This is an optimization exercise on Yosys and OpenROAD, whose aim is small area, a short achievable clock period and few clock cycles, not a production implementation. RTL that was checked went through simulation tests only; none was proved equivalent to the original. The series may have gaps, and a smaller design here may also do less where the tests do not look. No functional check of the RTL was part of run 5.

===== flow/run.sh =====
#!/bin/bash
# synth_recipe.tcl (not shown) runs the flow's synth.tcl, then flattens the netlist and writes it again
# the make line also repeats each setting of config.mk as NAME=value (left out here)
make -C /OpenROAD-flow-scripts/flow DESIGN_CONFIG=/design/flow/config.mk WORK_HOME=/design/flow/orfs CLKGATE_MAP_FILE= SYNTH_SCRIPT=/design/flow/synth_recipe.tcl finish

===== flow/config.mk =====
export PLATFORM = sky130hd
export DESIGN_NAME = MFE
export DESIGN_NICKNAME = MFE
export VERILOG_FILES = /design/flow/design.v
export SDC_FILE = /design/flow/constraint.sdc
export NUM_CORES = 4
export LEC_CHECK = 0
export CAP_MARGIN = 20
export CORE_MARGIN = 2
export CORE_UTILIZATION = 40
export SLEW_MARGIN = 20

===== flow/constraint.sdc =====
create_clock -name core_clock -period 7.0 [get_ports {clk}]
set_input_delay 1.4000 -clock core_clock [delete_from_list [all_inputs] [get_ports {clk}]]
set_output_delay 1.4000 -clock core_clock [all_outputs]
set_load 0.01 [all_outputs]

===== flow/design.v =====
module MFE(clk, reset, ready, busy, iaddr, idata, data_rd, addr, data_wr, wen);
input              clk, reset;
input              ready;
output reg         busy;
output reg  [13:0] iaddr;   
input       [ 7:0] idata;                          
input       [ 7:0] data_rd;                        
output reg  [13:0] addr;
output reg  [ 7:0] data_wr;
output reg         wen;
reg         [ 7:0] mat [8:0];
reg         [ 3:0] mat_rd_idx;                     
reg  signed [ 7:0] x_center;                        
reg  signed [ 7:0] y_center;                       
wire signed [ 1:0] dx = mat_rd_idx / 4'd3 - 4'd1;  
wire signed [ 1:0] dy = mat_rd_idx % 4'd3 - 4'd1;  
wire signed [ 7:0] x  = x_center + dx;
wire signed [ 7:0] y  = y_center + dy;
reg         [ 7:0] mat_for_sort [8:0];
reg         [ 3:0] sort_idx;
reg         [ 7:0] sort_a;
reg         [ 7:0] sort_b;
reg         [ 7:0] sort_c;
reg         [ 7:0] sort_s0;
reg         [ 7:0] sort_s1;
reg         [ 7:0] sort_s2;
parameter S_IDLE   =  0;
parameter S_RD_REQ =  1;
parameter S_RD_RES =  2;
parameter S_SORT_R =  3;
parameter S_SORT_C =  4;
parameter S_SORT_D =  5;
parameter S_SORT_E =  6;
parameter S_WR     =  7;
reg [2:0] state;
reg [2:0] n_state;
integer i;
task sort_2;
    input  [7:0] a, b;
    output [7:0] s0, s1;
    begin
        if (a < b) begin
            s0 = a;
            s1 = b;
        end
        else begin
            s0 = b;
            s1 = a;
        end
    end
endtask
task sort_3;
    input  [7:0] a, b, c;
    output [7:0] s0, s1, s2;
    begin
        if (a <= c && b <= c) begin
            s2 = c;
            sort_2(a, b, s0, s1);
        end
        else begin
            if (a <= b) begin  
                s2 = b;
                sort_2(a, c, s0, s1);
            end
            else begin
                s2 = a;
                sort_2(b, c, s0, s1);
            end
        end
    end
endtask
always @(posedge clk or posedge reset) begin
    if (reset)
        state <= S_IDLE;
    else
        state <= n_state;
end
always @(posedge clk or posedge reset) begin
    if (reset) begin
        busy <= 0;
        wen  <= 0;
    end
    else begin
        case (state)
            S_IDLE: begin
                busy <= 0;
                wen  <= 0;
            end
            S_RD_REQ: begin
                busy <= 1;
                wen  <= 0;
            end
            S_WR: begin
                wen  <= 1;
            end
            default: begin
            end
        endcase
    end
end
always @(posedge clk) begin
    case (state)
        S_IDLE: begin
            iaddr      <= 0;
            addr       <= 0;
            x_center   <= 0;
            y_center   <= 0;
            mat_rd_idx <= 0;
        end
        S_RD_REQ: begin
            if (!(x < 0 || x >= 128 || y < 0 || y >= 128)) begin
                iaddr <= (y << 7) | x;
            end
        end
        S_RD_RES: begin
            for (i = 0; i < 9-1; i = i + 1) begin
                mat[i]          <= mat[i+1];
                mat_for_sort[i] <= mat[i+1];
            end
            if (x < 0 || x >= 128 || y < 0 || y >= 128) begin
                mat[8]          <= 0;
                mat_for_sort[8] <= 0;
            end
            else begin
                mat[8]          <= idata;
                mat_for_sort[8] <= idata;
            end
            if (mat_rd_idx == 8) begin
                mat_rd_idx <= 6;
                sort_idx   <= 0;
            end
            else begin
                mat_rd_idx <= mat_rd_idx + 4'd1;
            end
        end
        S_SORT_R: begin
            case (sort_idx)
                0: begin
                    sort_a <= mat_for_sort[0];
                    sort_b <= mat_for_sort[1];
                    sort_c <= mat_for_sort[2];
                    sort_idx <= 1;
                end
                1: begin
                    mat_for_sort[0] <= sort_s0;
                    mat_for_sort[1] <= sort_s1;
                    mat_for_sort[2] <= sort_s2;
                    sort_a <= mat_for_sort[3];
                    sort_b <= mat_for_sort[4];
                    sort_c <= mat_for_sort[5];
                    sort_idx <= 2;
                end
                2: begin
                    mat_for_sort[3] <= sort_s0;
                    mat_for_sort[4] <= sort_s1;
                    mat_for_sort[5] <= sort_s2;
                    sort_a <= mat_for_sort[6];
                    sort_b <= mat_for_sort[7];
                    sort_c <= mat_for_sort[8];
                    sort_idx <= 3;
                end
                3: begin
                    mat_for_sort[6] <= sort_s0;
                    mat_for_sort[7] <= sort_s1;
                    mat_for_sort[8] <= sort_s2;
                    sort_idx <= 4;
                end
                default: begin
                end
            endcase
        end
        S_SORT_C: begin
            case (sort_idx)
                4: begin
                    sort_a <= mat_for_sort[0];
                    sort_b <= mat_for_sort[3];
                    sort_c <= mat_for_sort[6];
                    sort_idx <= 5;
                end
                5: begin
                    mat_for_sort[0] <= sort_s0;
                    mat_for_sort[3] <= sort_s1;
                    mat_for_sort[6] <= sort_s2;
                    sort_a <= mat_for_sort[1];
                    sort_b <= mat_for_sort[4];
                    sort_c <= mat_for_sort[7];
                    sort_idx <= 6;
                end
                6: begin
                    mat_for_sort[1] <= sort_s0;
                    mat_for_sort[4] <= sort_s1;
                    mat_for_sort[7] <= sort_s2;
                    sort_a <= mat_for_sort[2];
                    sort_b <= mat_for_sort[5];
                    sort_c <= mat_for_sort[8];
                    sort_idx <= 7;
                end
                7: begin
                    mat_for_sort[2] <= sort_s0;
                    mat_for_sort[5] <= sort_s1;
                    mat_for_sort[8] <= sort_s2;
                    sort_idx <= 8;
                end
                default: begin
                end
            endcase
        end
        S_SORT_D: begin
            case (sort_idx)
                8: begin
                    sort_a <= mat_for_sort[2];
                    sort_b <= mat_for_sort[4];
                    sort_c <= mat_for_sort[6];
                    sort_idx <= 9;
                end
                9: begin
                    mat_for_sort[2] <= sort_s0;
                    mat_for_sort[4] <= sort_s1;
                    mat_for_sort[6] <= sort_s2;
                    sort_idx <= 0;
                end
                default: begin
                end
            endcase
        end
        S_SORT_E: begin
            sort_3(sort_a, sort_b, sort_c, sort_s0, sort_s1, sort_s2);
        end
        S_WR: begin
            addr    <= (y_center << 7) | x_center;
            data_wr <= mat_for_sort[4];
            if (x_center == 127) begin
                x_center   <= 0;
                y_center   <= y_center + 8'd1;
                mat_rd_idx <= 0;
            end
            else begin
                x_center   <= x_center + 8'd1;
            end
        end
        default: begin
        end
    endcase
end
always @(*) begin
    n_state = S_IDLE;
    case (state)
        S_IDLE: begin
            if (ready)
                n_state = S_RD_REQ;
            else
                n_state = S_IDLE;
        end
        S_RD_REQ: begin
            n_state = S_RD_RES;
        end
        S_RD_RES: begin
            if (mat_rd_idx == 8)
                n_state = S_SORT_R;
            else
                n_state = S_RD_REQ;
        end
        S_SORT_R: begin
            if (sort_idx == 3)
                n_state = S_SORT_C;
            else
                n_state = S_SORT_E;
        end
        S_SORT_C: begin
            if (sort_idx == 7)
                n_state = S_SORT_D;
            else
                n_state = S_SORT_E;
        end
        S_SORT_D: begin
            if (sort_idx == 9)
                n_state = S_WR;
            else
                n_state = S_SORT_E;
        end
        S_SORT_E: begin
            if (sort_idx <= 3)
                n_state = S_SORT_R;
            else if (sort_idx <= 7)
                n_state = S_SORT_C;
            else
                n_state = S_SORT_D;
        end
        S_WR: begin
            if (x_center == 127 && y_center == 127)
                n_state = S_IDLE;
            else
                n_state = S_RD_REQ;
        end
        default: begin
        end
    endcase
end
endmodule

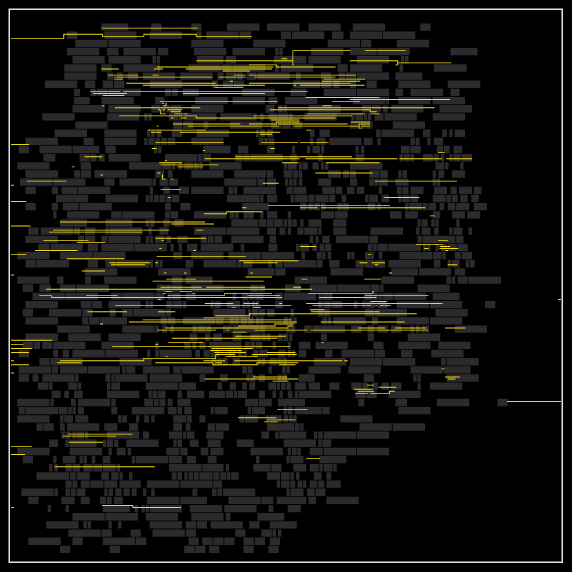
*The metal 3 layer, run 1*
Scale: 3 px per µm.
longest straight run = 88.3 µm
wire length on this layer = 3710 µm
share of all routed wire = 10%
main direction = horizontal
nets with wire on the layer = 131

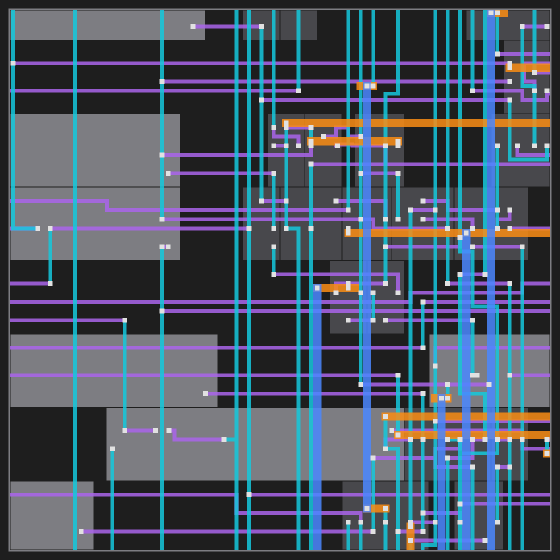
*Zoomed window, run 1*
Window x 36 to 56, y 128 to 148 µm. Cells in gray, sequential cells in the stronger gray; small squares are vias.
blue -> M4
cyan -> M2
orange -> M3
purple -> M1
cells with their middle in the window = 20
sequential cells in the window = 4
most frequent = nand2_1 (4), edfxtp_1 (4)
netlist names of flops here include = mat_for_sort (3), mat (1)

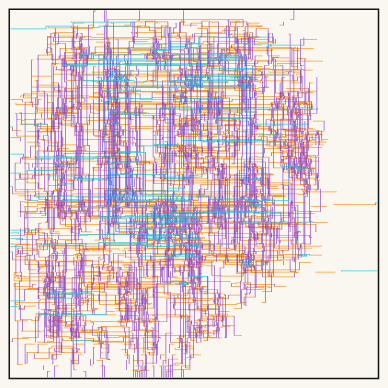
*Wiring by layer, run 1*
Scale: 2 px per µm.
blue -> M4  # wire length 1130 µm
orange -> M1  # wire length 15500 µm
purple -> M2  # wire length 15900 µm
cyan -> M3  # wire length 3710 µm

==> results.cfg, run 1 <==
[run_status]
status = no timing/DRC/antenna violations

[floorplan]
fp.coreArea_um2 = 31700
ios = 57
die_height_um = 184
dieWidth_um = 184
core.rowCount = 65

[placement]
dp_slack_ns = 1.07
gp_congestion = 0.838
port_buffers = 48
placed_area_um2 = 13900

[layout]
num-multi-input-gates = 747
largest_class = sequential cells
multi_input_area_share_pct = 34.8
n_antenna_cell = 0
fill_cells = 2856
final_common_cell = edfxtp_1
n_all_inverters = 35
seq_cell_count = 249
most-common-layout-cells = edfxtp_1, nand2_1, nor2_1, a21oi_1, a221o_1

[timing]
rsz0062_at_grt = false
worst_pin_slew_ns = 1.24
timing.hold.ws_ns = 0.443
finalSetupViolations = 0
clock_skew_ns = 0.0102
setup_ws_ns = 1.03

[setup_path]
ff2ff_path_depth = 21
cp-startpoint = mat_rd_idx[2]$_SDFFCE_PN0P_
critical_path.top_delay_family = compound AO/OA/AOI/OAI gates
startpoint_type = flop
critPathCaptureType = flop
crit_buf_inv = 5

[route]
ant_nets = 0

[job]
maxCapViolCount = 0

[synth]
synth-compound-area-share_pct = 16.9
syn_nets = 1164
async_reset_ff_share_pct = 2.01
synth_cells = 1093
synthTopCellsByCount = edfxtp_1, nand2_1, nor2_1
synth_edf_count = 244
synth-simple-area-share_pct = 12.1
synth_top_cells_by_area = edfxtp_1, a221o_1, ha_1
synth.yosys.seq_area_share_pct = 57.6
yosysWarningCount = 3

[cts]
clk-insertion-delay-late_ns = 0.54
cts_root_buffer = clkbuf_16
clock_path_buffers = 3
clk_pin_slew_ns = 0.06

[hold_path]
holdPathEnd = mat[4][7]$_DFFE_PP_

[grt]
grt_pass1_wl_mm = 54.6
grt_usage_pct = 21.3
Testbench counts for the RTL of run 1, summed over its fixed seeds: cycles 3,158,040.
## run 1: state kept, by name, indices dropped and copies added, names as in the netlist, 8 cells and up
| register | cells |
|---|---|
| sort_b | 8 |
| iaddr | 14 |
| addr | 14 |
| x_center | 8 |
| sort_a | 8 |
| sort_c | 8 |
| sort_s0 | 8 |
| y_center | 8 |
| mat | 64 |
| sort_s1 | 8 |
| mat_for_sort | 72 |
| sort_s2 | 8 |
| data_wr | 8 |
## run 1: logic make-up (layout without fill, tap and decap cells)
family | after synthesis | after routing
xor gates and xnor gates | 28 | 28
and+or+nand+nor | 336 | 336
adders and majority gates | 52 | 52
AOI/OAI and AO/OA | 295 | 295
buffers and inverters | 97 | 155
DFF | 249 | 249
muxes | 36 | 36
## run 1: routing by layer
metal | track usage (%) | part of all wire (%)
met1 | 30.6 | 43
met2 | 31.7 | 44
met3 | 4.77 | 10
met4 | 7.65 | 3.1
met5 | 0 | 0
### The whole layout, all layers, run 1

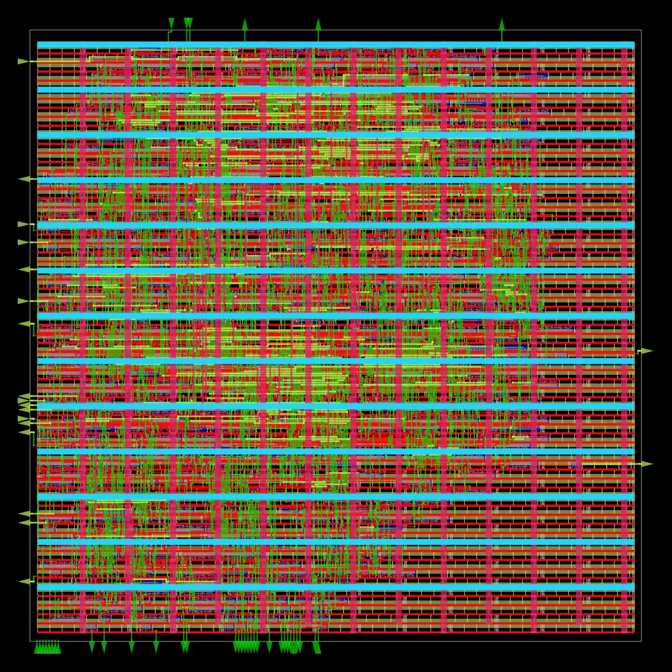

==> inputs of run 2 (changes only) <==
==> flow/design.v (replaced) <==
module MFE(clk, reset, ready, busy, iaddr, idata, data_rd, addr, data_wr, wen);
input              clk, reset;
input              ready;
output reg         busy;
output reg  [13:0] iaddr;
input       [ 7:0] idata;
input       [ 7:0] data_rd;
output reg  [13:0] addr;
output reg  [ 7:0] data_wr;
output reg         wen;
reg        run;         
reg  [1:0] ph;          
reg  [2:0] v;           
reg        first;       
reg        done_rd;     
wire [6:0] rrow = iaddr[13:7];
wire [6:0] rcol = iaddr[6:0];
wire       pix_ok = !((ph == 2'd0 && rrow == 7'd127) || (ph == 2'd2 && rrow == 7'd0));
reg  [7:0] r0, r1, r2;                
reg  [7:0] c0l, c0m, c0h;             
reg  [7:0] c1l, c1m, c1h;             
reg  [7:0] c2l, c2m, c2h;             
reg  [7:0] L, M, H;
reg        hz;                        
reg        s_c0;                      
reg        s_lmh;                     
reg        col0_r, col1_r;            
reg        cm_new, cm_old;            
wire       mnew = cm_new, mold = cm_old;
wire ab = r2 > r1, ac = r2 > r0, bc = r1 > r0;
wire [7:0] s_lo = ab ? (bc ? r0 : r1) : (ac ? r0 : r2);
wire [7:0] s_hi = ab ? (ac ? r2 : r0) : (bc ? r1 : r0);
wire [7:0] s_md = ab ? (bc ? r1 : (ac ? r0 : r2)) : (ac ? r2 : (bc ? r0 : r1));
wire l_ab = (c2l > c1l) & ~mold;
wire l_ac = ((c2l > c0l) | mnew) & ~mold;
wire l_bc = (c1l > c0l) | mnew;
wire [7:0] l_max = l_ab ? (l_ac ? c2l : c0l) : (l_bc ? c1l : c0l);
wire m_ab = (c2m > c1m) & ~mold;
wire m_ac = ((c2m > c0m) | mnew) & ~mold;
wire m_bc = (c1m > c0m) | mnew;
wire [7:0] m_med = m_ab ? (m_bc ? c1m : (m_ac ? c0m : c2m)) : (m_ac ? c2m : (m_bc ? c0m : c1m));
wire h_ab = c2h > c1h, h_ac = c2h > c0h, h_bc = c1h > c0h;
wire [7:0] h_min = h_ab ? (h_bc ? c0h : c1h) : (h_ac ? c0h : c2h);
wire f_ab = L > M;
wire f_ac = (L > H) | hz;
wire f_bc = (M > H) | hz;
wire [7:0] f_med = f_ab ? (f_bc ? M : (f_ac ? H : L)) : (f_ac ? L : (f_bc ? H : M));
always @(posedge clk) begin
    r0 <= pix_ok ? idata : 8'd0;
    r1 <= r0;
    r2 <= r1;
    c0l <= s_lo; c0m <= s_md; c0h <= s_hi;
    if (s_c0) begin
        c1l <= c0l; c1m <= c0m; c1h <= c0h;
        c2l <= c1l; c2m <= c1m; c2h <= c1h;
    end
    L <= l_max; M <= m_med; H <= h_min;
    hz <= mnew | mold;
    data_wr <= f_med;
end
reg s_r;
always @(posedge clk or posedge reset) begin
    if (reset) begin
        run     <= 1'b0;
        busy    <= 1'b0;
        wen     <= 1'b0;
        ph      <= 2'd0;
        s_r     <= 1'b0;
        s_c0    <= 1'b0;
        s_lmh   <= 1'b0;
        first   <= 1'b0;
        done_rd <= 1'b0;
    end else begin
        s_r   <= run && ph == 2'd2;
        s_c0  <= s_r;
        s_lmh <= s_c0 && !first;
        wen   <= s_lmh;
        if (s_c0) first <= 1'b0;
        if (!busy) begin
            if (ready) begin
                busy  <= 1'b1;
                run   <= 1'b1;
                ph    <= 2'd1;
                first <= 1'b1;
                done_rd <= 1'b0;
            end
        end else begin
            if (run) begin
                ph <= (ph == 2'd2) ? 2'd0 : ph + 2'd1;
                if (ph == 2'd2 && done_rd) run <= 1'b0;
                if (ph == 2'd2 && rcol == 7'd127 && rrow == 7'd0) done_rd <= 1'b1;
            end
            if (wen && addr == 14'd16383) busy <= 1'b0;
        end
    end
end
always @(posedge clk) begin
    col0_r <= rcol == 7'd0;
    col1_r <= rcol == 7'd1;
    if (s_r) begin
        cm_new <= col0_r;
        cm_old <= col1_r;
    end
end
always @(posedge clk) begin
    if (!busy) begin
        iaddr <= 14'd16256;
        addr  <= 14'd0;
        if (ready) iaddr <= 14'd16256 + 14'd128;
    end else begin
        if (ph == 2'd2) iaddr <= iaddr + 14'd16129;    
        else            iaddr <= iaddr + 14'd128;      
        if (wen) addr <= addr + 14'd1;
    end
end
endmodule
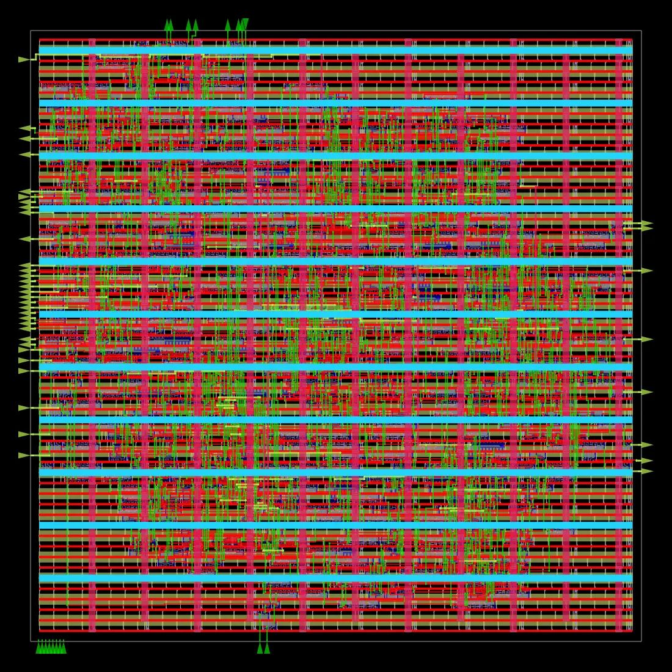
*The whole layout, all layers, run 2*
# IOs: 57
Die ar.: 24800 µm²
DIE HEIGHT: 157 µm
Final Util: 46.4%

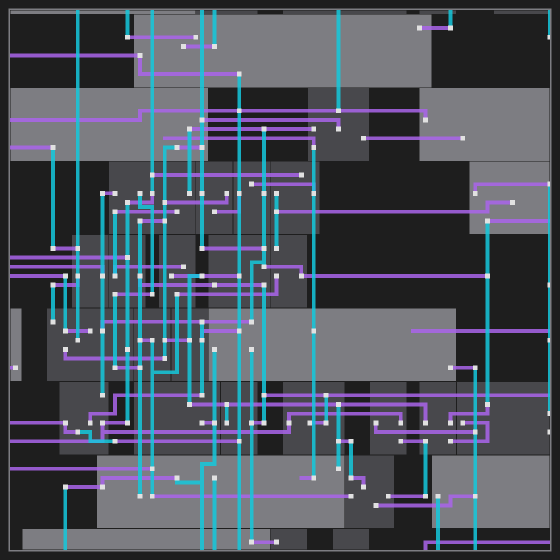
*Zoomed window, run 2*
Window x 29 to 49, y 108 to 128 µm. Cells in gray, sequential cells in the stronger gray; small squares are vias.
purple -> M1
cyan -> M2
sequential cells in the window = 5
most frequent = nand2_1 (5), nor2_1 (4), dfrtp_1 (4)
cells with their middle in the window = 26

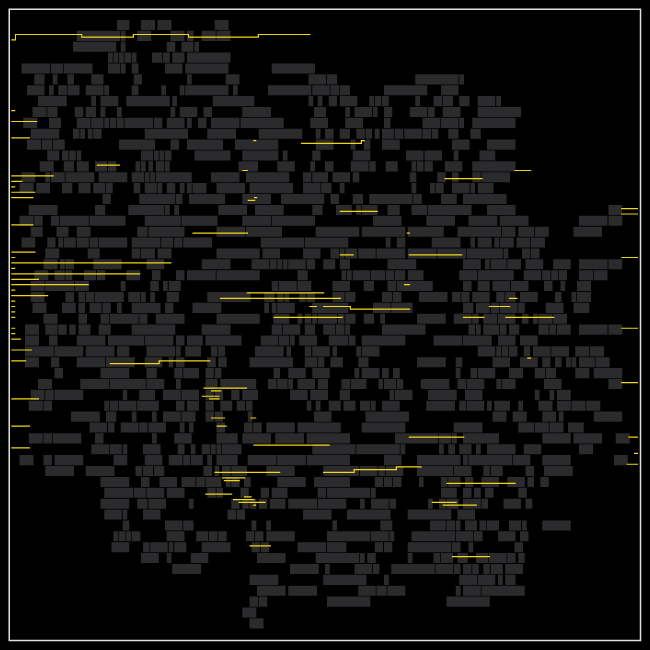
*The metal 3 layer, run 2*
Scale: 4 px per µm.
vias: 6610
routed wire length: 19.7 mm

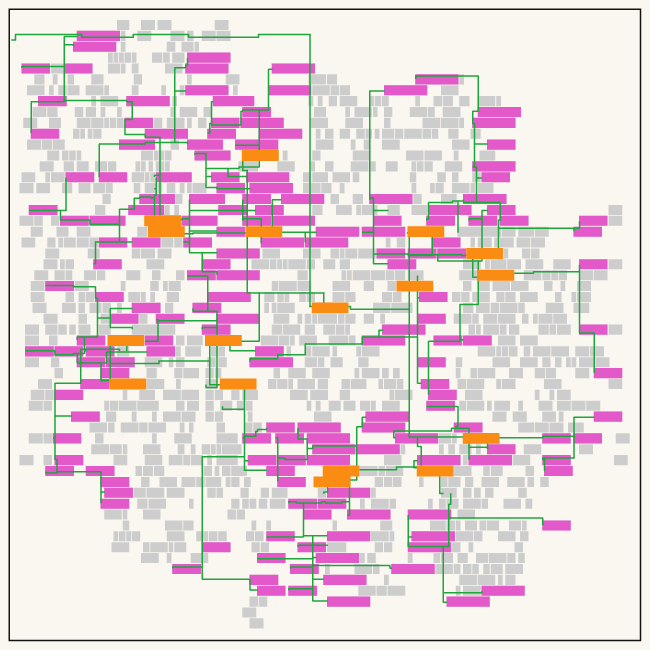
*Clock distribution, run 2*
Scale: 4 px per µm.
orange -> clock-net drivers  # count 17
magenta -> flip-flops  # count 171
green -> clock wires  # length 2120 µm
routed clock nets = 18
flops lie = spread over the die

==> run 2 against run 1 <==
  * First-iteration DRC count is 69% lower
  * Sequential share of layout area decreased by 13 points
  * Largest cell class is now multi-input gates
  * Cell count decreased by 18%
  * Critical path type unchanged
  * Still clean on timing, DRC and antenna
  * Routed wire length is 46% lower
  * Register-to-register slack better by 3.0 ns
  * Maximum frequency is 99% higher
  * Count of clock-buffer cells in the layout shrank 10
  * Worst hold slack worse by 0.083 ns
  * Global-route usage shrank 4.7 points
==> results.cfg, run 2 <==
[run_status]
status = no timing/DRC/antenna violations

[timing]
setup_ws_ns = 4.01
timing.hold.ws_ns = 0.361
worst_pin_slew_ns = 1.07

[grt]
grt_most_used_layer = met2
grt_use_met3_pct = 3.14
grt_pass1_wl_mm = 32.4
grtUsageMet1_pct = 23.3

[hold_path]
holdPathEnd = wen$_DFF_PP0_

[synth]
synth-compound-area-share_pct = 15.4
synth-simple-area-share_pct = 12.3
synth_edf_count = 57
syn_nets = 1035
synthTopCellsByCount = ha_1, dfxtp_1, inv_1
yosysWarningCount = 1
synth_cells = 889

[cts]
clk_pin_slew_ns = 0.07
clock_path_buffers = 2
clk-insertion-delay-late_ns = 0.43
cts_root_buffer = clkbuf_16

[layout]
reg_top3 = addr x14, iaddr x14
n_antenna_cell = 0
most-common-layout-cells = ha_1, dfxtp_1, inv_1, edfxtp_1, clkdlybuf4s50_1
largest_class = multi-input gates
num-multi-input-gates = 605
fill_cells = 2192
seq_cell_count = 171

[route]
ant_nets = 0
drt-met1-wl_mm = 10.1
top_layer = met4
routed-wl-met2_mm = 8.60

[placement]
gp_congestion = 0.835
placed_area_um2 = 10200

[setup_path]
cp-startpoint = H[1]$_DFF_P_
critPathCaptureType = flop
startpoint_type = flop

[floorplan]
dieWidth_um = 157
Testbench counts for the RTL of run 2, summed over its fixed seeds: cycles 393,280.
-- run 2: cell count changes after synthesis, moves of 19 or more --
cell / change
dfxtp_1: +104
inv_1: +61
a21oi_1: -21
nor2_1: -67
ha_1: +77
mux2i_1: +19
clkbuf_1: -45
a221oi_1: -20
nand2_1: -90
edfxtp_1: -187
nand4_1: +21
and3_1: -39
a221o_1: -61
-- run 2: cells by family after synthesis --
| kind of cell | Yosys count |
|---|---|
| compound gates | 202 |
| mux | 48 |
| fa+ha+maj | 127 |
| buf+inv | 113 |
| flops | 171 |
| xor+xnor | 22 |
| simple gates | 206 |
-- run 2: critical path, cell delays in order (launching register included) --
cell and delay, ns:
dfxtp_1 0.34, inv_1 0.08, ha_1 0.30, nor2b_1 0.13, o211ai_1 0.15, a21oi_1 0.09
o22ai_1 0.17, buf_4 0.25, nor2b_1 0.86, mux2i_1 0.20, mux2_2 0.31
### Wiring by layer, run 2

Scale: 3 px per µm.
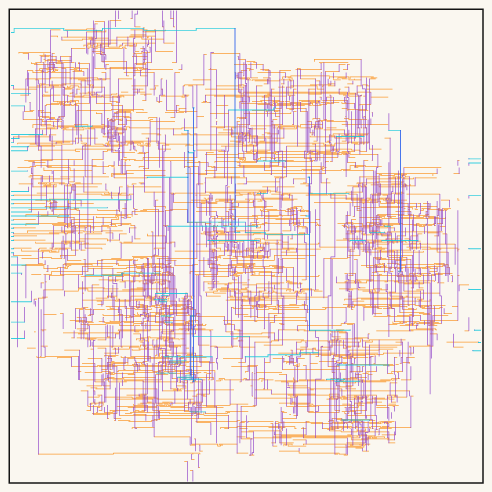

==> inputs of run 3 (changes only) <==
==> flow/design.v (replaced) <==
module MFE(clk, reset, ready, busy, iaddr, idata, data_rd, addr, data_wr, wen);
input              clk, reset;
input              ready;
output reg         busy;
output reg  [13:0] iaddr;
input       [ 7:0] idata;
input       [ 7:0] data_rd;
output reg  [13:0] addr;
output reg  [ 7:0] data_wr;
output reg         wen;
reg  [1:0] ph;
reg  [1:0] pcnt;        
wire [6:0] rrow = iaddr[13:7];
wire [6:0] rcol = iaddr[6:0];
wire       p_first  = (ph == 2'd1);
wire       p_second = (ph == 2'd2);
wire       p_third  = (ph == 2'd0);
wire       pix_ok = !((p_third && rrow == 7'd127) || (p_second && rrow == 7'd0));
wire       zcol = (rcol == 7'd2) && !p_second;
reg  [7:0] r0;
reg  [7:0] q0, q1, q2;                 
wire       ce0 = (r0 < q0) | p_first;
wire       ce1 = (r0 < q1) | !p_third;
always @(posedge clk) begin
    r0 <= pix_ok ? idata : 8'd0;
    q0 <= ce0 ? r0 : q0;
    q1 <= ce0 ? q0 : (ce1 ? r0 : q1);
    q2 <= ce1 ? q1 : r0;
end
reg  [23:0] P, Q;
always @(posedge clk) begin
    Q <= P;
    P <= p_first ? {q2, q1, q0} : Q;
end
wire [7:0] vl = zcol ? 8'd0 : Q[ 7: 0];
wire [7:0] vm = zcol ? 8'd0 : Q[15: 8];
wire [7:0] vh = zcol ? 8'd0 : Q[23:16];
reg  [7:0] L, H, mn, mx;
wire gtL = vl > L;
wire ltH = vh < H;
wire gtm = vm > mn;
wire ltx = vm < mx;
always @(posedge clk) begin
    if (p_first | gtL) L <= vl;
    if (p_first | ltH) H <= vh;
    if (p_first) begin
        mn <= vm;
        mx <= vm;
    end else if (p_second) begin
        if (!gtm) mn <= vm;
        if (!ltx) mx <= vm;
    end else begin
        if (gtm) mn <= ltx ? vm : mx;
    end
end
wire f_ab = L > mn, f_ac = L > H, f_bc = mn > H;
wire [7:0] f_med = f_ab ? (f_bc ? mn : (f_ac ? H : L)) : (f_ac ? L : (f_bc ? H : mn));
always @(posedge clk) begin
    if (p_first) data_wr <= f_med;
end
always @(posedge clk or posedge reset) begin
    if (reset) begin
        busy <= 1'b0;
        wen  <= 1'b0;
        ph   <= 2'd0;
        pcnt <= 2'd0;
    end else begin
        wen <= busy && p_first && pcnt == 2'd3 && !(wen && addr == 14'd16383);
        if (!busy) begin
            ph   <= 2'd0;
            pcnt <= 2'd0;
            if (ready) begin
                busy <= 1'b1;
                ph   <= 2'd1;
            end
        end else begin
            ph <= p_second ? 2'd0 : ph + 2'd1;
            if (p_first && pcnt != 2'd3) pcnt <= pcnt + 2'd1;
            if (wen && addr == 14'd16383) busy <= 1'b0;
        end
    end
end
always @(posedge clk) begin
    if (!busy) begin
        iaddr <= ready ? 14'd16256 + 14'd128 : 14'd16256;
    end else begin
        iaddr <= iaddr + (p_second ? 14'd16129 : 14'd128);
    end
    addr <= iaddr - 14'd3;
end
endmodule
--- a/flow/config.mk
+++ b/flow/config.mk
@@ -8,4 +8,5 @@
 export CAP_MARGIN = 20
 export CORE_MARGIN = 2
 export CORE_UTILIZATION = 40
+export SETUP_SLACK_MARGIN = 4.5
 export SLEW_MARGIN = 20
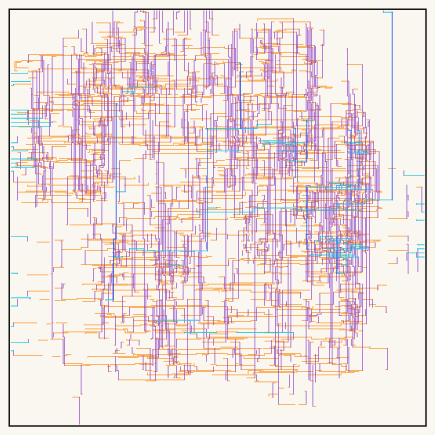
*Wiring by layer, run 3*
Scale: 3 px per µm.
orange -> M1  # wire length 7100 µm
purple -> M2  # wire length 7980 µm
blue -> M4  # wire length 297 µm
cyan -> M3  # wire length 542 µm

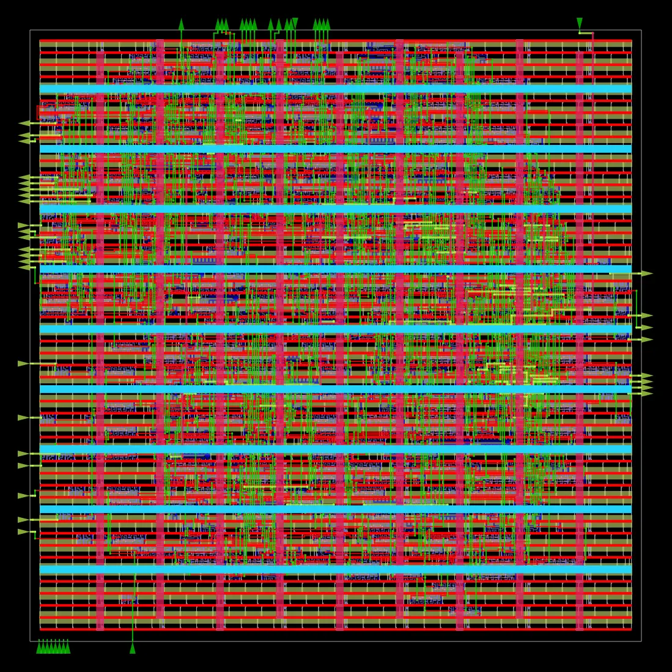
*The whole layout, all layers, run 3*
Die ar.: 19200 µm²
routed wire length: 15.9 mm
design area: 9200 µm²
DIE HEIGHT: 138 µm
non-filler instance count after layout: 969

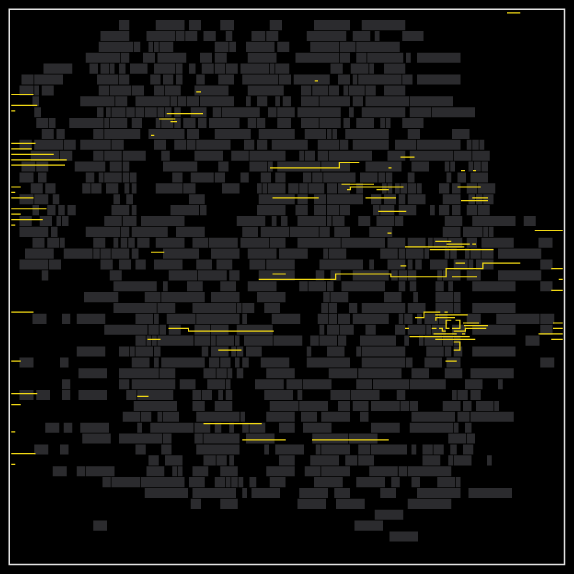
*The metal 3 layer, run 3*
Scale: 4 px per µm.
share of all routed wire = 3.4%
main direction = horizontal
longest straight run = 21.2 µm
nets with wire on the layer = 65

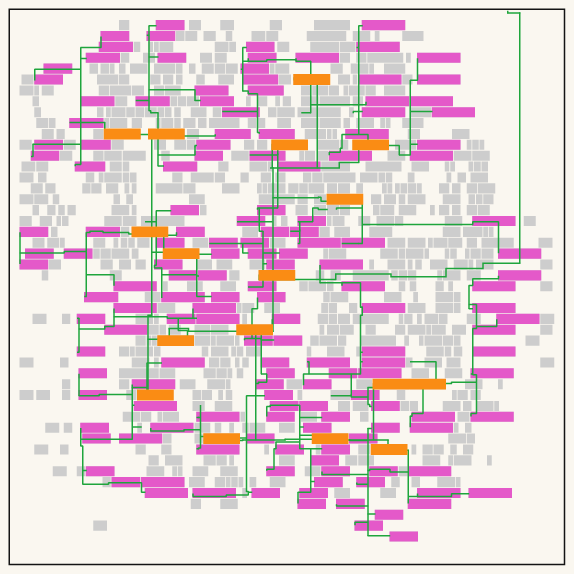
*Clock distribution, run 3*
Scale: 4 px per µm.
Max Clock Skew: 0.0119 ns
clk latency of the worst-skew pair: 0.42 ns

==> run 3 against run 2 <==
  * Maximum frequency grew 3.7%
  * Sequential share of layout area grew 3.0 points
  * First-iteration DRC count fell by 10%
  * Via count shrank 24%
  * Still clean
  * Routed wire length shrank 19%
  * Critical path type unchanged
  * Die area shrank 23%
  * Non-clock buffer count increased by 40
  * Largest cell class is now sequential cells
  * Sequential cell count is 17 lower
==> results.cfg, run 3 <==
[timing]
setup_ws_ns = 4.11
finalSetupViolations = 0
timing.hold.ws_ns = 0.323
worst_pin_slew_ns = 0.539

[synth]
yosysWarningCount = 1
async_reset_ff_share_pct = 3.90
synth_top_cells_by_area = dfxtp_1, edfxtp_1, ha_1
synth_cells = 629
synth_edf_count = 56
synth.yosys.seq_area_share_pct = 50.8
synthTopCellsByCount = dfxtp_1, ha_1, inv_1
synth-compound-area-share_pct = 11.2

[setup_path]
path_cells = inv_2 > ha_4 > nor3b_4 > nand2_4 > and2_4 > ha_4 > a21o_1 > a21o_1 > a21oi_2 > a211oi_2 > a41oi_4 > buf_12 > mux2_4
startpoint_type = flop
cp-startpoint = ph[0]$_DFF_PP0_
cpMaxStageDelayCell = dfrtp_1
crit_cells = 13
cp_slowest_stage_delay_ns = 0.37
ff2ff_path_depth = 13
critical_path.top_delay_family = compound AO/OA/AOI/OAI gates
critPathCaptureType = flop

[hold_path]
holdPathEnd = Q[22]$_DFF_P_

[route]
drt-met1-wl_mm = 7.10
top_layer = met4
wl_met3_um = 542
routed-wl-met2_mm = 7.98
drt_pass1_iterations = 7
ant_nets = 0

[layout]
fill_cells = 1546
n_antenna_cell = 0
most-common-layout-cells = dfxtp_1, ha_1, edfxtp_1, inv_1, buf_4
reg_top3 = P x24, Q x24
num-multi-input-gates = 403
final_common_cell = dfxtp_1
n_all_inverters = 61
largest_class = sequential cells
final_util_pct = 51.5
seq_cell_count = 154
multi_input_area_share_pct = 39.2

[grt]
overflow = 0
grt_usage_pct = 17.0

[run_status]
status = no timing/DRC/antenna violations

[placement]
placed_area_um2 = 8050
port_buffers = 48
gp_congestion = 0.923
dp_slack_ns = 3.33

[floorplan]
ios = 57

[cts]
clock_path_buffers = 2
clk_pin_slew_ns = 0.06
cts_root_buffer = clkbuf_16
Testbench counts for the RTL of run 3, summed over its fixed seeds: cycles 393,296.
run 3: cell types whose count changed in the layout (fill, tap and decap cells not counted), sizes merged, moves of 16 or more:
cell | previous run | this run
o221a | 16 | 0
inv | 101 | 61
buf | 2 | 45
nand4 | 27 | 11
dlygate4sd2 | 0 | 18
clkdlybuf4s50 | 48 | 10
o22ai | 22 | 2
mux2 | 10 | 40
a21oi | 47 | 29
mux2i | 38 | 3
nor2 | 28 | 11
ha | 127 | 81
run 3: logic make-up (layout without fill, tap and decap cells):
family | Yosys count | count (layout)
buf+inv | 73 | 183
mux | 43 | 43
simple gates | 136 | 137
flops | 154 | 154
compound gates | 117 | 117
fa+ha+maj | 81 | 81
xor+xnor | 25 | 25
run 3: layer usage:
metal,GRT usage [%],up-vias
li1,-,2467
met1,20.7,2399
met2,29.5,127
met3,3.74,27
met4,6.71,0
met5,0,-
### Zoomed window, run 3

Window x 25 to 45, y 94 to 114 µm. Cells in gray, sequential cells in the stronger gray; small squares are vias.
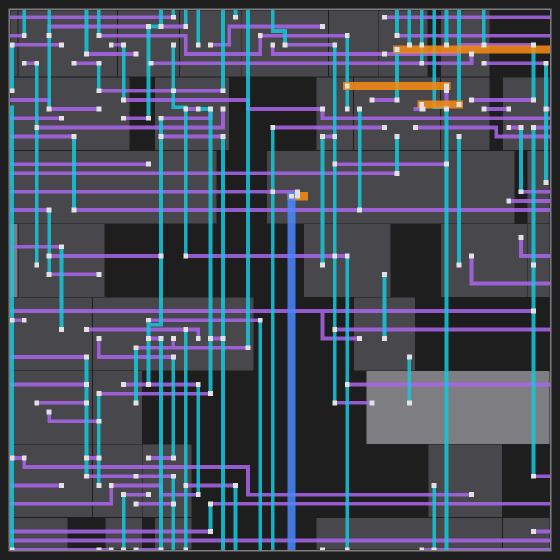

==> inputs of run 4 (changes only) <==
--- a/flow/config.mk
+++ b/flow/config.mk
@@ -8,5 +8,4 @@
 export CAP_MARGIN = 20
 export CORE_MARGIN = 2
 export CORE_UTILIZATION = 40
-export SETUP_SLACK_MARGIN = 4.5
 export SLEW_MARGIN = 20
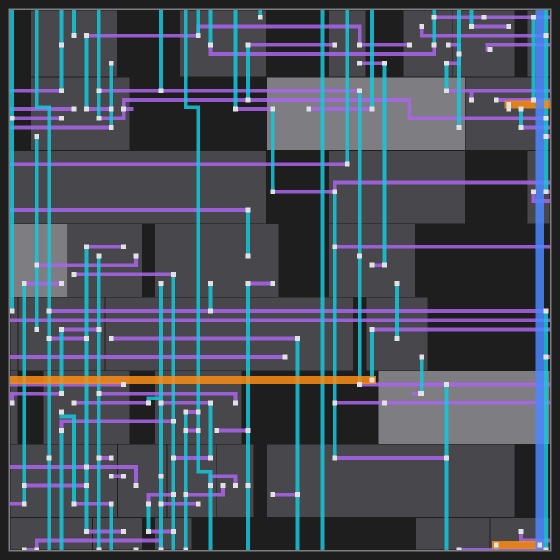
*Zoomed window, run 4*
Window x 25 to 45, y 94 to 114 µm. Cells in gray, sequential cells in the stronger gray; small squares are vias.
purple -> M1
cyan -> M2
blue -> M4
orange -> M3
most frequent = xnor2_1 (3)
cells with their middle in the window = 24
netlist names of flops here include = addr (1), iaddr (1)
sequential cells in the window = 2

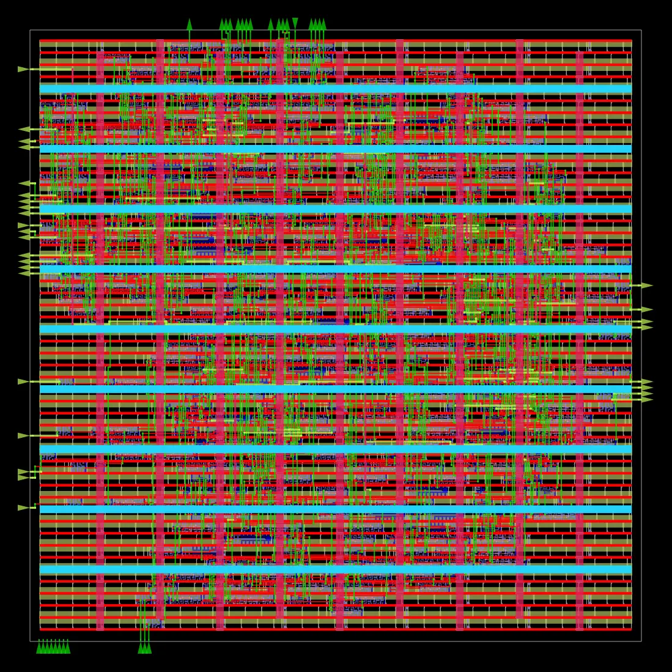
*The whole layout, all layers, run 4*
Die X: 138 µm
routed wire length: 14.9 mm
design area: 8530 µm²

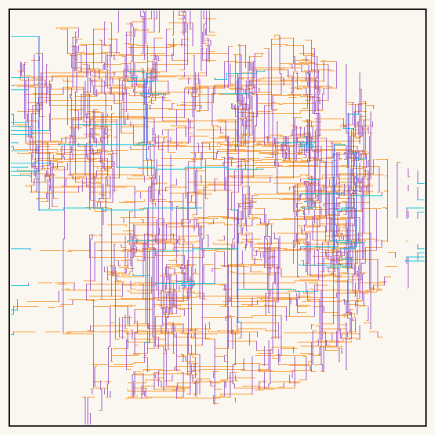
*Wiring by layer, run 4*
Scale: 3 px per µm.
wire per inst: 16.1 µm
vias: 4794
GRT Overall Usage: 16.0%

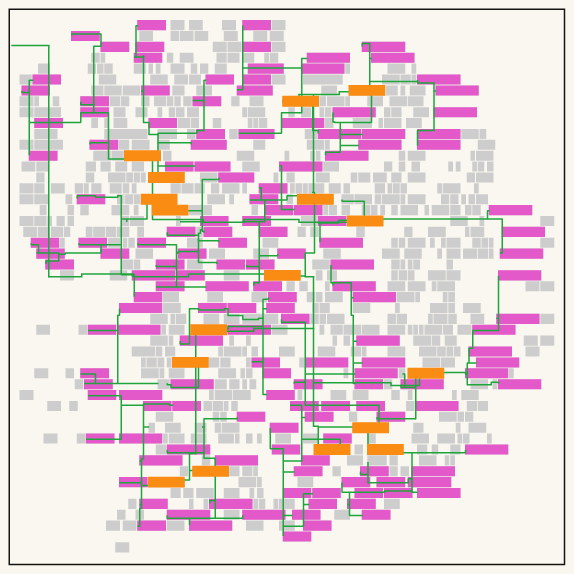
*Clock distribution, run 4*
Scale: 4 px per µm.
orange -> clock-net drivers  # count 17
green -> clock wires  # length 1830 µm
magenta -> flip-flops  # count 154
flops lie = spread over the die
routed clock nets = 18

==> run 4 against run 3 <==
  * Design area fell by 7.3%
  * Area after synthesis unchanged
  * Critical path depth shrank 2
  * Routed wire length fell by 6.4%
  * Die area stayed put
  * Largest cell class unchanged
  * Highest routed layer unchanged
==> results.cfg, run 4 <==
[route]
drt_pass1_iterations = 5
drt-met1-wl_mm = 6.76
wl_met3_um = 601

[layout]
n_antenna_cell = 0
most-common-layout-cells = dfxtp_1, ha_1, inv_1, edfxtp_1, clkdlybuf4s50_1
reg_top3 = P x24, Q x24
final_util_pct = 47.8

[setup_path]
path_cells = inv_1 > ha_1 > nor3b_1 > nand2_1 > and2_1 > ha_1 > a211oi_1 > o21ai_0 > a31o_2 > o21ai_0 > mux2i_1
critical_path.top_delay_family = simple AND/OR/NAND/NOR gates
critPathCaptureType = flop
startpoint_type = flop
crit_cells = 11
crit_buf_inv = 1
cp-startpoint = ph[0]$_DFF_PP0_
ff2ff_path_depth = 11

[timing]
rsz0062_at_grt = false
worst_pin_slew_ns = 0.995
timing.hold.ws_ns = 0.324
clock_skew_ns = 0.00698
finalSetupViolations = 0

[synth]
synth_top_cells_by_area = dfxtp_1, edfxtp_1, ha_1
synth-compound-area-share_pct = 11.2
synth_cells = 629
synth-simple-area-share_pct = 10.4

[grt]
overflow = 0
met2_usage_pct = 26.5
grt_most_used_layer = met2
grt_use_met3_pct = 3.67

[cts]
cts_root_buffer = clkbuf_16
clock_path_buffers = 2
clk_pin_slew_ns = 0.06

[floorplan]
die_area_um2 = 19200
fp.coreArea_um2 = 17800
ios = 57

[placement]
port_buffers = 48
dp_slack_ns = 2.45
placed_area_um2 = 7950

[run_status]
status = no timing/DRC/antenna violations
## run 4: cell count changes in the layout (fill, tap and decap cells not counted), moves of 10 or more
cell | before | now
dfxtp_1 | 79 | 92
ha_1 | 71 | 81
dfxtp_4 | 11 | 0
clkdlybuf4s50_1 | 10 | 48
clkdlybuf4s15_1 | 12 | 0
dlygate4sd2_1 | 18 | 0
buf_4 | 35 | 1
## run 4: how the worst min path moves through the flow
stage,startpoint,end,slack (ns)
after detailed placement,P[0]$_DFF_P_,Q[0]$_DFF_P_,0.31
after CTS,P[4]$_DFF_P_,Q[4]$_DFF_P_,0.32
after floorplan,P[0]$_DFF_P_,Q[0]$_DFF_P_,0.31
after global placement,P[20]$_DFF_P_,Q[20]$_DFF_P_,0.31
final,P[4]$_DFF_P_,Q[4]$_DFF_P_,0.32
after global routing,P[22]$_DFF_P_,Q[22]$_DFF_P_,0.33
## run 4: layout make-up
class / count / area, µm²
clock buffers: 23 / 499
clock inverters: 9 / 82.6
fillers: 1571 / 9310
inverters: 61 / 229
multi-input cells: 402 / 3270
flip-flops and latches: 154 / 3670
well taps: 229 / 287
repair buffers: 49 / 488
### The metal 3 layer, run 4

Scale: 4 px per µm.
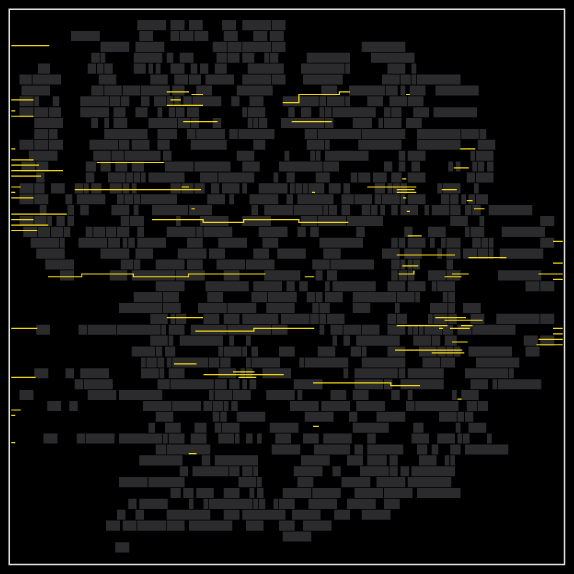

==> inputs of run 5 (changes only) <==
==> flow/design.v (replaced) <==
module MFE(clk, reset, ready, busy, iaddr, idata, data_rd, addr, data_wr, wen);
input              clk, reset;
input              ready;
output reg         busy;
output reg  [13:0] iaddr;
input       [ 7:0] idata;
input       [ 7:0] data_rd;
output reg  [13:0] addr;
output reg  [ 7:0] data_wr;
output reg         wen;
function gt8;
    input [7:0] a, b;
    begin
        gt8 = a > b;
    end
endfunction
reg        p_first, p_second, p_third;
reg  [1:0] pcnt;        
reg        zcol;        
reg        znew;        
wire [6:0] rrow = iaddr[13:7];
wire [6:0] rcol = iaddr[6:0];
wire       pix_ok = !((p_third && rrow == 7'd127) || (p_second && rrow == 7'd0));
reg  [7:0] r0;
reg  [7:0] q0, q1, q2;                 
wire       ce0 = gt8(q0, r0) | p_first;
wire       ce1 = gt8(q1, r0) | !p_third;
always @(posedge clk) begin
    r0 <= pix_ok ? idata : 8'd0;
    q0 <= ce0 ? r0 : q0;
    q1 <= ce0 ? q0 : (ce1 ? r0 : q1);
    q2 <= ce1 ? q1 : r0;
end
reg  [23:0] P, Q;
always @(posedge clk) begin
    Q <= P;
    P <= p_first ? {q2, q1, q0} : Q;
end
wire [7:0] ql = Q[ 7: 0];
wire [7:0] qm = Q[15: 8];
wire [7:0] qh = Q[23:16];
wire [7:0] vl = zcol ? 8'd0 : ql;
wire [7:0] vh = zcol ? 8'd0 : qh;
reg  [7:0] L, H, M;
wire gtL = gt8(ql, L) & ~zcol;
wire ltH = gt8(H, qh) | zcol;
wire [7:0] ma = qm, mb = P[15:8], mc = q1;
wire m_ab = gt8(ma, mb) & ~zcol;
wire m_ac = (gt8(ma, mc) | znew) & ~zcol;
wire m_bc = gt8(mb, mc) | znew;
wire [7:0] m_med = m_ab ? (m_bc ? mb : (m_ac ? mc : ma)) : (m_ac ? ma : (m_bc ? mc : mb));
always @(posedge clk) begin
    if (p_first | gtL) L <= vl;
    if (p_first | ltH) H <= vh;
    if (p_first) M <= m_med;
end
wire f_ab = gt8(L, M), f_ac = gt8(L, H), f_bc = gt8(M, H);
wire [7:0] f_med = f_ab ? (f_bc ? M : (f_ac ? H : L)) : (f_ac ? L : (f_bc ? H : M));
always @(posedge clk) begin
    data_wr <= f_med;
end
always @(posedge clk or posedge reset) begin
    if (reset) begin
        busy     <= 1'b0;
        wen      <= 1'b0;
        p_first  <= 1'b0;
        p_second <= 1'b0;
        p_third  <= 1'b1;
        pcnt     <= 2'd0;
    end else begin
        wen <= busy && p_first && pcnt == 2'd3;
        if (!busy) begin
            pcnt <= 2'd0;
            if (ready) begin
                busy     <= 1'b1;
                p_first  <= 1'b1;
                p_third  <= 1'b0;
            end
        end else begin
            p_first  <= p_third;
            p_second <= p_first;
            p_third  <= p_second;
            if (p_first && pcnt != 2'd3) pcnt <= pcnt + 2'd1;
            if (wen && addr == 14'd16383) begin
                busy     <= 1'b0;
                p_first  <= 1'b0;
                p_second <= 1'b0;
                p_third  <= 1'b1;
            end
        end
    end
end
always @(posedge clk) begin
    zcol <= (p_second && rcol == 7'd1) || (p_third && rcol == 7'd2);
    znew <= rcol == 7'd1;
    if (!busy && !ready) iaddr <= 14'd16256;
    else                 iaddr <= iaddr + (p_second ? 14'd16129 : 14'd128);
    addr <= iaddr - 14'd3;
end
endmodule
--- a/flow/config.mk
+++ b/flow/config.mk
@@ -8,4 +8,6 @@
 export CAP_MARGIN = 20
 export CORE_MARGIN = 2
 export CORE_UTILIZATION = 40
+export CTS_BUF_LIST = sky130_fd_sc_hd__clkbuf_4 sky130_fd_sc_hd__clkbuf_8
+export SETUP_SLACK_MARGIN = 4.5
 export SLEW_MARGIN = 20
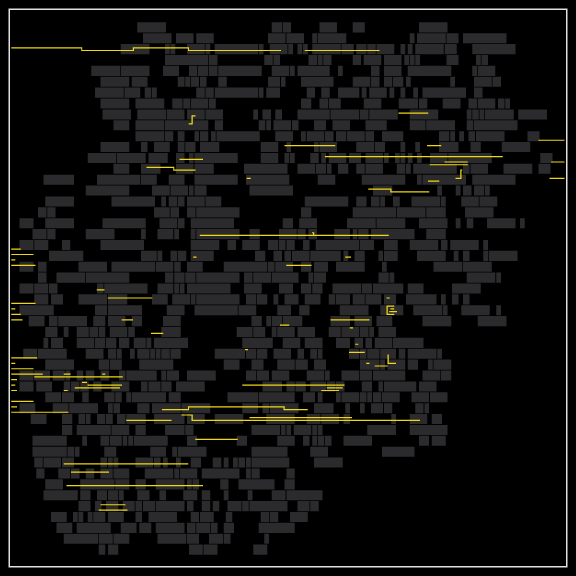
*The metal 3 layer, run 5*
Scale: 4 px per µm.
nets with wire on the layer = 55
share of all routed wire = 4.3%

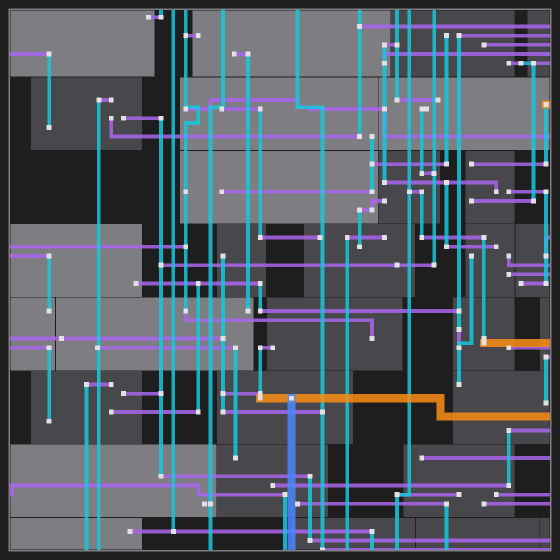
*Zoomed window, run 5*
Window x 25 to 45, y 94 to 114 µm. Cells in gray, sequential cells in the stronger gray; small squares are vias.
orange -> M3
blue -> M4
cyan -> M2
purple -> M1
most frequent = dfxtp_1 (6), mux2_2 (5)
netlist names of flops here include = P (3), Q (3)
cells with their middle in the window = 22
sequential cells in the window = 8

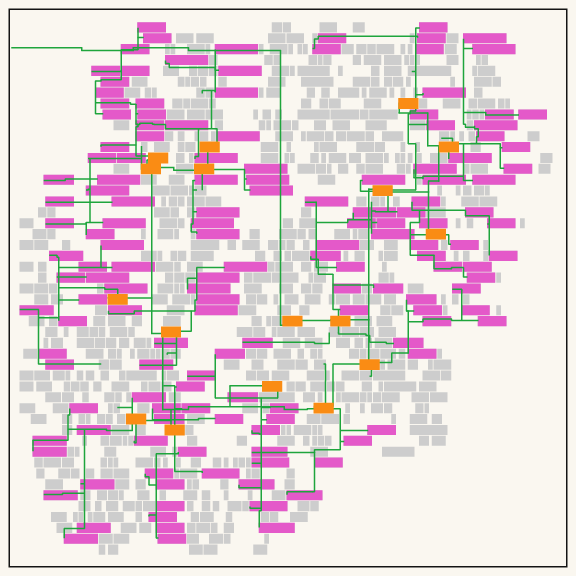
*Clock distribution, run 5*
Scale: 4 px per µm.
orange -> clock-net drivers  # count 17
green -> clock wires  # length 1770 µm
magenta -> flip-flops  # count 149
routed clock nets = 18

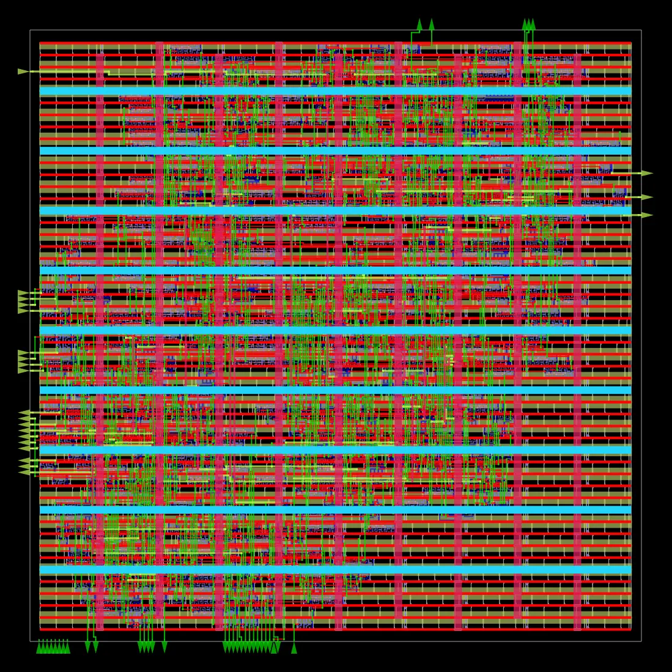
*The whole layout, all layers, run 5*
DIE HEIGHT: 139 µm
Cell Rows: 49
Die ar.: 19300 µm²

==> run 5 against run 4 <==
  * Global-route usage up 1.1 points
  * Register-to-register slack better by 2.2 ns
  * Routed wire length rose by 9.7%
  * Core utilization increased by 1.5 points
  * Via count increased by 9.0%
  * Critical path type is now flop to primary output
==> results.cfg, run 5 <==
[layout]
most-common-layout-cells = ha_1, dfxtp_1, inv_1, nor2_1, edfxtp_1
instances_no_fill = 1008
reg_top3 = P x24, Q x24
design_area_um2 = 8820

[floorplan]
dieWidth_um = 139
fp.coreArea_um2 = 17900
ios = 57

[run_status]
status = no timing/DRC/antenna violations

[grt]
grt_most_used_layer = met2
grtUsageMet1_pct = 21.5

[placement]
dp_slack_ns = 4.05
port_buffers = 48
placed_area_um2 = 8010
gp_congestion = 0.840

[job]
maxCapViolCount = 0

[setup_path]
crit_buf_inv = 1
critPathCaptureType = primary output
cp_slowest_stage_delay_ns = 0.37
path_cells = clkdlybuf4s15_1

[timing]
clock_skew_ns = 0.0121
timing.hold.ws_ns = 0.328
setup_ws_ns = 4.54

[route]
num_vias = 5226
wl_met3_um = 706
routed-wl-met2_mm = 7.73
drt_pass1_iterations = 4
ant_nets = 0
routed_wl_mm = 16.3

[cts]
clock_path_buffers = 2
cts_root_buffer = clkbuf_8
clk-insertion-delay-late_ns = 0.44

[synth]
syn_nets = 790
synth.yosys.seq_area_share_pct = 46.9
synth-simple-area-share_pct = 12.3
yosysWarningCount = 1
synth_cells = 679
synthTopCellsByCount = dfxtp_1, ha_1, inv_1
synth-compound-area-share_pct = 11.7
async_reset_ff_share_pct = 4.70
==> run 5: cell types whose count changed after synthesis, moves of 8 or more <==
cell,before,now
a222oi_1,8,0
dfxtp_1,92,102
a21oi_1,29,21
o21a_1,3,13
and3_1,2,11
nor2_1,11,44
mux2_2,40,24
o22ai_1,2,11
edfxtp_1,56,40
ha_1,81,92
and2_1,38,13
nor2b_1,6,19
==> run 5: cell type report <==
type,count,area (µm²)
Timing Repair Buffer,80,706
Clock inverter,11,98.8
Tap cell,229,287
Multi-Input combinational cell,450,3720
Fill cell,1645,9080
Clock buffer,21,270
Sequential cell,149,3490
Inverter,68,255
==> run 5: final timing paths <==
check                      depth (start not counted)                   end  slack (ns)       startpoint
max                                                1               addr[7]        4.54  addr[7]$_DFF_P_
min                                                0         Q[22]$_DFF_P_        0.33    P[22]$_DFF_P_
max reg2reg                                       10        M[0]$_DFFE_PP_        4.55  q1[3]$_DFFE_PP_
min reg2reg                                        0         Q[22]$_DFF_P_        0.33    P[22]$_DFF_P_
max in group asynchronous                          2   p_third$_DFFE_PP1N_        5.56            reset
min in group asynchronous                          2  p_second$_DFFE_PP0P_        1.18            reset
### Wiring by layer, run 5

Scale: 3 px per µm.
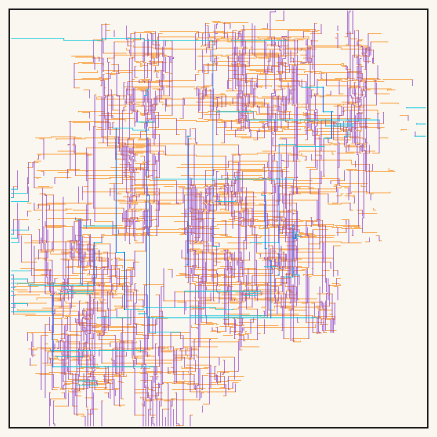

==> inputs of run 6 (changes only) <==
--- a/flow/design.v
+++ b/flow/design.v
@@ -10,8 +10,22 @@
 output reg         wen;
 function gt8;
     input [7:0] a, b;
+    reg [7:0] g1, e1;
+    reg [3:0] g2, e2;
+    reg [1:0] g3, e3;
+    integer i;
     begin
-        gt8 = a > b;
+        g1 = a & ~b;
+        e1 = a | ~b;
+        for (i = 0; i < 4; i = i + 1) begin
+            g2[i] = g1[2*i+1] | (e1[2*i+1] & g1[2*i]);
+            e2[i] = g1[2*i+1] | (e1[2*i+1] & e1[2*i]);
+        end
+        for (i = 0; i < 2; i = i + 1) begin
+            g3[i] = g2[2*i+1] | (e2[2*i+1] & g2[2*i]);
+            e3[i] = g2[2*i+1] | (e2[2*i+1] & e2[2*i]);
+        end
+        gt8 = g3[1] | (e3[1] & g3[0]);
     end
 endfunction
 reg        p_first, p_second, p_third;
--- a/flow/config.mk
+++ b/flow/config.mk
@@ -5,6 +5,7 @@
 export SDC_FILE = /design/flow/constraint.sdc
 export NUM_CORES = 4
 export LEC_CHECK = 0
+export ABC_AREA = 1
 export CAP_MARGIN = 20
 export CORE_MARGIN = 2
 export CORE_UTILIZATION = 40
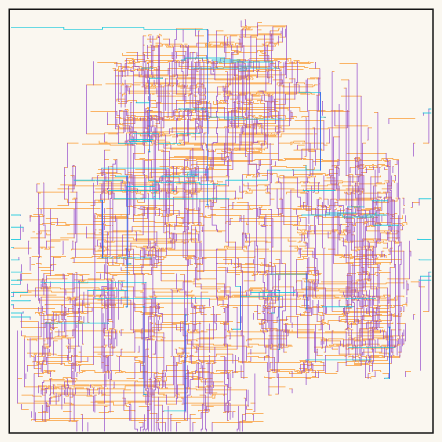
*Wiring by layer, run 6*
Scale: 3 px per µm.
routed wire length: 18.4 mm
GRT Overall Usage: 19.1%

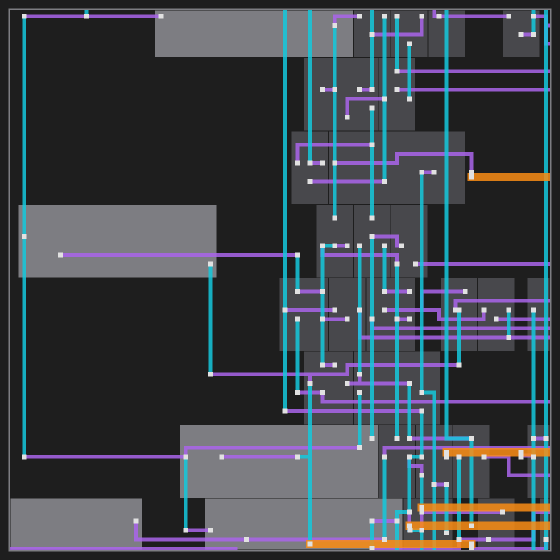
*Zoomed window, run 6*
Window x 25 to 45, y 96 to 116 µm. Cells in gray, sequential cells in the stronger gray; small squares are vias.
orange -> M3
cyan -> M2
purple -> M1
sequential cells in the window = 5
cells with their middle in the window = 30
netlist names of flops here include = Q (3), P (2)
most frequent = nand2_1 (13), dfxtp_1 (5)

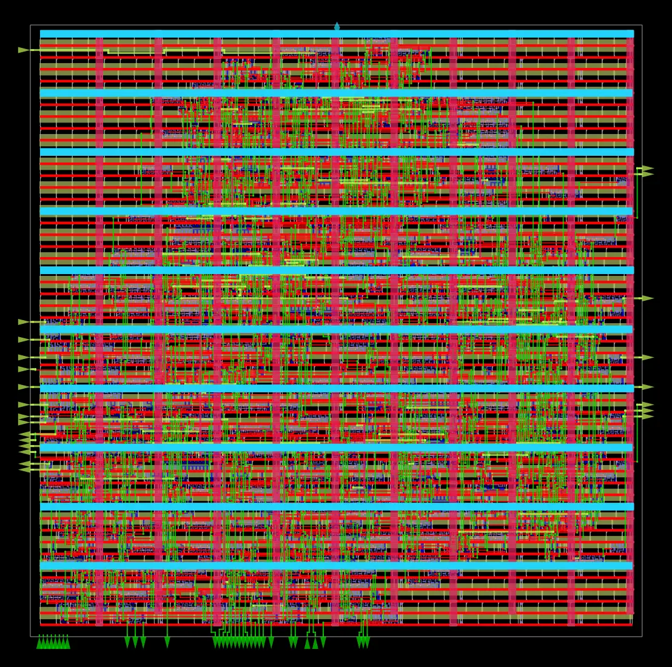
*The whole layout, all layers, run 6*
DIE HEIGHT: 141 µm
Die X: 141 µm

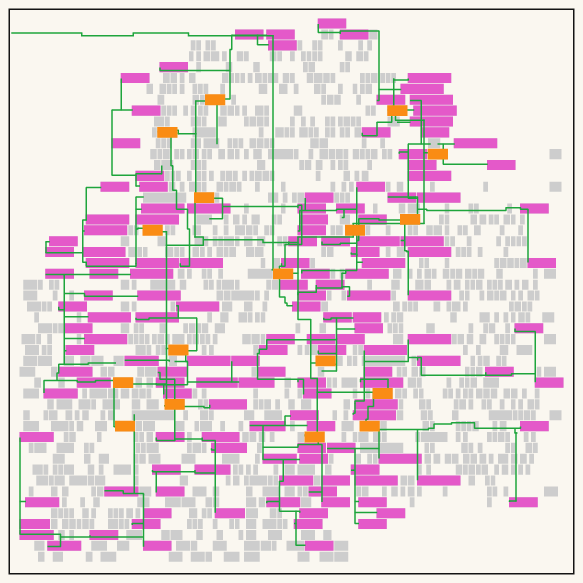
*Clock distribution, run 6*
Scale: 4 px per µm.
green -> clock wires  # length 1890 µm
magenta -> flip-flops  # count 149
orange -> clock-net drivers  # count 17
routed clock nets = 18

==> run 6 against run 5 <==
  * Die area up 2.6%
  * Routed wire length up 13%
  * Clock skew up 0.0010 ns
  * Still clean on timing, DRC and antenna
  * Critical path type unchanged
  * Global-route usage up 2.0 points
  * Sequential share of layout area up 0.27 points
  * Design area down 1.0%
  * Non-clock buffer count down 15
==> results.cfg, run 6 <==
[setup_path]
crit_cells = 1
startpoint_type = flop
regToRegSetupSlack_ns = 4.69
ff2ff_path_depth = 8
critPathCapture = busy
r2r_start = r0[7]$_SDFF_PP0_
crit_buf_inv = 1
path_cells = clkdlybuf4s15_1

[hold_path]
whs_path_depth = 0

[job]
maxCapViolCount = 0

[timing]
finalSetupViolations = 0
rsz0062_at_grt = true
setup_ws_ns = 4.50
clock_skew_ns = 0.0131

[synth]
synth.yosys.seq_area_share_pct = 45.7
synth_top_cells_by_area = dfxtp_1, edfxtp_1, nand2_1
synth_cells = 1017
yosysWarningCount = 1
synthTopCellsByCount = nand2_1, inv_1, dfxtp_1
synth_edf_count = 40
async_reset_ff_share_pct = 4.70

[route]
drt_pass1_iterations = 5
routed-wl-met2_mm = 8.64
ant_nets = 0
top_layer = met4

[run_status]
status = no timing/DRC/antenna violations

[floorplan]
fp.coreArea_um2 = 18500
ios = 57
die_area_um2 = 19800

[cts]
clock_path_buffers = 2
clk_pin_slew_ns = 0.09

[grt]
overflow = 0
met2_usage_pct = 31.3

[placement]
dp_slack_ns = 4.19
gp_congestion = 0.886

[layout]
design_area_um2 = 8730
Testbench counts for the RTL of run 6, summed over its fixed seeds: cycles 393,296.
[run 6: cell types whose count changed after synthesis, sizes merged, moves of 53 or more]
cell,change
ha,-80
inv,+75
nand2,+293
nand3,+85
o21ai,+53
[run 6: worst reg2reg max path, delay by kind of cell (launching register included)]
family | cells | cell delay (ns)
compound gates | 1 | 0.28
buf+inv | 1 | 0.15
flops | 1 | 0.39
simple gates | 6 | 1.16
[run 6: area by class of cell]
type / instances / area [µm²] / share of cell area, %
flip-flops and latches: 149 / 3470 / 39.8
multi-input cells: 700 / 3390 / 38.9
repair buffers: 65 / 577 / 6.60
inverters: 146 / 548 / 6.28
well taps: 234 / 293 / 3.35
clock buffers: 19 / 249 / 2.85
clock inverters: 13 / 196 / 2.25
diodes: 1 / 2.50 / 0.0287
[run 6: kinds of logic (layout without fill, tap and decap cells)]
kind of cell / Yosys count / in the layout / synth area share (%)
AO/OA/AOI/OAI: 146 / 146 / 11.4
XOR/XNOR: 14 / 14 / 1.64
adder cells (fa/ha/maj): 12 / 12 / 2.01
buffers and inverters: 168 / 243 / 9.01
flip-flops: 149 / 149 / 45.7
other: 0 / 1 / 0
AND/OR/NAND/NOR: 528 / 528 / 30.3
### The metal 3 layer, run 6

Scale: 4 px per µm.
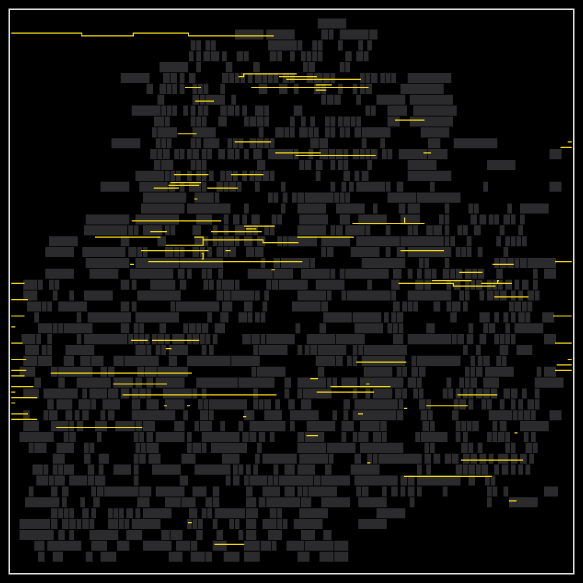

==> inputs of run 7 (changes only) <==
--- a/flow/config.mk
+++ b/flow/config.mk
@@ -5,7 +5,6 @@
 export SDC_FILE = /design/flow/constraint.sdc
 export NUM_CORES = 4
 export LEC_CHECK = 0
-export ABC_AREA = 1
 export CAP_MARGIN = 20
 export CORE_MARGIN = 2
 export CORE_UTILIZATION = 40
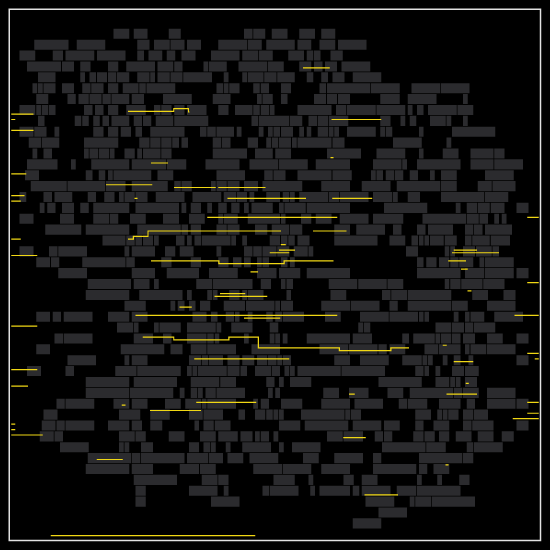
*The metal 3 layer, run 7*
Scale: 4 px per µm.
share of all routed wire = 4.1%
wire length on this layer = 629 µm
main direction = horizontal

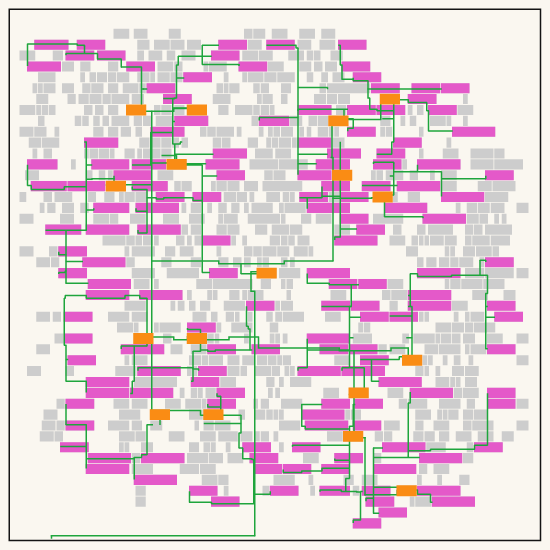
*Clock distribution, run 7*
Scale: 4 px per µm.
green -> clock wires  # length 1820 µm
orange -> clock-net drivers  # count 17
magenta -> flip-flops  # count 149
routed clock nets = 18
flops lie = spread over the die

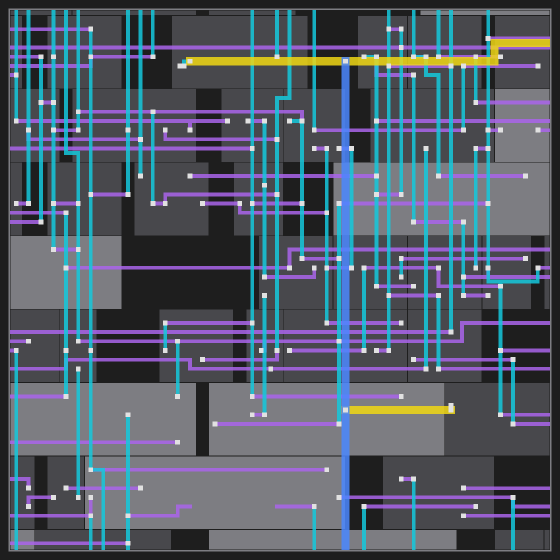
*Zoomed window, run 7*
Window x 23 to 43, y 89 to 109 µm. Cells in gray, sequential cells in the stronger gray; small squares are vias.
purple -> M1
yellow -> M3
blue -> M4
cyan -> M2
sequential cells in the window = 4
netlist names of flops here include = iaddr (2)
most frequent = buf_4 (6), o21ai_0 (4)
cells with their middle in the window = 31

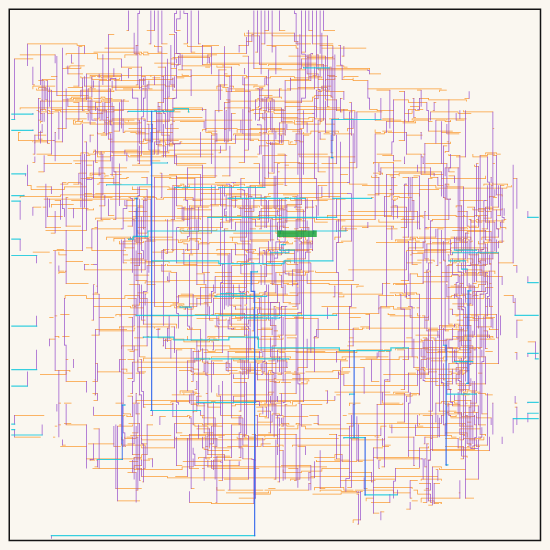
*Wiring by layer, run 7*
Scale: 4 px per µm.
blue -> M4  # wire length 265 µm
green -> M5  # wire length 8.30 µm
orange -> M1  # wire length 7050 µm
cyan -> M3  # wire length 629 µm
purple -> M2  # wire length 7600 µm

==> run 7 against run 6 <==
  * Sequential cell count did not move
  * Critical path type is now flop to flop
  * Area after synthesis fell by 12%
  * Register-to-register slack got worse by 1.0 ns
  * Routed wire length fell by 15%
  * Worst hold slack got worse by 0.0045 ns
==> results.cfg, run 7 <==
[placement]
port_buffers = 48

[timing]
clock_skew_ns = 0.0131
rsz0062_at_grt = true
setup_ws_ns = 3.68
finalSetupViolations = 0

[floorplan]
die_height_um = 132
fp.coreArea_um2 = 16000
die_area_um2 = 17500
ios = 57
core.rowCount = 46

[hold_path]
min_from = P[7]$_DFF_P_

[layout]
multiInputGateArea_um2 = 3320
seq_share_pct = 40.0
reg_top3 = P x24, Q x24
n_antenna_cell = 0
num-nonclk-buffers = 107
fill_cells = 1434
multi_input_area_share_pct = 38.3
clkbuf_count = 21
clock_area_share_pct = 4.64
design_area_um2 = 8680

[synth]
yosysWarningCount = 1
synth_top_cells_by_area = dfxtp_1, edfxtp_1, maj3_1
syn_nets = 666
async_reset_ff_share_pct = 4.70

[setup_path]
cp-startpoint = H[0]$_SDFFCE_PP0P_
critical_path.top_delay_family = adder cells
ff2ff_path_depth = 9
crit_top_cell = maj3_2
regToRegSetupSlack_ns = 3.68
critPathCapture = H[4]$_SDFFCE_PP0P_
path_cells = nor2b_4 > maj3_2 > maj3_2 > maj3_2 > maj3_2 > maj3_2 > maj3_2 > maj3_2 > or3_4

[route]
drt_pass1_iterations = 4
routed_wl_mm = 15.5
wl_met3_um = 628

[run_status]
status = no timing/DRC/antenna violations

[grt]
grt_usage_pct = 17.6

[job]
maxCapViolCount = 0

[cts]
cts_root_buffer = clkbuf_8
[run 7: changes by cell type in the layout (fill, tap and decap cells not counted), sizes merged, moves of 17 or more]
cell,before,now
a21oi,35,18
buf,19,61
inv,147,59
maj3,0,29
mux2,0,20
nand2,324,35
nand3,92,13
nand4,29,6
nor2,68,44
nor2b,0,24
o21ai,82,33
[run 7: layer usage]
layer | global-route usage [%] | vias up
met5 | 0 | -
met4 | 7.35 | 2
met3 | 4.29 | 25
met2 | 28.9 | 97
met1 | 22.3 | 2416
li1 | - | 2507
[run 7: repair_timing]
item | CTS | global route
gates cloned | 1 | 0
pin swaps | 14 | 21
buffers inserted | 33 | 25
gates resized for setup | 134 | 52
setup endpoints to repair | 97 | 74
[run 7: logic make-up (layout without fill, tap and decap cells)]
logic type | after synthesis | in the layout | synth area share, %
AO/OA/AOI/OAI | 135 | 136 | 14.8
buffers and inverters | 74 | 197 | 4.21
multiplexers | 35 | 35 | 5.69
XOR/XNOR | 23 | 23 | 3.05
adder cells (fa/ha/maj) | 41 | 41 | 6.81
flip-flops | 149 | 149 | 51.8
AND/OR/NAND/NOR | 178 | 178 | 13.7
### The whole layout, all layers, run 7

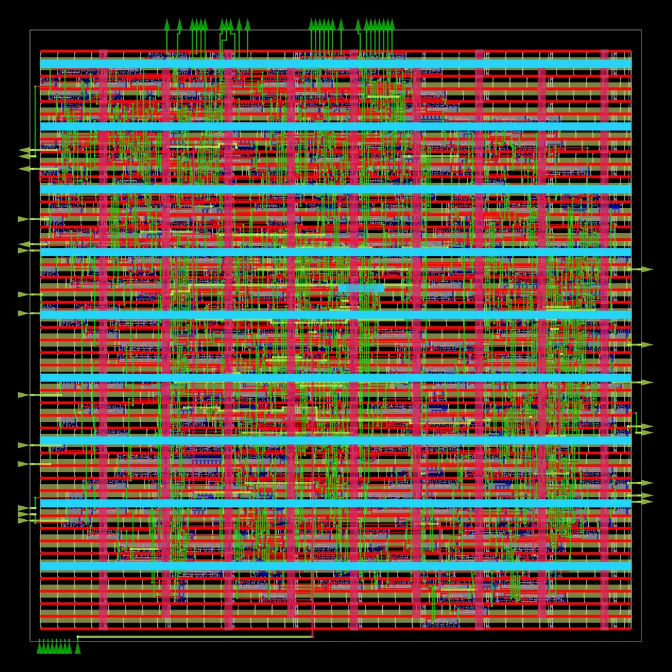

==> inputs of run 8 (changes only) <==
==> flow/flow/run.sh (new file) <==
#!/bin/bash
# The standard layout, with plain buffers (buf_2) on the ports instead of the
# default delay-cell choice.
set -euo pipefail
bash standard.sh BUFFER_PORTS_ARGS="-buffer_cell sky130_fd_sc_hd__buf_2" finish > standard.log 2>&1
==> flow/standard.sh (new file) <==
#!/bin/bash
# synth_recipe.tcl (not shown) runs the flow's synth.tcl, then flattens the netlist and writes it again
# the make line also repeats each setting of config.mk as NAME=value (left out here)
make -C /OpenROAD-flow-scripts/flow DESIGN_CONFIG=/design/flow/config.mk WORK_HOME=/design/flow/orfs CLKGATE_MAP_FILE= SYNTH_SCRIPT=/design/flow/synth_recipe.tcl "${@:-finish}"
removed: flow/run.sh
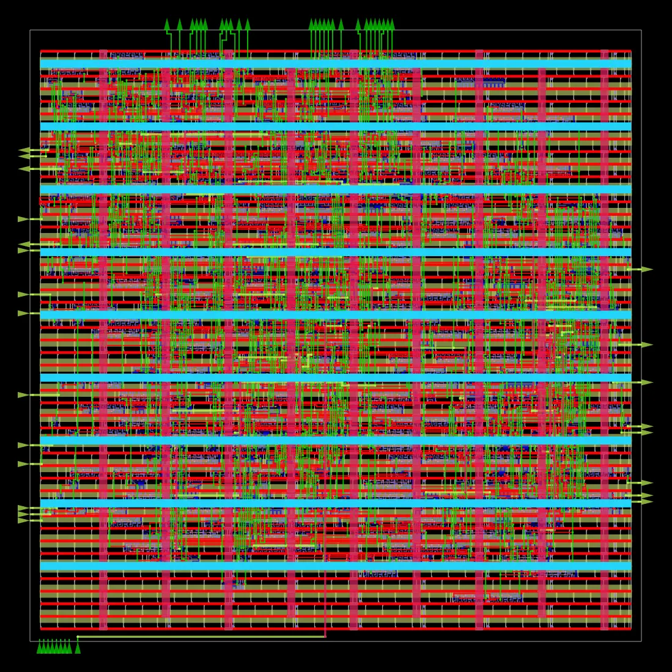
*The whole layout, all layers, run 8*
routed wire length: 14.7 mm
non-filler instance count after layout: 956
design area: 8260 µm²

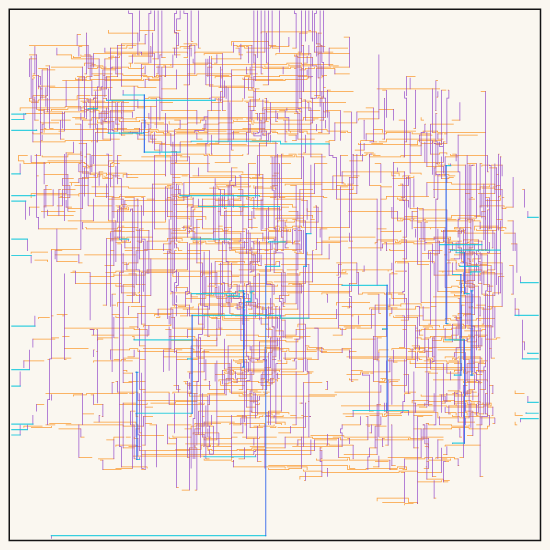
*Wiring by layer, run 8*
Scale: 4 px per µm.
cyan -> M3  # wire length 461 µm
purple -> M2  # wire length 7060 µm
orange -> M1  # wire length 6880 µm
blue -> M4  # wire length 308 µm

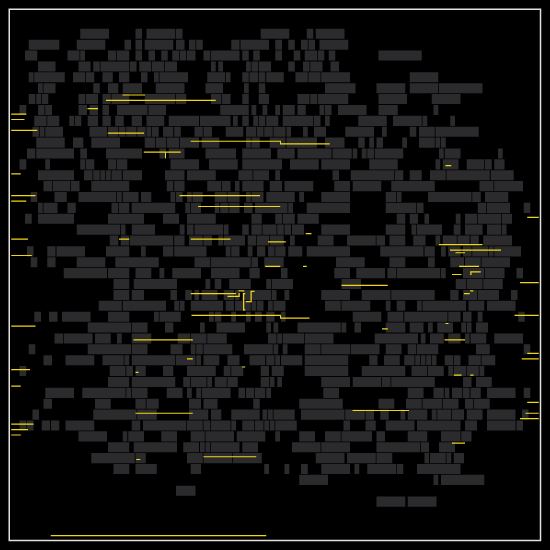
*The metal 3 layer, run 8*
Scale: 4 px per µm.
wire length on this layer = 461 µm
nets with wire on the layer = 49
main direction = horizontal
longest straight run = 53.6 µm

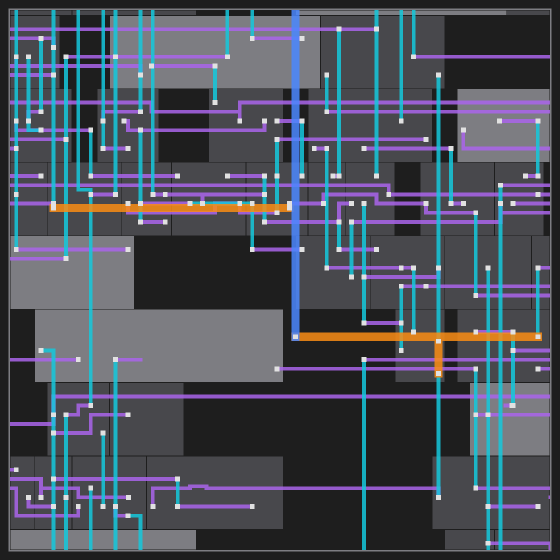
*Zoomed window, run 8*
Window x 23 to 43, y 89 to 109 µm. Cells in gray, sequential cells in the stronger gray; small squares are vias.

==> run 8 against run 7 <==
  * Maximum frequency rose by 0.16%
  * Critical path depth did not move
  * Area after synthesis did not move
  * Non-clock buffer count fell by 20
  * First-iteration DRC count fell by 0.74%
  * Worst setup slack improved by 0.0054 ns
  * Highest routed layer is now met4
  * Clock skew rose by 0.0052 ns
  * Worst hold slack barely moved
  * Register-to-register slack barely moved
  * Via count fell by 2.7%
==> results.cfg, run 8 <==
[layout]
final_util_pct = 51.6
final_common_cell = dfxtp_1
fill_cells = 1459
most-common-layout-cells = dfxtp_1, inv_1, buf_2, nor2_1, edfxtp_1
multiInputGateArea_um2 = 3330
reg_top3 = P x24, Q x24

[route]
routed-wl-met2_mm = 7.06
num_vias = 4912
wl_met3_um = 460
wire_per_inst_um = 15.4
drt_pass1_iterations = 5
top_layer = met4

[setup_path]
startpoint_type = flop
critPathCapture = H[7]$_SDFFCE_PP0P_
critPathCaptureType = flop
r2r_start = H[0]$_SDFFCE_PP0P_

[synth]
synth.yosys.seq_area_share_pct = 51.8
syn_nets = 666
synth_cells = 635
async_reset_ff_share_pct = 4.70
yosysWarningCount = 1
synth_edf_count = 40
synth_top_cells_by_area = dfxtp_1, edfxtp_1, maj3_1

[grt]
grt_most_used_layer = met2
grt_usage_pct = 17.1
met2_usage_pct = 27.4
grt_pass1_wl_mm = 23.9

[floorplan]
ios = 57
die_area_um2 = 17500
dieWidth_um = 132
core.rowCount = 46

[placement]
dp_slack_ns = 3.61
placed_area_um2 = 7160
port_buffers = 48

[timing]
timing.hold.ws_ns = 0.324
clock_skew_ns = 0.0182
rsz0062_at_grt = true
worst_pin_slew_ns = 1.01

[hold_path]
holdPathEnd = Q[5]$_DFF_P_
whs_path_depth = 0

[run_status]
status = no timing/DRC/antenna violations

[job]
maxCapViolCount = 0

[cts]
clock_path_buffers = 2
[run 8: cell counts after synthesis]
Identical to the previous run, type by type.
[run 8: cell families (layout without fill, tap and decap cells)]
group | count (synthesis) | after routing | synth area share, %
multiplexers | 35 | 35 | 5.69
AO/OA/AOI/OAI | 135 | 136 | 14.8
adder cells (fa/ha/maj) | 41 | 41 | 6.81
buffers and inverters | 74 | 177 | 4.21
XOR/XNOR | 23 | 23 | 3.05
flip-flops | 149 | 149 | 51.8
AND/OR/NAND/NOR | 178 | 179 | 13.7
[run 8: cell type report]
type / count / share of cell area [%]
sequential: 149 / 41.6
inverter: 58 / 2.63
multi-input combinational: 414 / 40.3
clock inverter: 12 / 1.56
timing repair buffer: 87 / 7.43
clock buffer: 20 / 3.18
tap: 216 / 3.27
[run 8: worst max-delay path, cell delays in order, from the launching register on]
cell and delay (ns):
edfxtp_1 0.39, nor2b_4 0.13, maj3_2 0.29, maj3_2 0.32
maj3_2 0.33, maj3_2 0.30, maj3_2 0.30, maj3_2 0.30
maj3_2 0.29, or3_4 0.41
[run 8: repair_timing]
action                     4_1_cts  5_1_grt
buffers inserted                22       16
pin swaps                       18       25
cloned                           2        0
resized for setup               52       42
setup endpoints to repair       72       62
### Clock distribution, run 8

Scale: 4 px per µm.
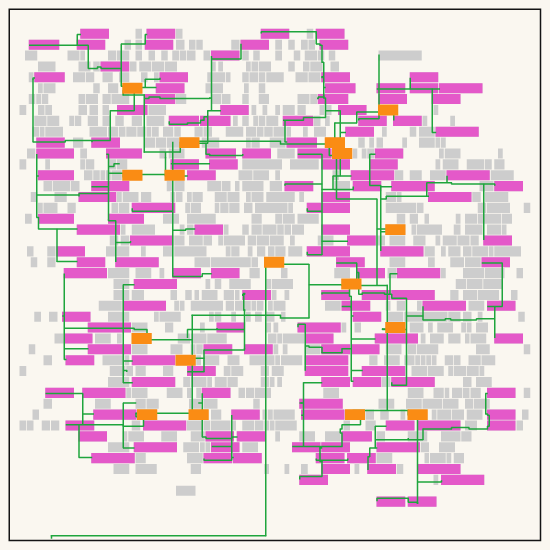

==> inputs of run 9 (changes only) <==
==> flow/flow/run.sh (replaced) <==
#!/bin/bash
# The standard layout (standard.sh, all ORFS steps), with two changes:
#  - the ports get plain buf_2 buffers instead of the default delay-cell choice;
#  - clock tree synthesis uses no dummy loads.
set -euo pipefail
bash standard.sh \
  BUFFER_PORTS_ARGS="-buffer_cell sky130_fd_sc_hd__buf_2" \
  CTS_ARGS="-sink_clustering_enable -repair_clock_nets -dont_use_dummy_load -buf_list {sky130_fd_sc_hd__clkbuf_4 sky130_fd_sc_hd__clkbuf_8}" \
  finish > standard.log 2>&1
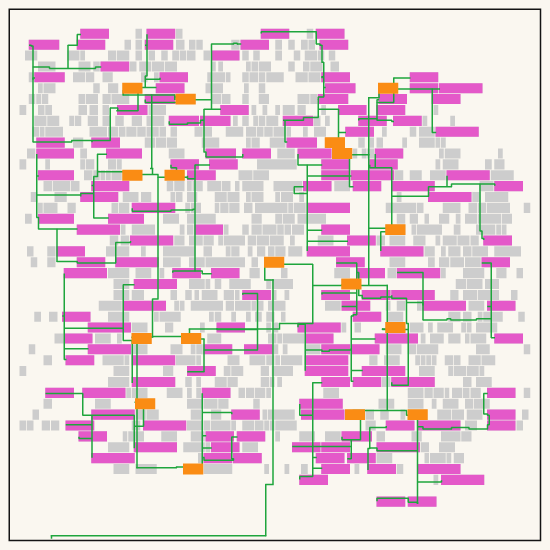
*Clock distribution, run 9*
Scale: 4 px per µm.
Max Clock Skew: 0.0286 ns

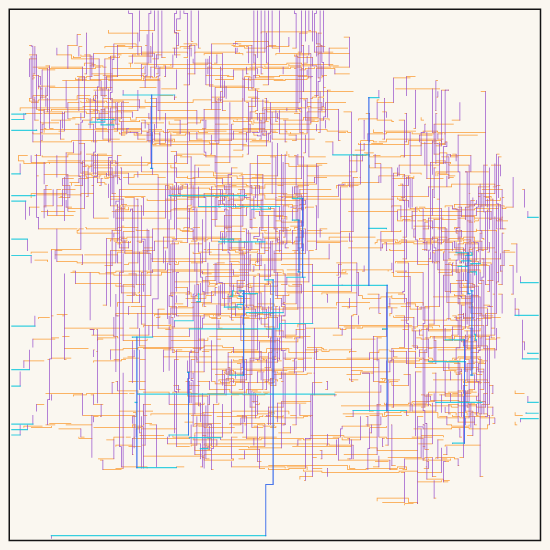
*Wiring by layer, run 9*
Scale: 4 px per µm.
purple -> M2  # wire length 7150 µm
cyan -> M3  # wire length 474 µm
orange -> M1  # wire length 6820 µm
blue -> M4  # wire length 321 µm

==> run 9 against run 8 <==
  * Critical path depth unchanged
  * Register-to-register slack hardly changed
  * Worst hold slack worse by 0.0056 ns
  * Design area down 1.7%
  * Sequential cell count is the same
  * Clock skew rose by 0.010 ns
  * Worst setup slack worse by 0.012 ns
  * Critical path type unchanged
  * Highest routed layer unchanged
==> results.cfg, run 9 <==
[grt]
grt_usage_pct = 17.1
met2_usage_pct = 27.7
grtUsageMet1_pct = 22.6

[setup_path]
critical_path.top_delay_family = adder cells
ff2ff_path_depth = 9
critPathCaptureType = flop
crit_buf_inv = 0

[layout]
n_antenna_cell = 0
num-multi-input-gates = 414
buffer_area_share_pct = 7.85
design_area_um2 = 8130
num-nonclk-buffers = 90
seqCellArea_um2 = 3440
final_common_cell = dfxtp_1

[synth]
syn_nets = 666
synth_top_family_by_area = compound AO/OA/AOI/OAI gates
yosysWarningCount = 1
synth_top_cells_by_area = dfxtp_1, edfxtp_1, maj3_1
synth_edf_count = 40

[route]
ant_nets = 0
wire_per_inst_um = 15.6
routed-wl-met2_mm = 7.15

[job]
maxCapViolCount = 0

[run_status]
status = no timing/DRC/antenna violations

[hold_path]
min_from = P[2]$_DFF_P_
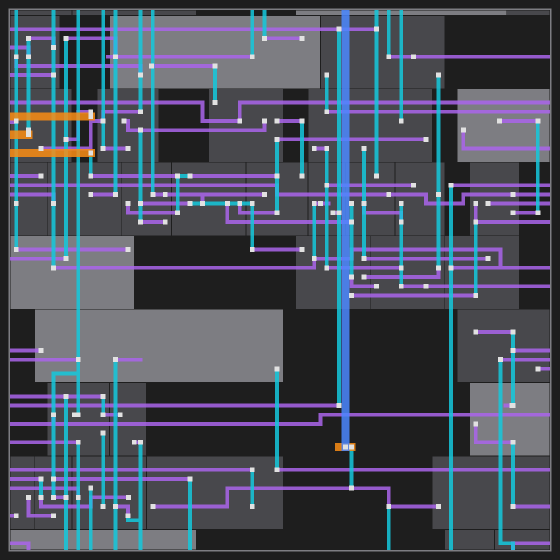
*Zoomed window, run 9*
Window x 23 to 43, y 89 to 109 µm. Cells in gray, sequential cells in the stronger gray; small squares are vias.
cyan -> M2
blue -> M4
orange -> M3
purple -> M1
netlist names of flops here include = iaddr (2), wen (1)
cells with their middle in the window = 28
sequential cells in the window = 3
most frequent = o21ai_0 (4), o21a_1 (3)

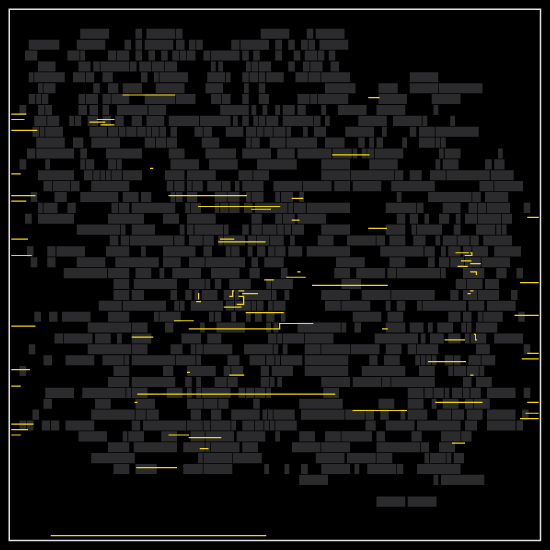
*The metal 3 layer, run 9*
Scale: 4 px per µm.
wire length on this layer = 474 µm
main direction = horizontal
nets with wire on the layer = 56
share of all routed wire = 3.2%

## run 9: worst max-delay path by stage
stage	from	end	slack, ns	cells after the start
final	H[0]$_SDFFCE_PP0P_	H[7]$_SDFFCE_PP0P_	3.67	9
after floorplan	H[0]$_SDFFCE_PP0P_	H[0]$_SDFFCE_PP0P_	3.80	9
after global placement	H[0]$_SDFFCE_PP0P_	H[1]$_SDFFCE_PP0P_	3.64	9
after detailed placement	H[0]$_SDFFCE_PP0P_	H[2]$_SDFFCE_PP0P_	3.61	9
after CTS	H[0]$_SDFFCE_PP0P_	H[7]$_SDFFCE_PP0P_	3.67	9
after global routing	H[0]$_SDFFCE_PP0P_	H[7]$_SDFFCE_PP0P_	3.60	9
## run 9: cells by family after synthesis
kind of cell / Yosys count
adders and majority gates: 41
AOI/OAI and AO/OA: 135
muxes: 35
DFF: 149
xor gates and xnor gates: 23
and+or+nand+nor: 178
buffers and inverters: 74
## run 9: timing repair
action	in CTS	in global routing
pin swaps	19	19
endpoints found under the setup margin	72	61
resized for setup	56	34
gates cloned	2	0
setup buffers	24	17
hold endpoints to repair	0	0
### The whole layout, all layers, run 9

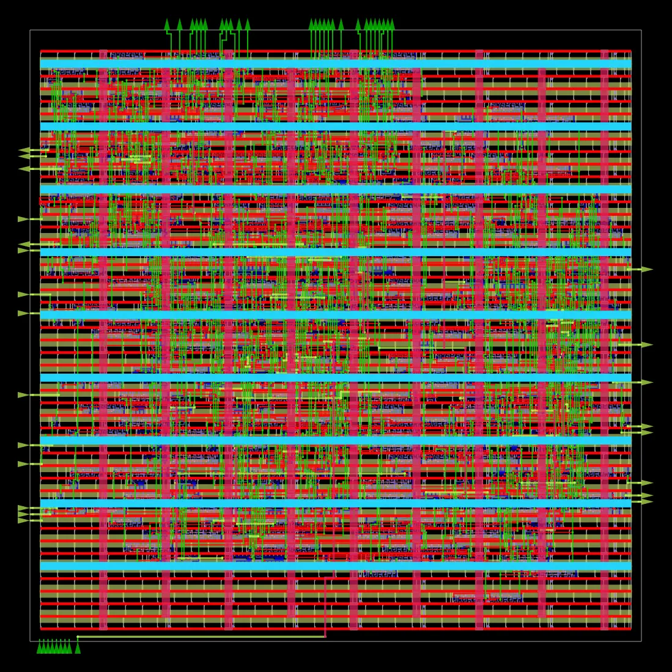

==> inputs of run 10 (changes only) <==
--- a/flow/config.mk
+++ b/flow/config.mk
@@ -5,6 +5,7 @@
 export SDC_FILE = /design/flow/constraint.sdc
 export NUM_CORES = 4
 export LEC_CHECK = 0
+export ABC_AREA = 1
 export CAP_MARGIN = 20
 export CORE_MARGIN = 2
 export CORE_UTILIZATION = 40
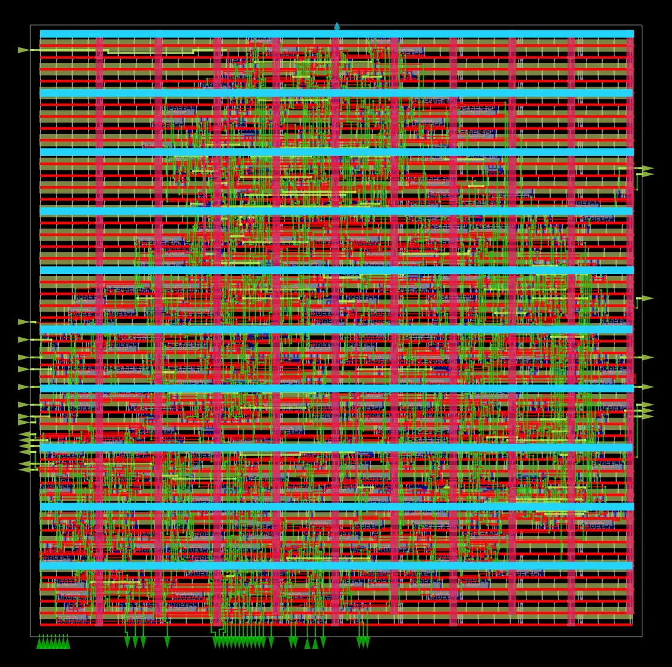
*The whole layout, all layers, run 10*
routed wire length: 17.7 mm
Cell Rows: 50
Final Util: 44.2%
Die ar.: 19800 µm²
non-filler instance count after layout: 1298

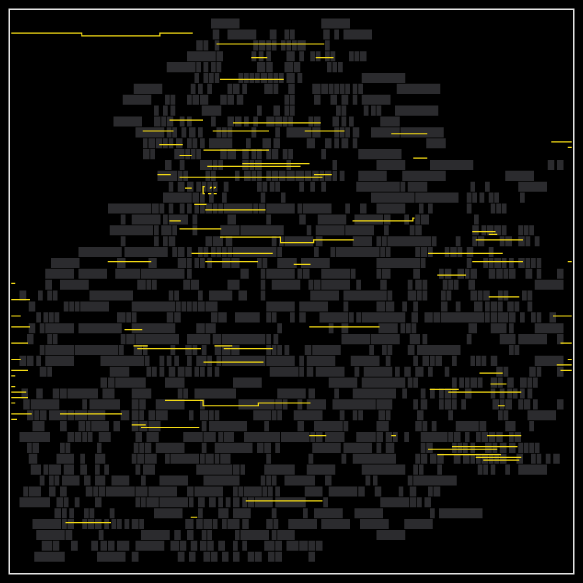
*The metal 3 layer, run 10*
Scale: 4 px per µm.
met3 Track Usage GR: 3.40%
vias: 6504

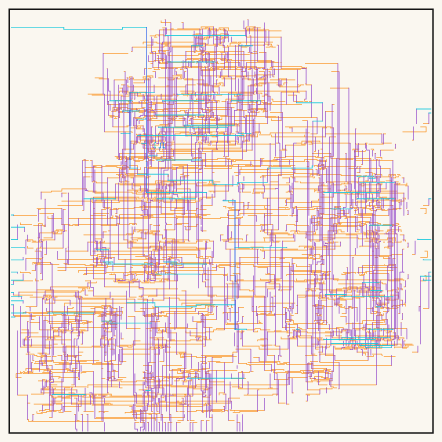
*Wiring by layer, run 10*
Scale: 3 px per µm.
orange -> M1  # wire length 8580 µm
cyan -> M3  # wire length 820 µm
purple -> M2  # wire length 8130 µm
blue -> M4  # wire length 126 µm

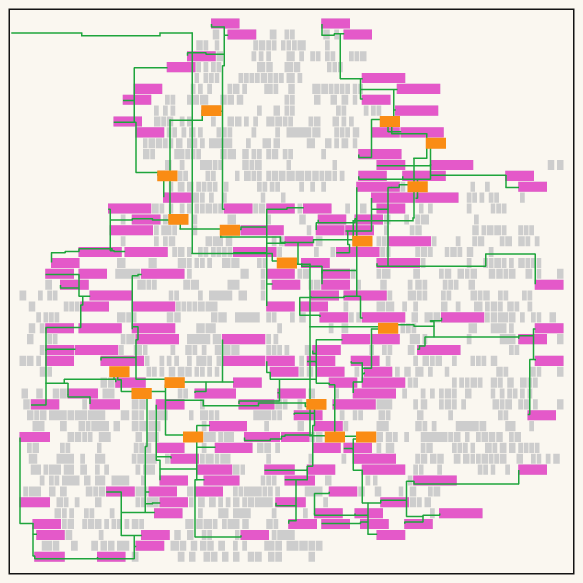
*Clock distribution, run 10*
Scale: 4 px per µm.
green -> clock wires  # length 1820 µm
magenta -> flip-flops  # count 149
orange -> clock-net drivers  # count 17
routed clock nets = 18

==> run 10 against run 9 <==
  * Still clean
  * First-iteration DRC count rose by 81%
  * Area after synthesis rose by 13%
  * Routed wire length rose by 20%
  * Core utilization fell by 6.6 points
  * Critical path depth fell by 8
  * Largest cell class unchanged
==> results.cfg, run 10 <==
[run_status]
status = no timing/DRC/antenna violations

[route]
wire_per_inst_um = 13.6
drt_pass1_iterations = 5
ant_nets = 0

[layout]
seqCellArea_um2 = 3440
final_common_cell = nand2_1
reg_top3 = P x24, Q x24
multiInputGateArea_um2 = 3400
fill_cells = 1881
most-common-layout-cells = nand2_1, inv_1, dfxtp_1, nand3_1, o21ai_0
design_area_um2 = 8190

[synth]
synth-simple-area-share_pct = 30.3
synth_xor_xnor_area_share_pct = 1.64
synth-adder-area-share_pct = 2.01
synth_mux_area_share_pct = 0
synth_edf_count = 40
synth_cells = 1017
synthTopCellsByCount = nand2_1, inv_1, dfxtp_1
syn_nets = 1048
synth-compound-area-share_pct = 11.4
synth_top_cells_by_area = dfxtp_1, edfxtp_1, nand2_1
yosysWarningCount = 1
synth.yosys.seq_area_share_pct = 45.7
synth_top_family_by_area = simple AND/OR/NAND/NOR gates

[setup_path]
cp_slowest_stage_delay_ns = 0.43
path_cells = buf_2
cpMaxStageDelayCell = dfxtp_1
crit_buf_inv = 1
critical_path.top_delay_family = flip-flops
startpoint_type = flop
crit_cells = 1
ff2ff_path_depth = 8

[placement]
gp_congestion = 0.851
port_buffers = 48
placed_area_um2 = 7900
dp_slack_ns = 4.28

[hold_path]
whs_path_depth = 0

[grt]
grt_usage_pct = 18.4
overflow = 0
grt_pass1_wl_mm = 29.3

[timing]
timing.hold.ws_ns = 0.308
worst_pin_slew_ns = 0.712
clock_skew_ns = 0.0291
finalSetupViolations = 0

[job]
maxCapViolCount = 0

[floorplan]
die_height_um = 141
ios = 57

[cts]
clk_pin_slew_ns = 0.09
clk-insertion-delay-late_ns = 0.44
clock_path_buffers = 2
-- run 10: final timing paths --
check,slack (ns),to,start
max,4.56,iaddr[10],iaddr[10]$_SDFF_PP1_
min,0.31,Q[21]$_DFF_P_,P[21]$_DFF_P_
max reg2reg,4.70,q1[2]$_DFFE_PP_,r0[7]$_SDFF_PP0_
min reg2reg,0.31,Q[21]$_DFF_P_,P[21]$_DFF_P_
max in group asynchronous,5.82,p_third$_DFFE_PP1N_,reset
min in group asynchronous,0.90,wen$_DFF_PP0_,reset
-- run 10: timing repair --
action                     in CTS  in global routing
setup endpoints to repair      24                 11
buffers inserted                0                  3
gates resized for setup         9                  5
-- run 10: metal layers --
layer  global-route usage (%)  vias up  wire [µm]
met3                     3.40       13        819
met5                        0        -          0
met4                     4.37        0        125
met1                     25.8     2942       8580
met2                     29.7      161       8130
li1                         -     3388          -
-- run 10: layout make-up --
cell class                 count  area share [%]
timing repair buffer          52            3.30
multi-input combinational    700            41.6
inverter                     146            6.70
tap                          234            3.58
clock buffer                  17            2.86
sequential                   149            42.0
### Zoomed window, run 10

Window x 25 to 45, y 96 to 116 µm. Cells in gray, sequential cells in the stronger gray; small squares are vias.
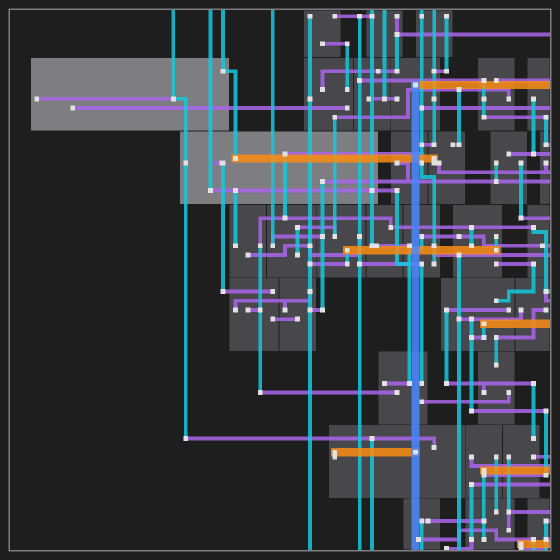

==> inputs of run 11 (changes only) <==
==> flow/flow/run.sh (replaced) <==
#!/bin/bash
# The standard layout (standard.sh, all ORFS steps), with three changes:
#  - Yosys's ABC maps with flow/abc_speed.script (the classic delay-targeted
#    mapper) in place of ORFS's abc_speed.script; ORFS's scripts are otherwise
#    used unchanged, from a copy in this folder;
#  - the ports get plain buf_2 buffers instead of the default delay-cell choice;
#  - clock tree synthesis uses no dummy loads.
set -euo pipefail
here=$(pwd)
rm -rf "$here/orfs_scripts"
cp -r "$FLOW_HOME/scripts" "$here/orfs_scripts"
cp "$here/flow/abc_speed.script" "$here/orfs_scripts/abc_speed.script"
bash standard.sh \
  SCRIPTS_DIR="$here/orfs_scripts" \
  BUFFER_PORTS_ARGS="-buffer_cell sky130_fd_sc_hd__buf_2" \
  CTS_ARGS="-sink_clustering_enable -repair_clock_nets -dont_use_dummy_load -buf_list {sky130_fd_sc_hd__clkbuf_4 sky130_fd_sc_hd__clkbuf_8}" \
  finish > standard.log 2>&1
==> flow/flow/abc_speed.script (new file) <==
strash
dch
map -D 1000
topo
buffer -c
upsize -c -D 1000
dnsize -c -D 1000
--- a/flow/config.mk
+++ b/flow/config.mk
@@ -5,7 +5,6 @@
 export SDC_FILE = /design/flow/constraint.sdc
 export NUM_CORES = 4
 export LEC_CHECK = 0
-export ABC_AREA = 1
 export CAP_MARGIN = 20
 export CORE_MARGIN = 2
 export CORE_UTILIZATION = 40
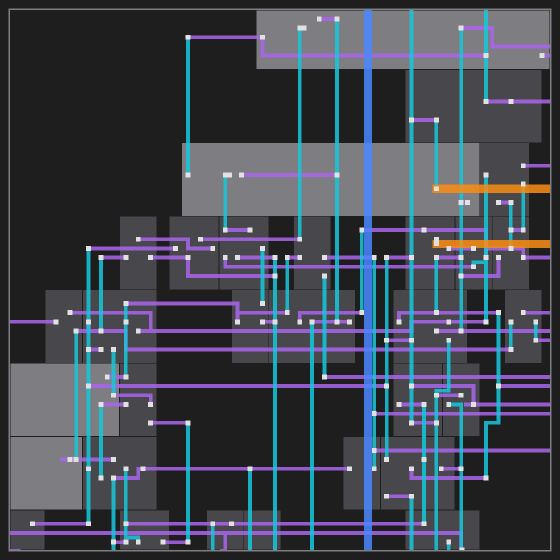
*Zoomed window, run 11*
Window x 24 to 44, y 91 to 111 µm. Cells in gray, sequential cells in the stronger gray; small squares are vias.
orange -> M3
blue -> M4
cyan -> M2
purple -> M1
cells with their middle in the window = 28
most frequent = nand2_1 (10), o21ai_1 (4)
sequential cells in the window = 2
netlist names of flops here include = q1 (2)

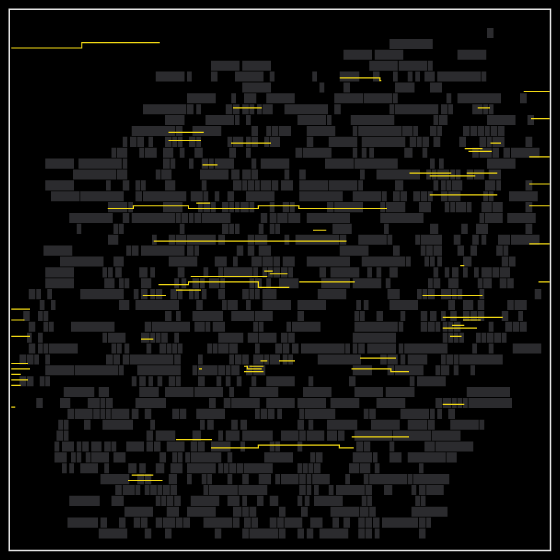
*The metal 3 layer, run 11*
Scale: 4 px per µm.
share of all routed wire = 3.9%
main direction = horizontal
nets with wire on the layer = 51
longest straight run = 47.8 µm

==> run 11 against run 10 <==
  * Routed wire length down 14%
  * Critical endpoint is now iaddr[6]
  * Clock skew up 0.0061 ns
  * First-iteration DRC count shrank 22%
  * Still clean on timing, DRC and antenna
==> results.cfg, run 11 <==
[timing]
setup_ws_ns = 4.55
worst_pin_slew_ns = 0.724
rsz0062_at_grt = false
timing.hold.ws_ns = 0.324
clock_skew_ns = 0.0353

[setup_path]
r2r-end = M[6]$_DFFE_PP_
cp-startpoint = iaddr[6]$_SDFF_PP0_
regToRegSetupSlack_ns = 4.74
critPathCaptureType = primary output
cp_slowest_stage_delay_ns = 0.43
critical_path.top_delay_family = flip-flops

[layout]
n_antenna_cell = 0
most-common-layout-cells = nand2_1, inv_1, dfxtp_1, o21ai_0, nor2_1
fill_cells = 1673

[synth]
syn_nets = 849
yosysWarningCount = 1
synth_edf_count = 40
synthTopCellsByCount = nand2_1, dfxtp_1, inv_1

[grt]
grt_usage_pct = 17.4
grt_most_used_layer = met2

[floorplan]
ios = 57
die_height_um = 135
fp.coreArea_um2 = 16700
core.rowCount = 47

[placement]
gp_congestion = 0.902
port_buffers = 48
placed_area_um2 = 7250
dp_slack_ns = 4.45

[route]
drt-met1-wl_mm = 7.67
routed_wl_mm = 15.2
routed-wl-met2_mm = 6.74

[cts]
clk-insertion-delay-late_ns = 0.46
cts_root_buffer = clkbuf_8
post-cts-setup-buffers = 1
clock_path_buffers = 2
clk_pin_slew_ns = 0.08

[run_status]
status = no timing/DRC/antenna violations

[hold_path]
whs_path_depth = 0
holdPathEnd = Q[23]$_DFF_P_
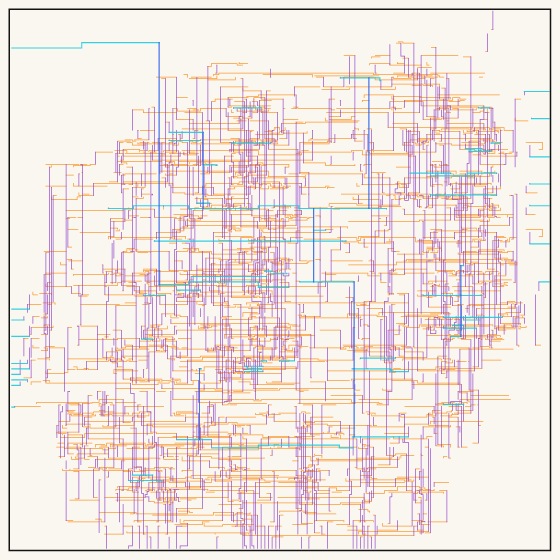
*Wiring by layer, run 11*
Scale: 4 px per µm.
cyan -> M3  # wire length 586 µm
blue -> M4  # wire length 205 µm
orange -> M1  # wire length 7670 µm
purple -> M2  # wire length 6740 µm

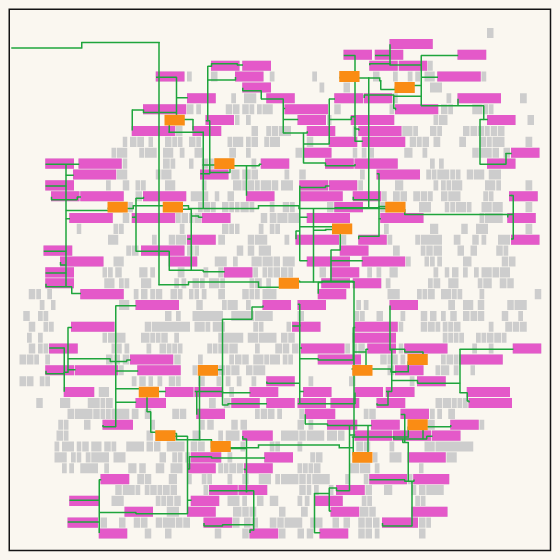
*Clock distribution, run 11*
Scale: 4 px per µm.
orange -> clock-net drivers  # count 17
green -> clock wires  # length 1810 µm
magenta -> flip-flops  # count 149
flops lie = spread over the die
routed clock nets = 18

-- run 11: cell count changes after synthesis, sizes merged, moves of 15 or more --
cell / before / now
a21oi: 35 / 62
o211ai: 5 / 20
nand4: 29 / 8
inv: 143 / 107
nand3: 92 / 15
o21ai: 82 / 113
nand2: 324 / 142
-- run 11: cell families (layout without fill, tap and decap cells) --
logic type / Yosys count / after routing / share of synthesized area, %
simple gates: 247 / 247 / 14.8
flops: 149 / 149 / 49.8
buf+inv: 135 / 177 / 8.32
xor+xnor: 12 / 12 / 1.53
compound gates: 263 / 264 / 23.3
fa+ha+maj: 12 / 12 / 2.19
-- run 11: area by class of cell --
| type | count | area [µm²] | area share [%] |
|---|---|---|---|
| flip-flops and latches | 149 | 3430 | 45.6 |
| multi-input cells | 535 | 2920 | 38.7 |
| inverters | 107 | 402 | 5.33 |
| repair buffers | 53 | 278 | 3.68 |
| well taps | 220 | 275 | 3.65 |
| clock buffers | 17 | 234 | 3.10 |
### The whole layout, all layers, run 11

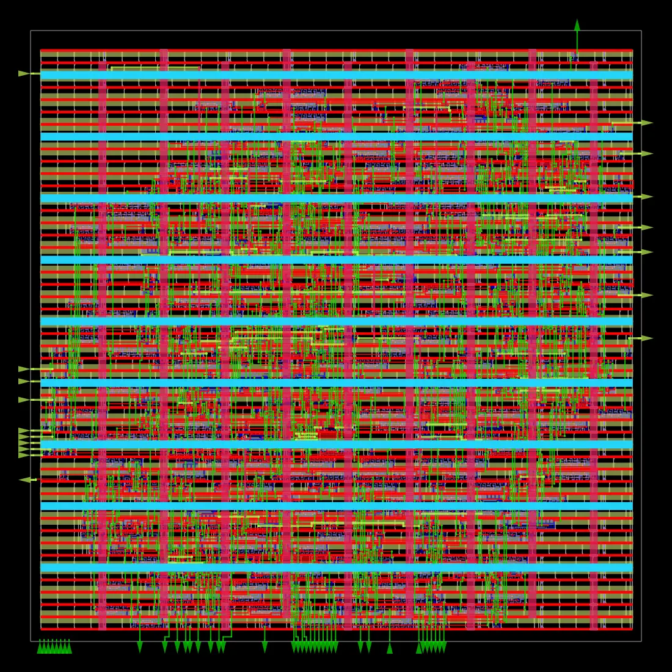

==> inputs of run 12 (changes only) <==
==> flow/flow/abc_speed.script (replaced) <==
strash
dch
map -D 1600
topo
buffer -c
upsize -c -D 1600
dnsize -c -D 1600
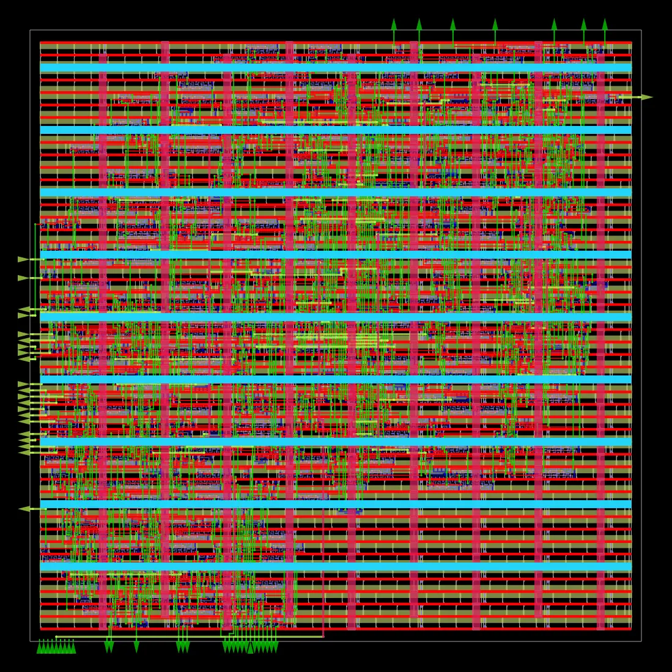
*The whole layout, all layers, run 12*
Final Util: 46.0%
Die X: 133 µm
Cell Rows: 47
DIE HEIGHT: 133 µm
non-filler instance count after layout: 1071

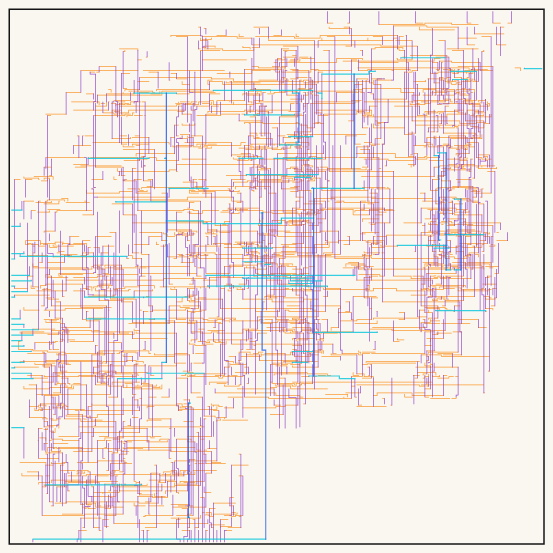
*Wiring by layer, run 12*
Scale: 4 px per µm.
orange -> M1  # wire length 7200 µm
purple -> M2  # wire length 7230 µm
cyan -> M3  # wire length 677 µm
blue -> M4  # wire length 334 µm

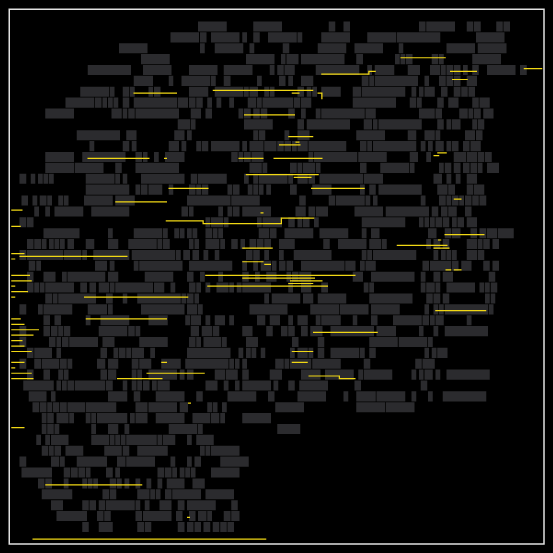
*The metal 3 layer, run 12*
Scale: 4 px per µm.
nets with wire on the layer = 57
share of all routed wire = 4.4%

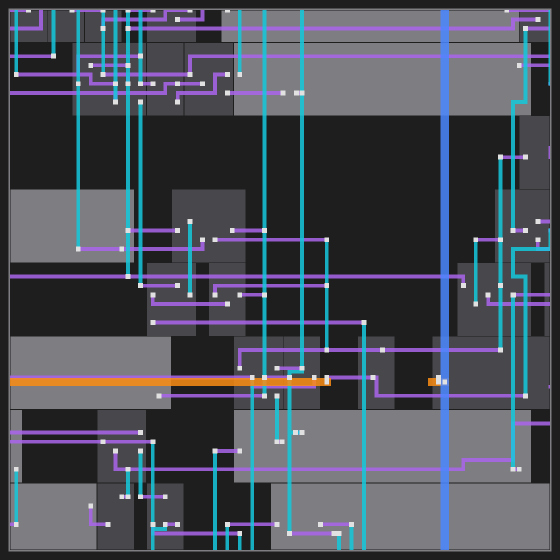
*Zoomed window, run 12*
Window x 23 to 43, y 90 to 110 µm. Cells in gray, sequential cells in the stronger gray; small squares are vias.

==> run 12 against run 11 <==
  * Non-clock buffer count rose by 15
  * Routed wire length grew 1.6%
  * Synthesized cell count is 3.1% lower
  * Die area decreased by 2.4%
  * Cell count decreased by 0.93%
  * First-iteration DRC count decreased by 39%
  * Global-route usage grew 0.34 points
  * Area after synthesis down 2.5%
  * Critical endpoint is now iaddr[13]
==> results.cfg, run 12 <==
[synth]
synth_xor_xnor_area_share_pct = 1.57
synth.yosys.seq_area_share_pct = 51.1
synth_top_family_by_area = compound AO/OA/AOI/OAI gates
syn_nets = 824
synth-simple-area-share_pct = 12.8
synth_top_cells_by_area = dfxtp_1, edfxtp_1, o21ai_0
synth_edf_count = 40

[route]
routed_wl_mm = 15.4
drt-met1-wl_mm = 7.20
drt_pass1_iterations = 7
num_vias = 5566

[grt]
grtUsageMet1_pct = 23.3
grt_most_used_layer = met2

[layout]
final_common_cell = inv_1
reg_top3 = P x24, Q x24
n_antenna_cell = 0

[setup_path]
cpMaxStageDelayCell = dfxtp_1
cp_slowest_stage_delay_ns = 0.44
critPathCaptureType = primary output
path_cells = buf_2
startpoint_type = flop

[placement]
dp_slack_ns = 4.29

[run_status]
status = no timing/DRC/antenna violations

[hold_path]
whs_path_depth = 0

[floorplan]
ios = 57

[timing]
clock_skew_ns = 0.0287
worst_pin_slew_ns = 0.873

[cts]
clk_pin_slew_ns = 0.07
cts_resized = 12
-- run 12: worst max path at each step --
stage,to,startpoint,depth (start not counted)
finish,iaddr[13],iaddr[13]$_SDFF_PP1_,1
global route,iaddr[12]$_SDFF_PP1_,iaddr[0]$_SDFF_PP0_,13
CTS,M[7]$_DFFE_PP_,q1[2]$_DFFE_PP_,9
detailed placement,M[7]$_DFFE_PP_,q1[2]$_DFFE_PP_,9
global placement,iaddr[3]$_SDFF_PP0_,ready,5
floorplan,H[0]$_SDFFCE_PP0P_,H[2]$_SDFFCE_PP0P_,5
-- run 12: final cells by class --
type | instances | area, µm² | area share (%)
Sequential cell | 149 | 3440 | 45.4
Multi-Input combinational cell | 504 | 2800 | 36.9
Inverter | 113 | 428 | 5.65
Timing Repair Buffer | 68 | 404 | 5.33
Tap cell | 220 | 275 | 3.63
Clock buffer | 17 | 234 | 3.09
### Clock distribution, run 12

Scale: 4 px per µm.
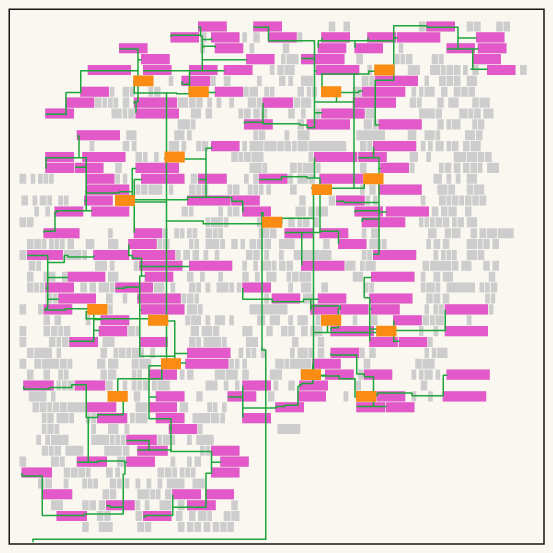

==> inputs of run 13 (changes only) <==
==> flow/flow/abc_speed.script (replaced) <==
strash
dch
map -D 1300
topo
buffer -c
upsize -c -D 1300
dnsize -c -D 1300
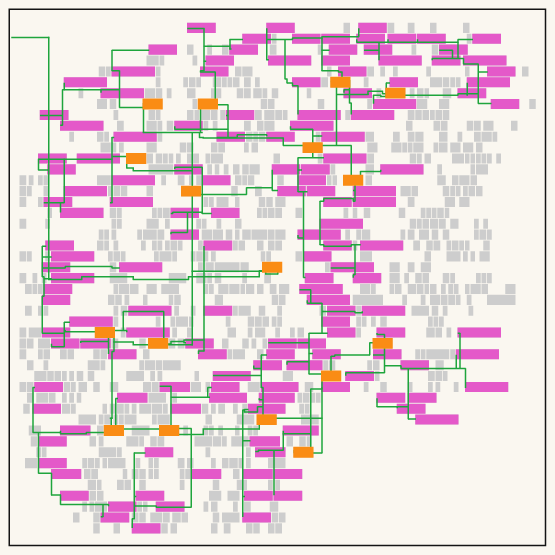
*Clock distribution, run 13*
Scale: 4 px per µm.
clk latency of the worst-skew pair: 0.46 ns

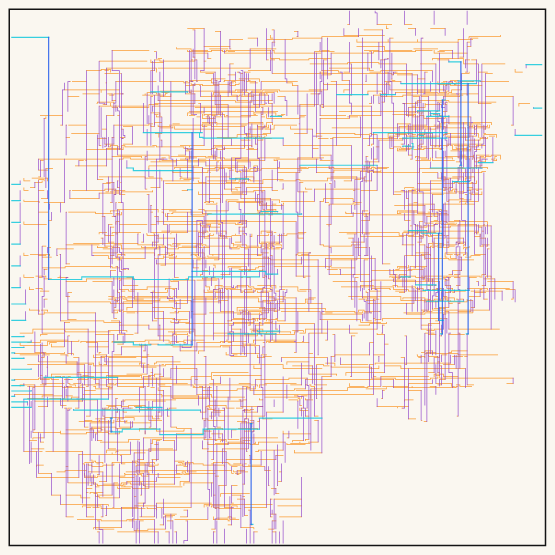
*Wiring by layer, run 13*
Scale: 4 px per µm.
blue -> M4  # wire length 311 µm
cyan -> M3  # wire length 590 µm
purple -> M2  # wire length 6460 µm
orange -> M1  # wire length 7370 µm

==> run 13 against run 12 <==
  * Core utilization shrank 0.82 points
  * Area after synthesis increased by 0.56%
  * Design area shrank 1.4%
  * Register-to-register slack about the same
  * Critical path depth is the same
  * Worst hold slack is essentially flat
  * Critical path type unchanged
  * Critical endpoint is now iaddr[12]
==> results.cfg, run 13 <==
[run_status]
status = no timing/DRC/antenna violations

[setup_path]
startpoint_type = flop
critical_path.top_delay_family = flip-flops
regToRegSetupSlack_ns = 4.60
cp_slowest_stage_delay_ns = 0.43
crit_buf_inv = 1

[placement]
gp_congestion = 0.868
placed_area_um2 = 7160
port_buffers = 48

[synth]
synth_xor_xnor_area_share_pct = 1.69
syn_nets = 832
synth_edf_count = 40
synth_mux_area_share_pct = 0
synth-simple-area-share_pct = 13.7
synth-compound-area-share_pct = 23.2
synth_cells = 801
synth-adder-area-share_pct = 2.38

[route]
top_layer = met4
wl_met3_um = 589
drt_pass1_iterations = 5
num_vias = 5452
ant_nets = 0

[timing]
finalSetupViolations = 0
setup_ws_ns = 4.56
worst_pin_slew_ns = 0.994
timing.hold.ws_ns = 0.322
clock_skew_ns = 0.0278

[job]
maxCapViolCount = 0

[layout]
fill_cells = 1624
n_antenna_cell = 0
instances_no_fill = 1067
most-common-layout-cells = nand2_1, dfxtp_1, inv_1, nor2_1, a21oi_1

[grt]
grt_pass1_wl_mm = 24.2
grtUsageMet1_pct = 24.0
grt_usage_pct = 17.2
grt_most_used_layer = met2
grt_use_met3_pct = 4.26
met2_usage_pct = 25.9

[cts]
cts_resized = 13
cts_root_buffer = clkbuf_8
post-cts-setup-buffers = 4

[floorplan]
fp.coreArea_um2 = 16500
core.rowCount = 47

[power_and_ir_drop]
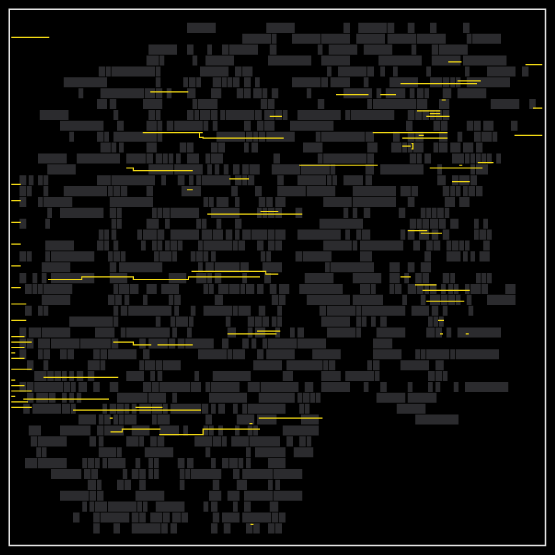
*The metal 3 layer, run 13*
Scale: 4 px per µm.
longest straight run = 31.7 µm
nets with wire on the layer = 59
wire length on this layer = 590 µm
share of all routed wire = 4.0%
main direction = horizontal

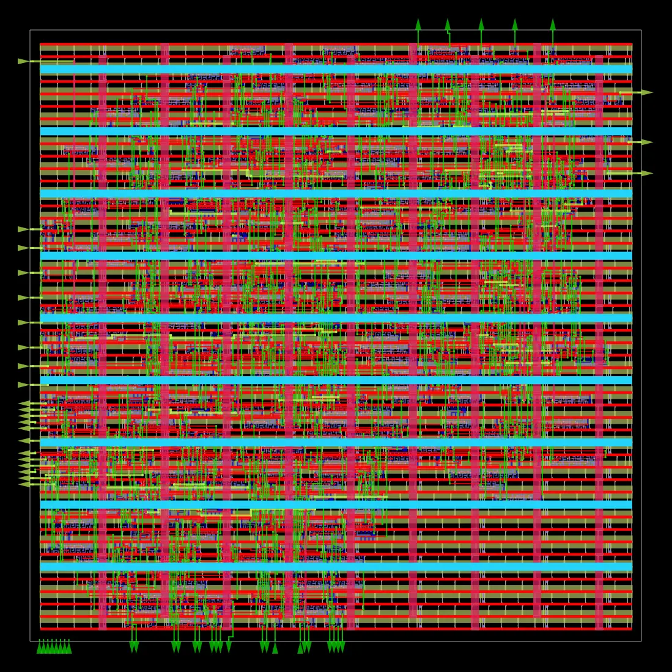
*The whole layout, all layers, run 13*
design area: 7470 µm²
Final Util: 45.2%

-- run 13: logic make-up after synthesis --
logic type               after synthesis
buffers and inverters                135
AO/OA/AOI/OAI                        262
XOR/XNOR                              13
AND/OR/NAND/NOR                      229
flip-flops                           149
adder cells (fa/ha/maj)               13
-- run 13: worst paths after layout --
kind,depth (start not counted),from,endpoint
min in group asynchronous,2,reset,pcnt[1]$_DFFE_PP0P_
max in group asynchronous,2,reset,p_third$_DFFE_PP1N_
setup / recovery,1,iaddr[12]$_SDFF_PP1_,iaddr[12]
hold / removal,0,P[3]$_DFF_P_,Q[3]$_DFF_P_
setup reg to reg,6,H[1]$_SDFFCE_PP0P_,H[4]$_SDFFCE_PP0P_
hold reg to reg,0,P[3]$_DFF_P_,Q[3]$_DFF_P_
-- run 13: final cells by class --
cell class                 count  area [µm²]  share of cell area, %
inverter                     108         423                   5.66
multi-input combinational    517        2800                   37.5
timing repair buffer          56         300                   4.02
tap                          220         275                   3.69
sequential                   149        3440                   46.0
clock buffer                  17         234                   3.13

==> afterwards: timing with drivers on the ports <==
How much do the figures lean on ideal ports? The routed layouts below were timed once more, with nothing changed but the port constraints.
Step 1 sets driving cells, clkbuf_16 on the clock port and buf_2 on the other inputs (assumed; they add their load-dependent delay and slew).
Step 2, shift: input delay + t, output delay - t, t = (earliest + latest rising clock arrival at the registers) / 2. This alone moves slack from input paths to output paths.
Slacks: no drivers / after step 1 / after step 2; pairs: no drivers / after step 1.
| run | shift t [ns] | slack for setup (ns) | hold slack, ns | pins driven straight from the clock port |
|---|---|---|---|---|
| run 1 | 0.589 | 1.034 / 1.034 / 1.034 | 0.443 / 0.443 / 0.443 | 1 |
| run 2 | 0.467 | 4.006 / 4.006 / 4.006 | 0.361 / 0.361 / 0.361 | 1 |
| run 3 | 0.461 | 4.113 / 4.113 / 4.113 | 0.323 / 0.323 / 0.323 | 1 |
| run 4 | 0.457 | 2.359 / 2.359 / 2.359 | 0.324 / 0.324 / 0.324 | 1 |
| run 5 | 0.475 | 4.542 / 4.502 / 4.452 | 0.328 / 0.328 / 0.328 | 1 |
| run 6 | 0.478 | 4.495 / 4.459 / 4.206 | 0.328 / 0.328 / 0.328 | 1 |
| run 7 | 0.487 | 3.680 / 3.680 / 3.680 | 0.323 / 0.323 / 0.323 | 1 |
| run 8 | 0.477 | 3.686 / 3.686 / 3.686 | 0.324 / 0.324 / 0.324 | 1 |
| run 9 | 0.464 | 3.673 / 3.673 / 3.673 | 0.318 / 0.318 / 0.318 | 1 |
| run 10 | 0.467 | 4.560 / 4.522 / 4.525 | 0.308 / 0.308 / 0.308 | 1 |
| run 11 | 0.480 | 4.552 / 4.511 / 4.743 | 0.324 / 0.324 / 0.324 | 1 |
| run 12 | 0.475 | 4.547 / 4.508 / 4.342 | 0.322 / 0.322 / 0.322 | 1 |
| run 13 | 0.478 | 4.563 / 4.526 / 4.597 | 0.322 / 0.322 / 0.322 | 1 |
After both steps setup and hold are still met in every run listed. The setup slack of run 6, which loses most, moves by -0.036 ns with the drivers and by -0.289 ns with both steps.
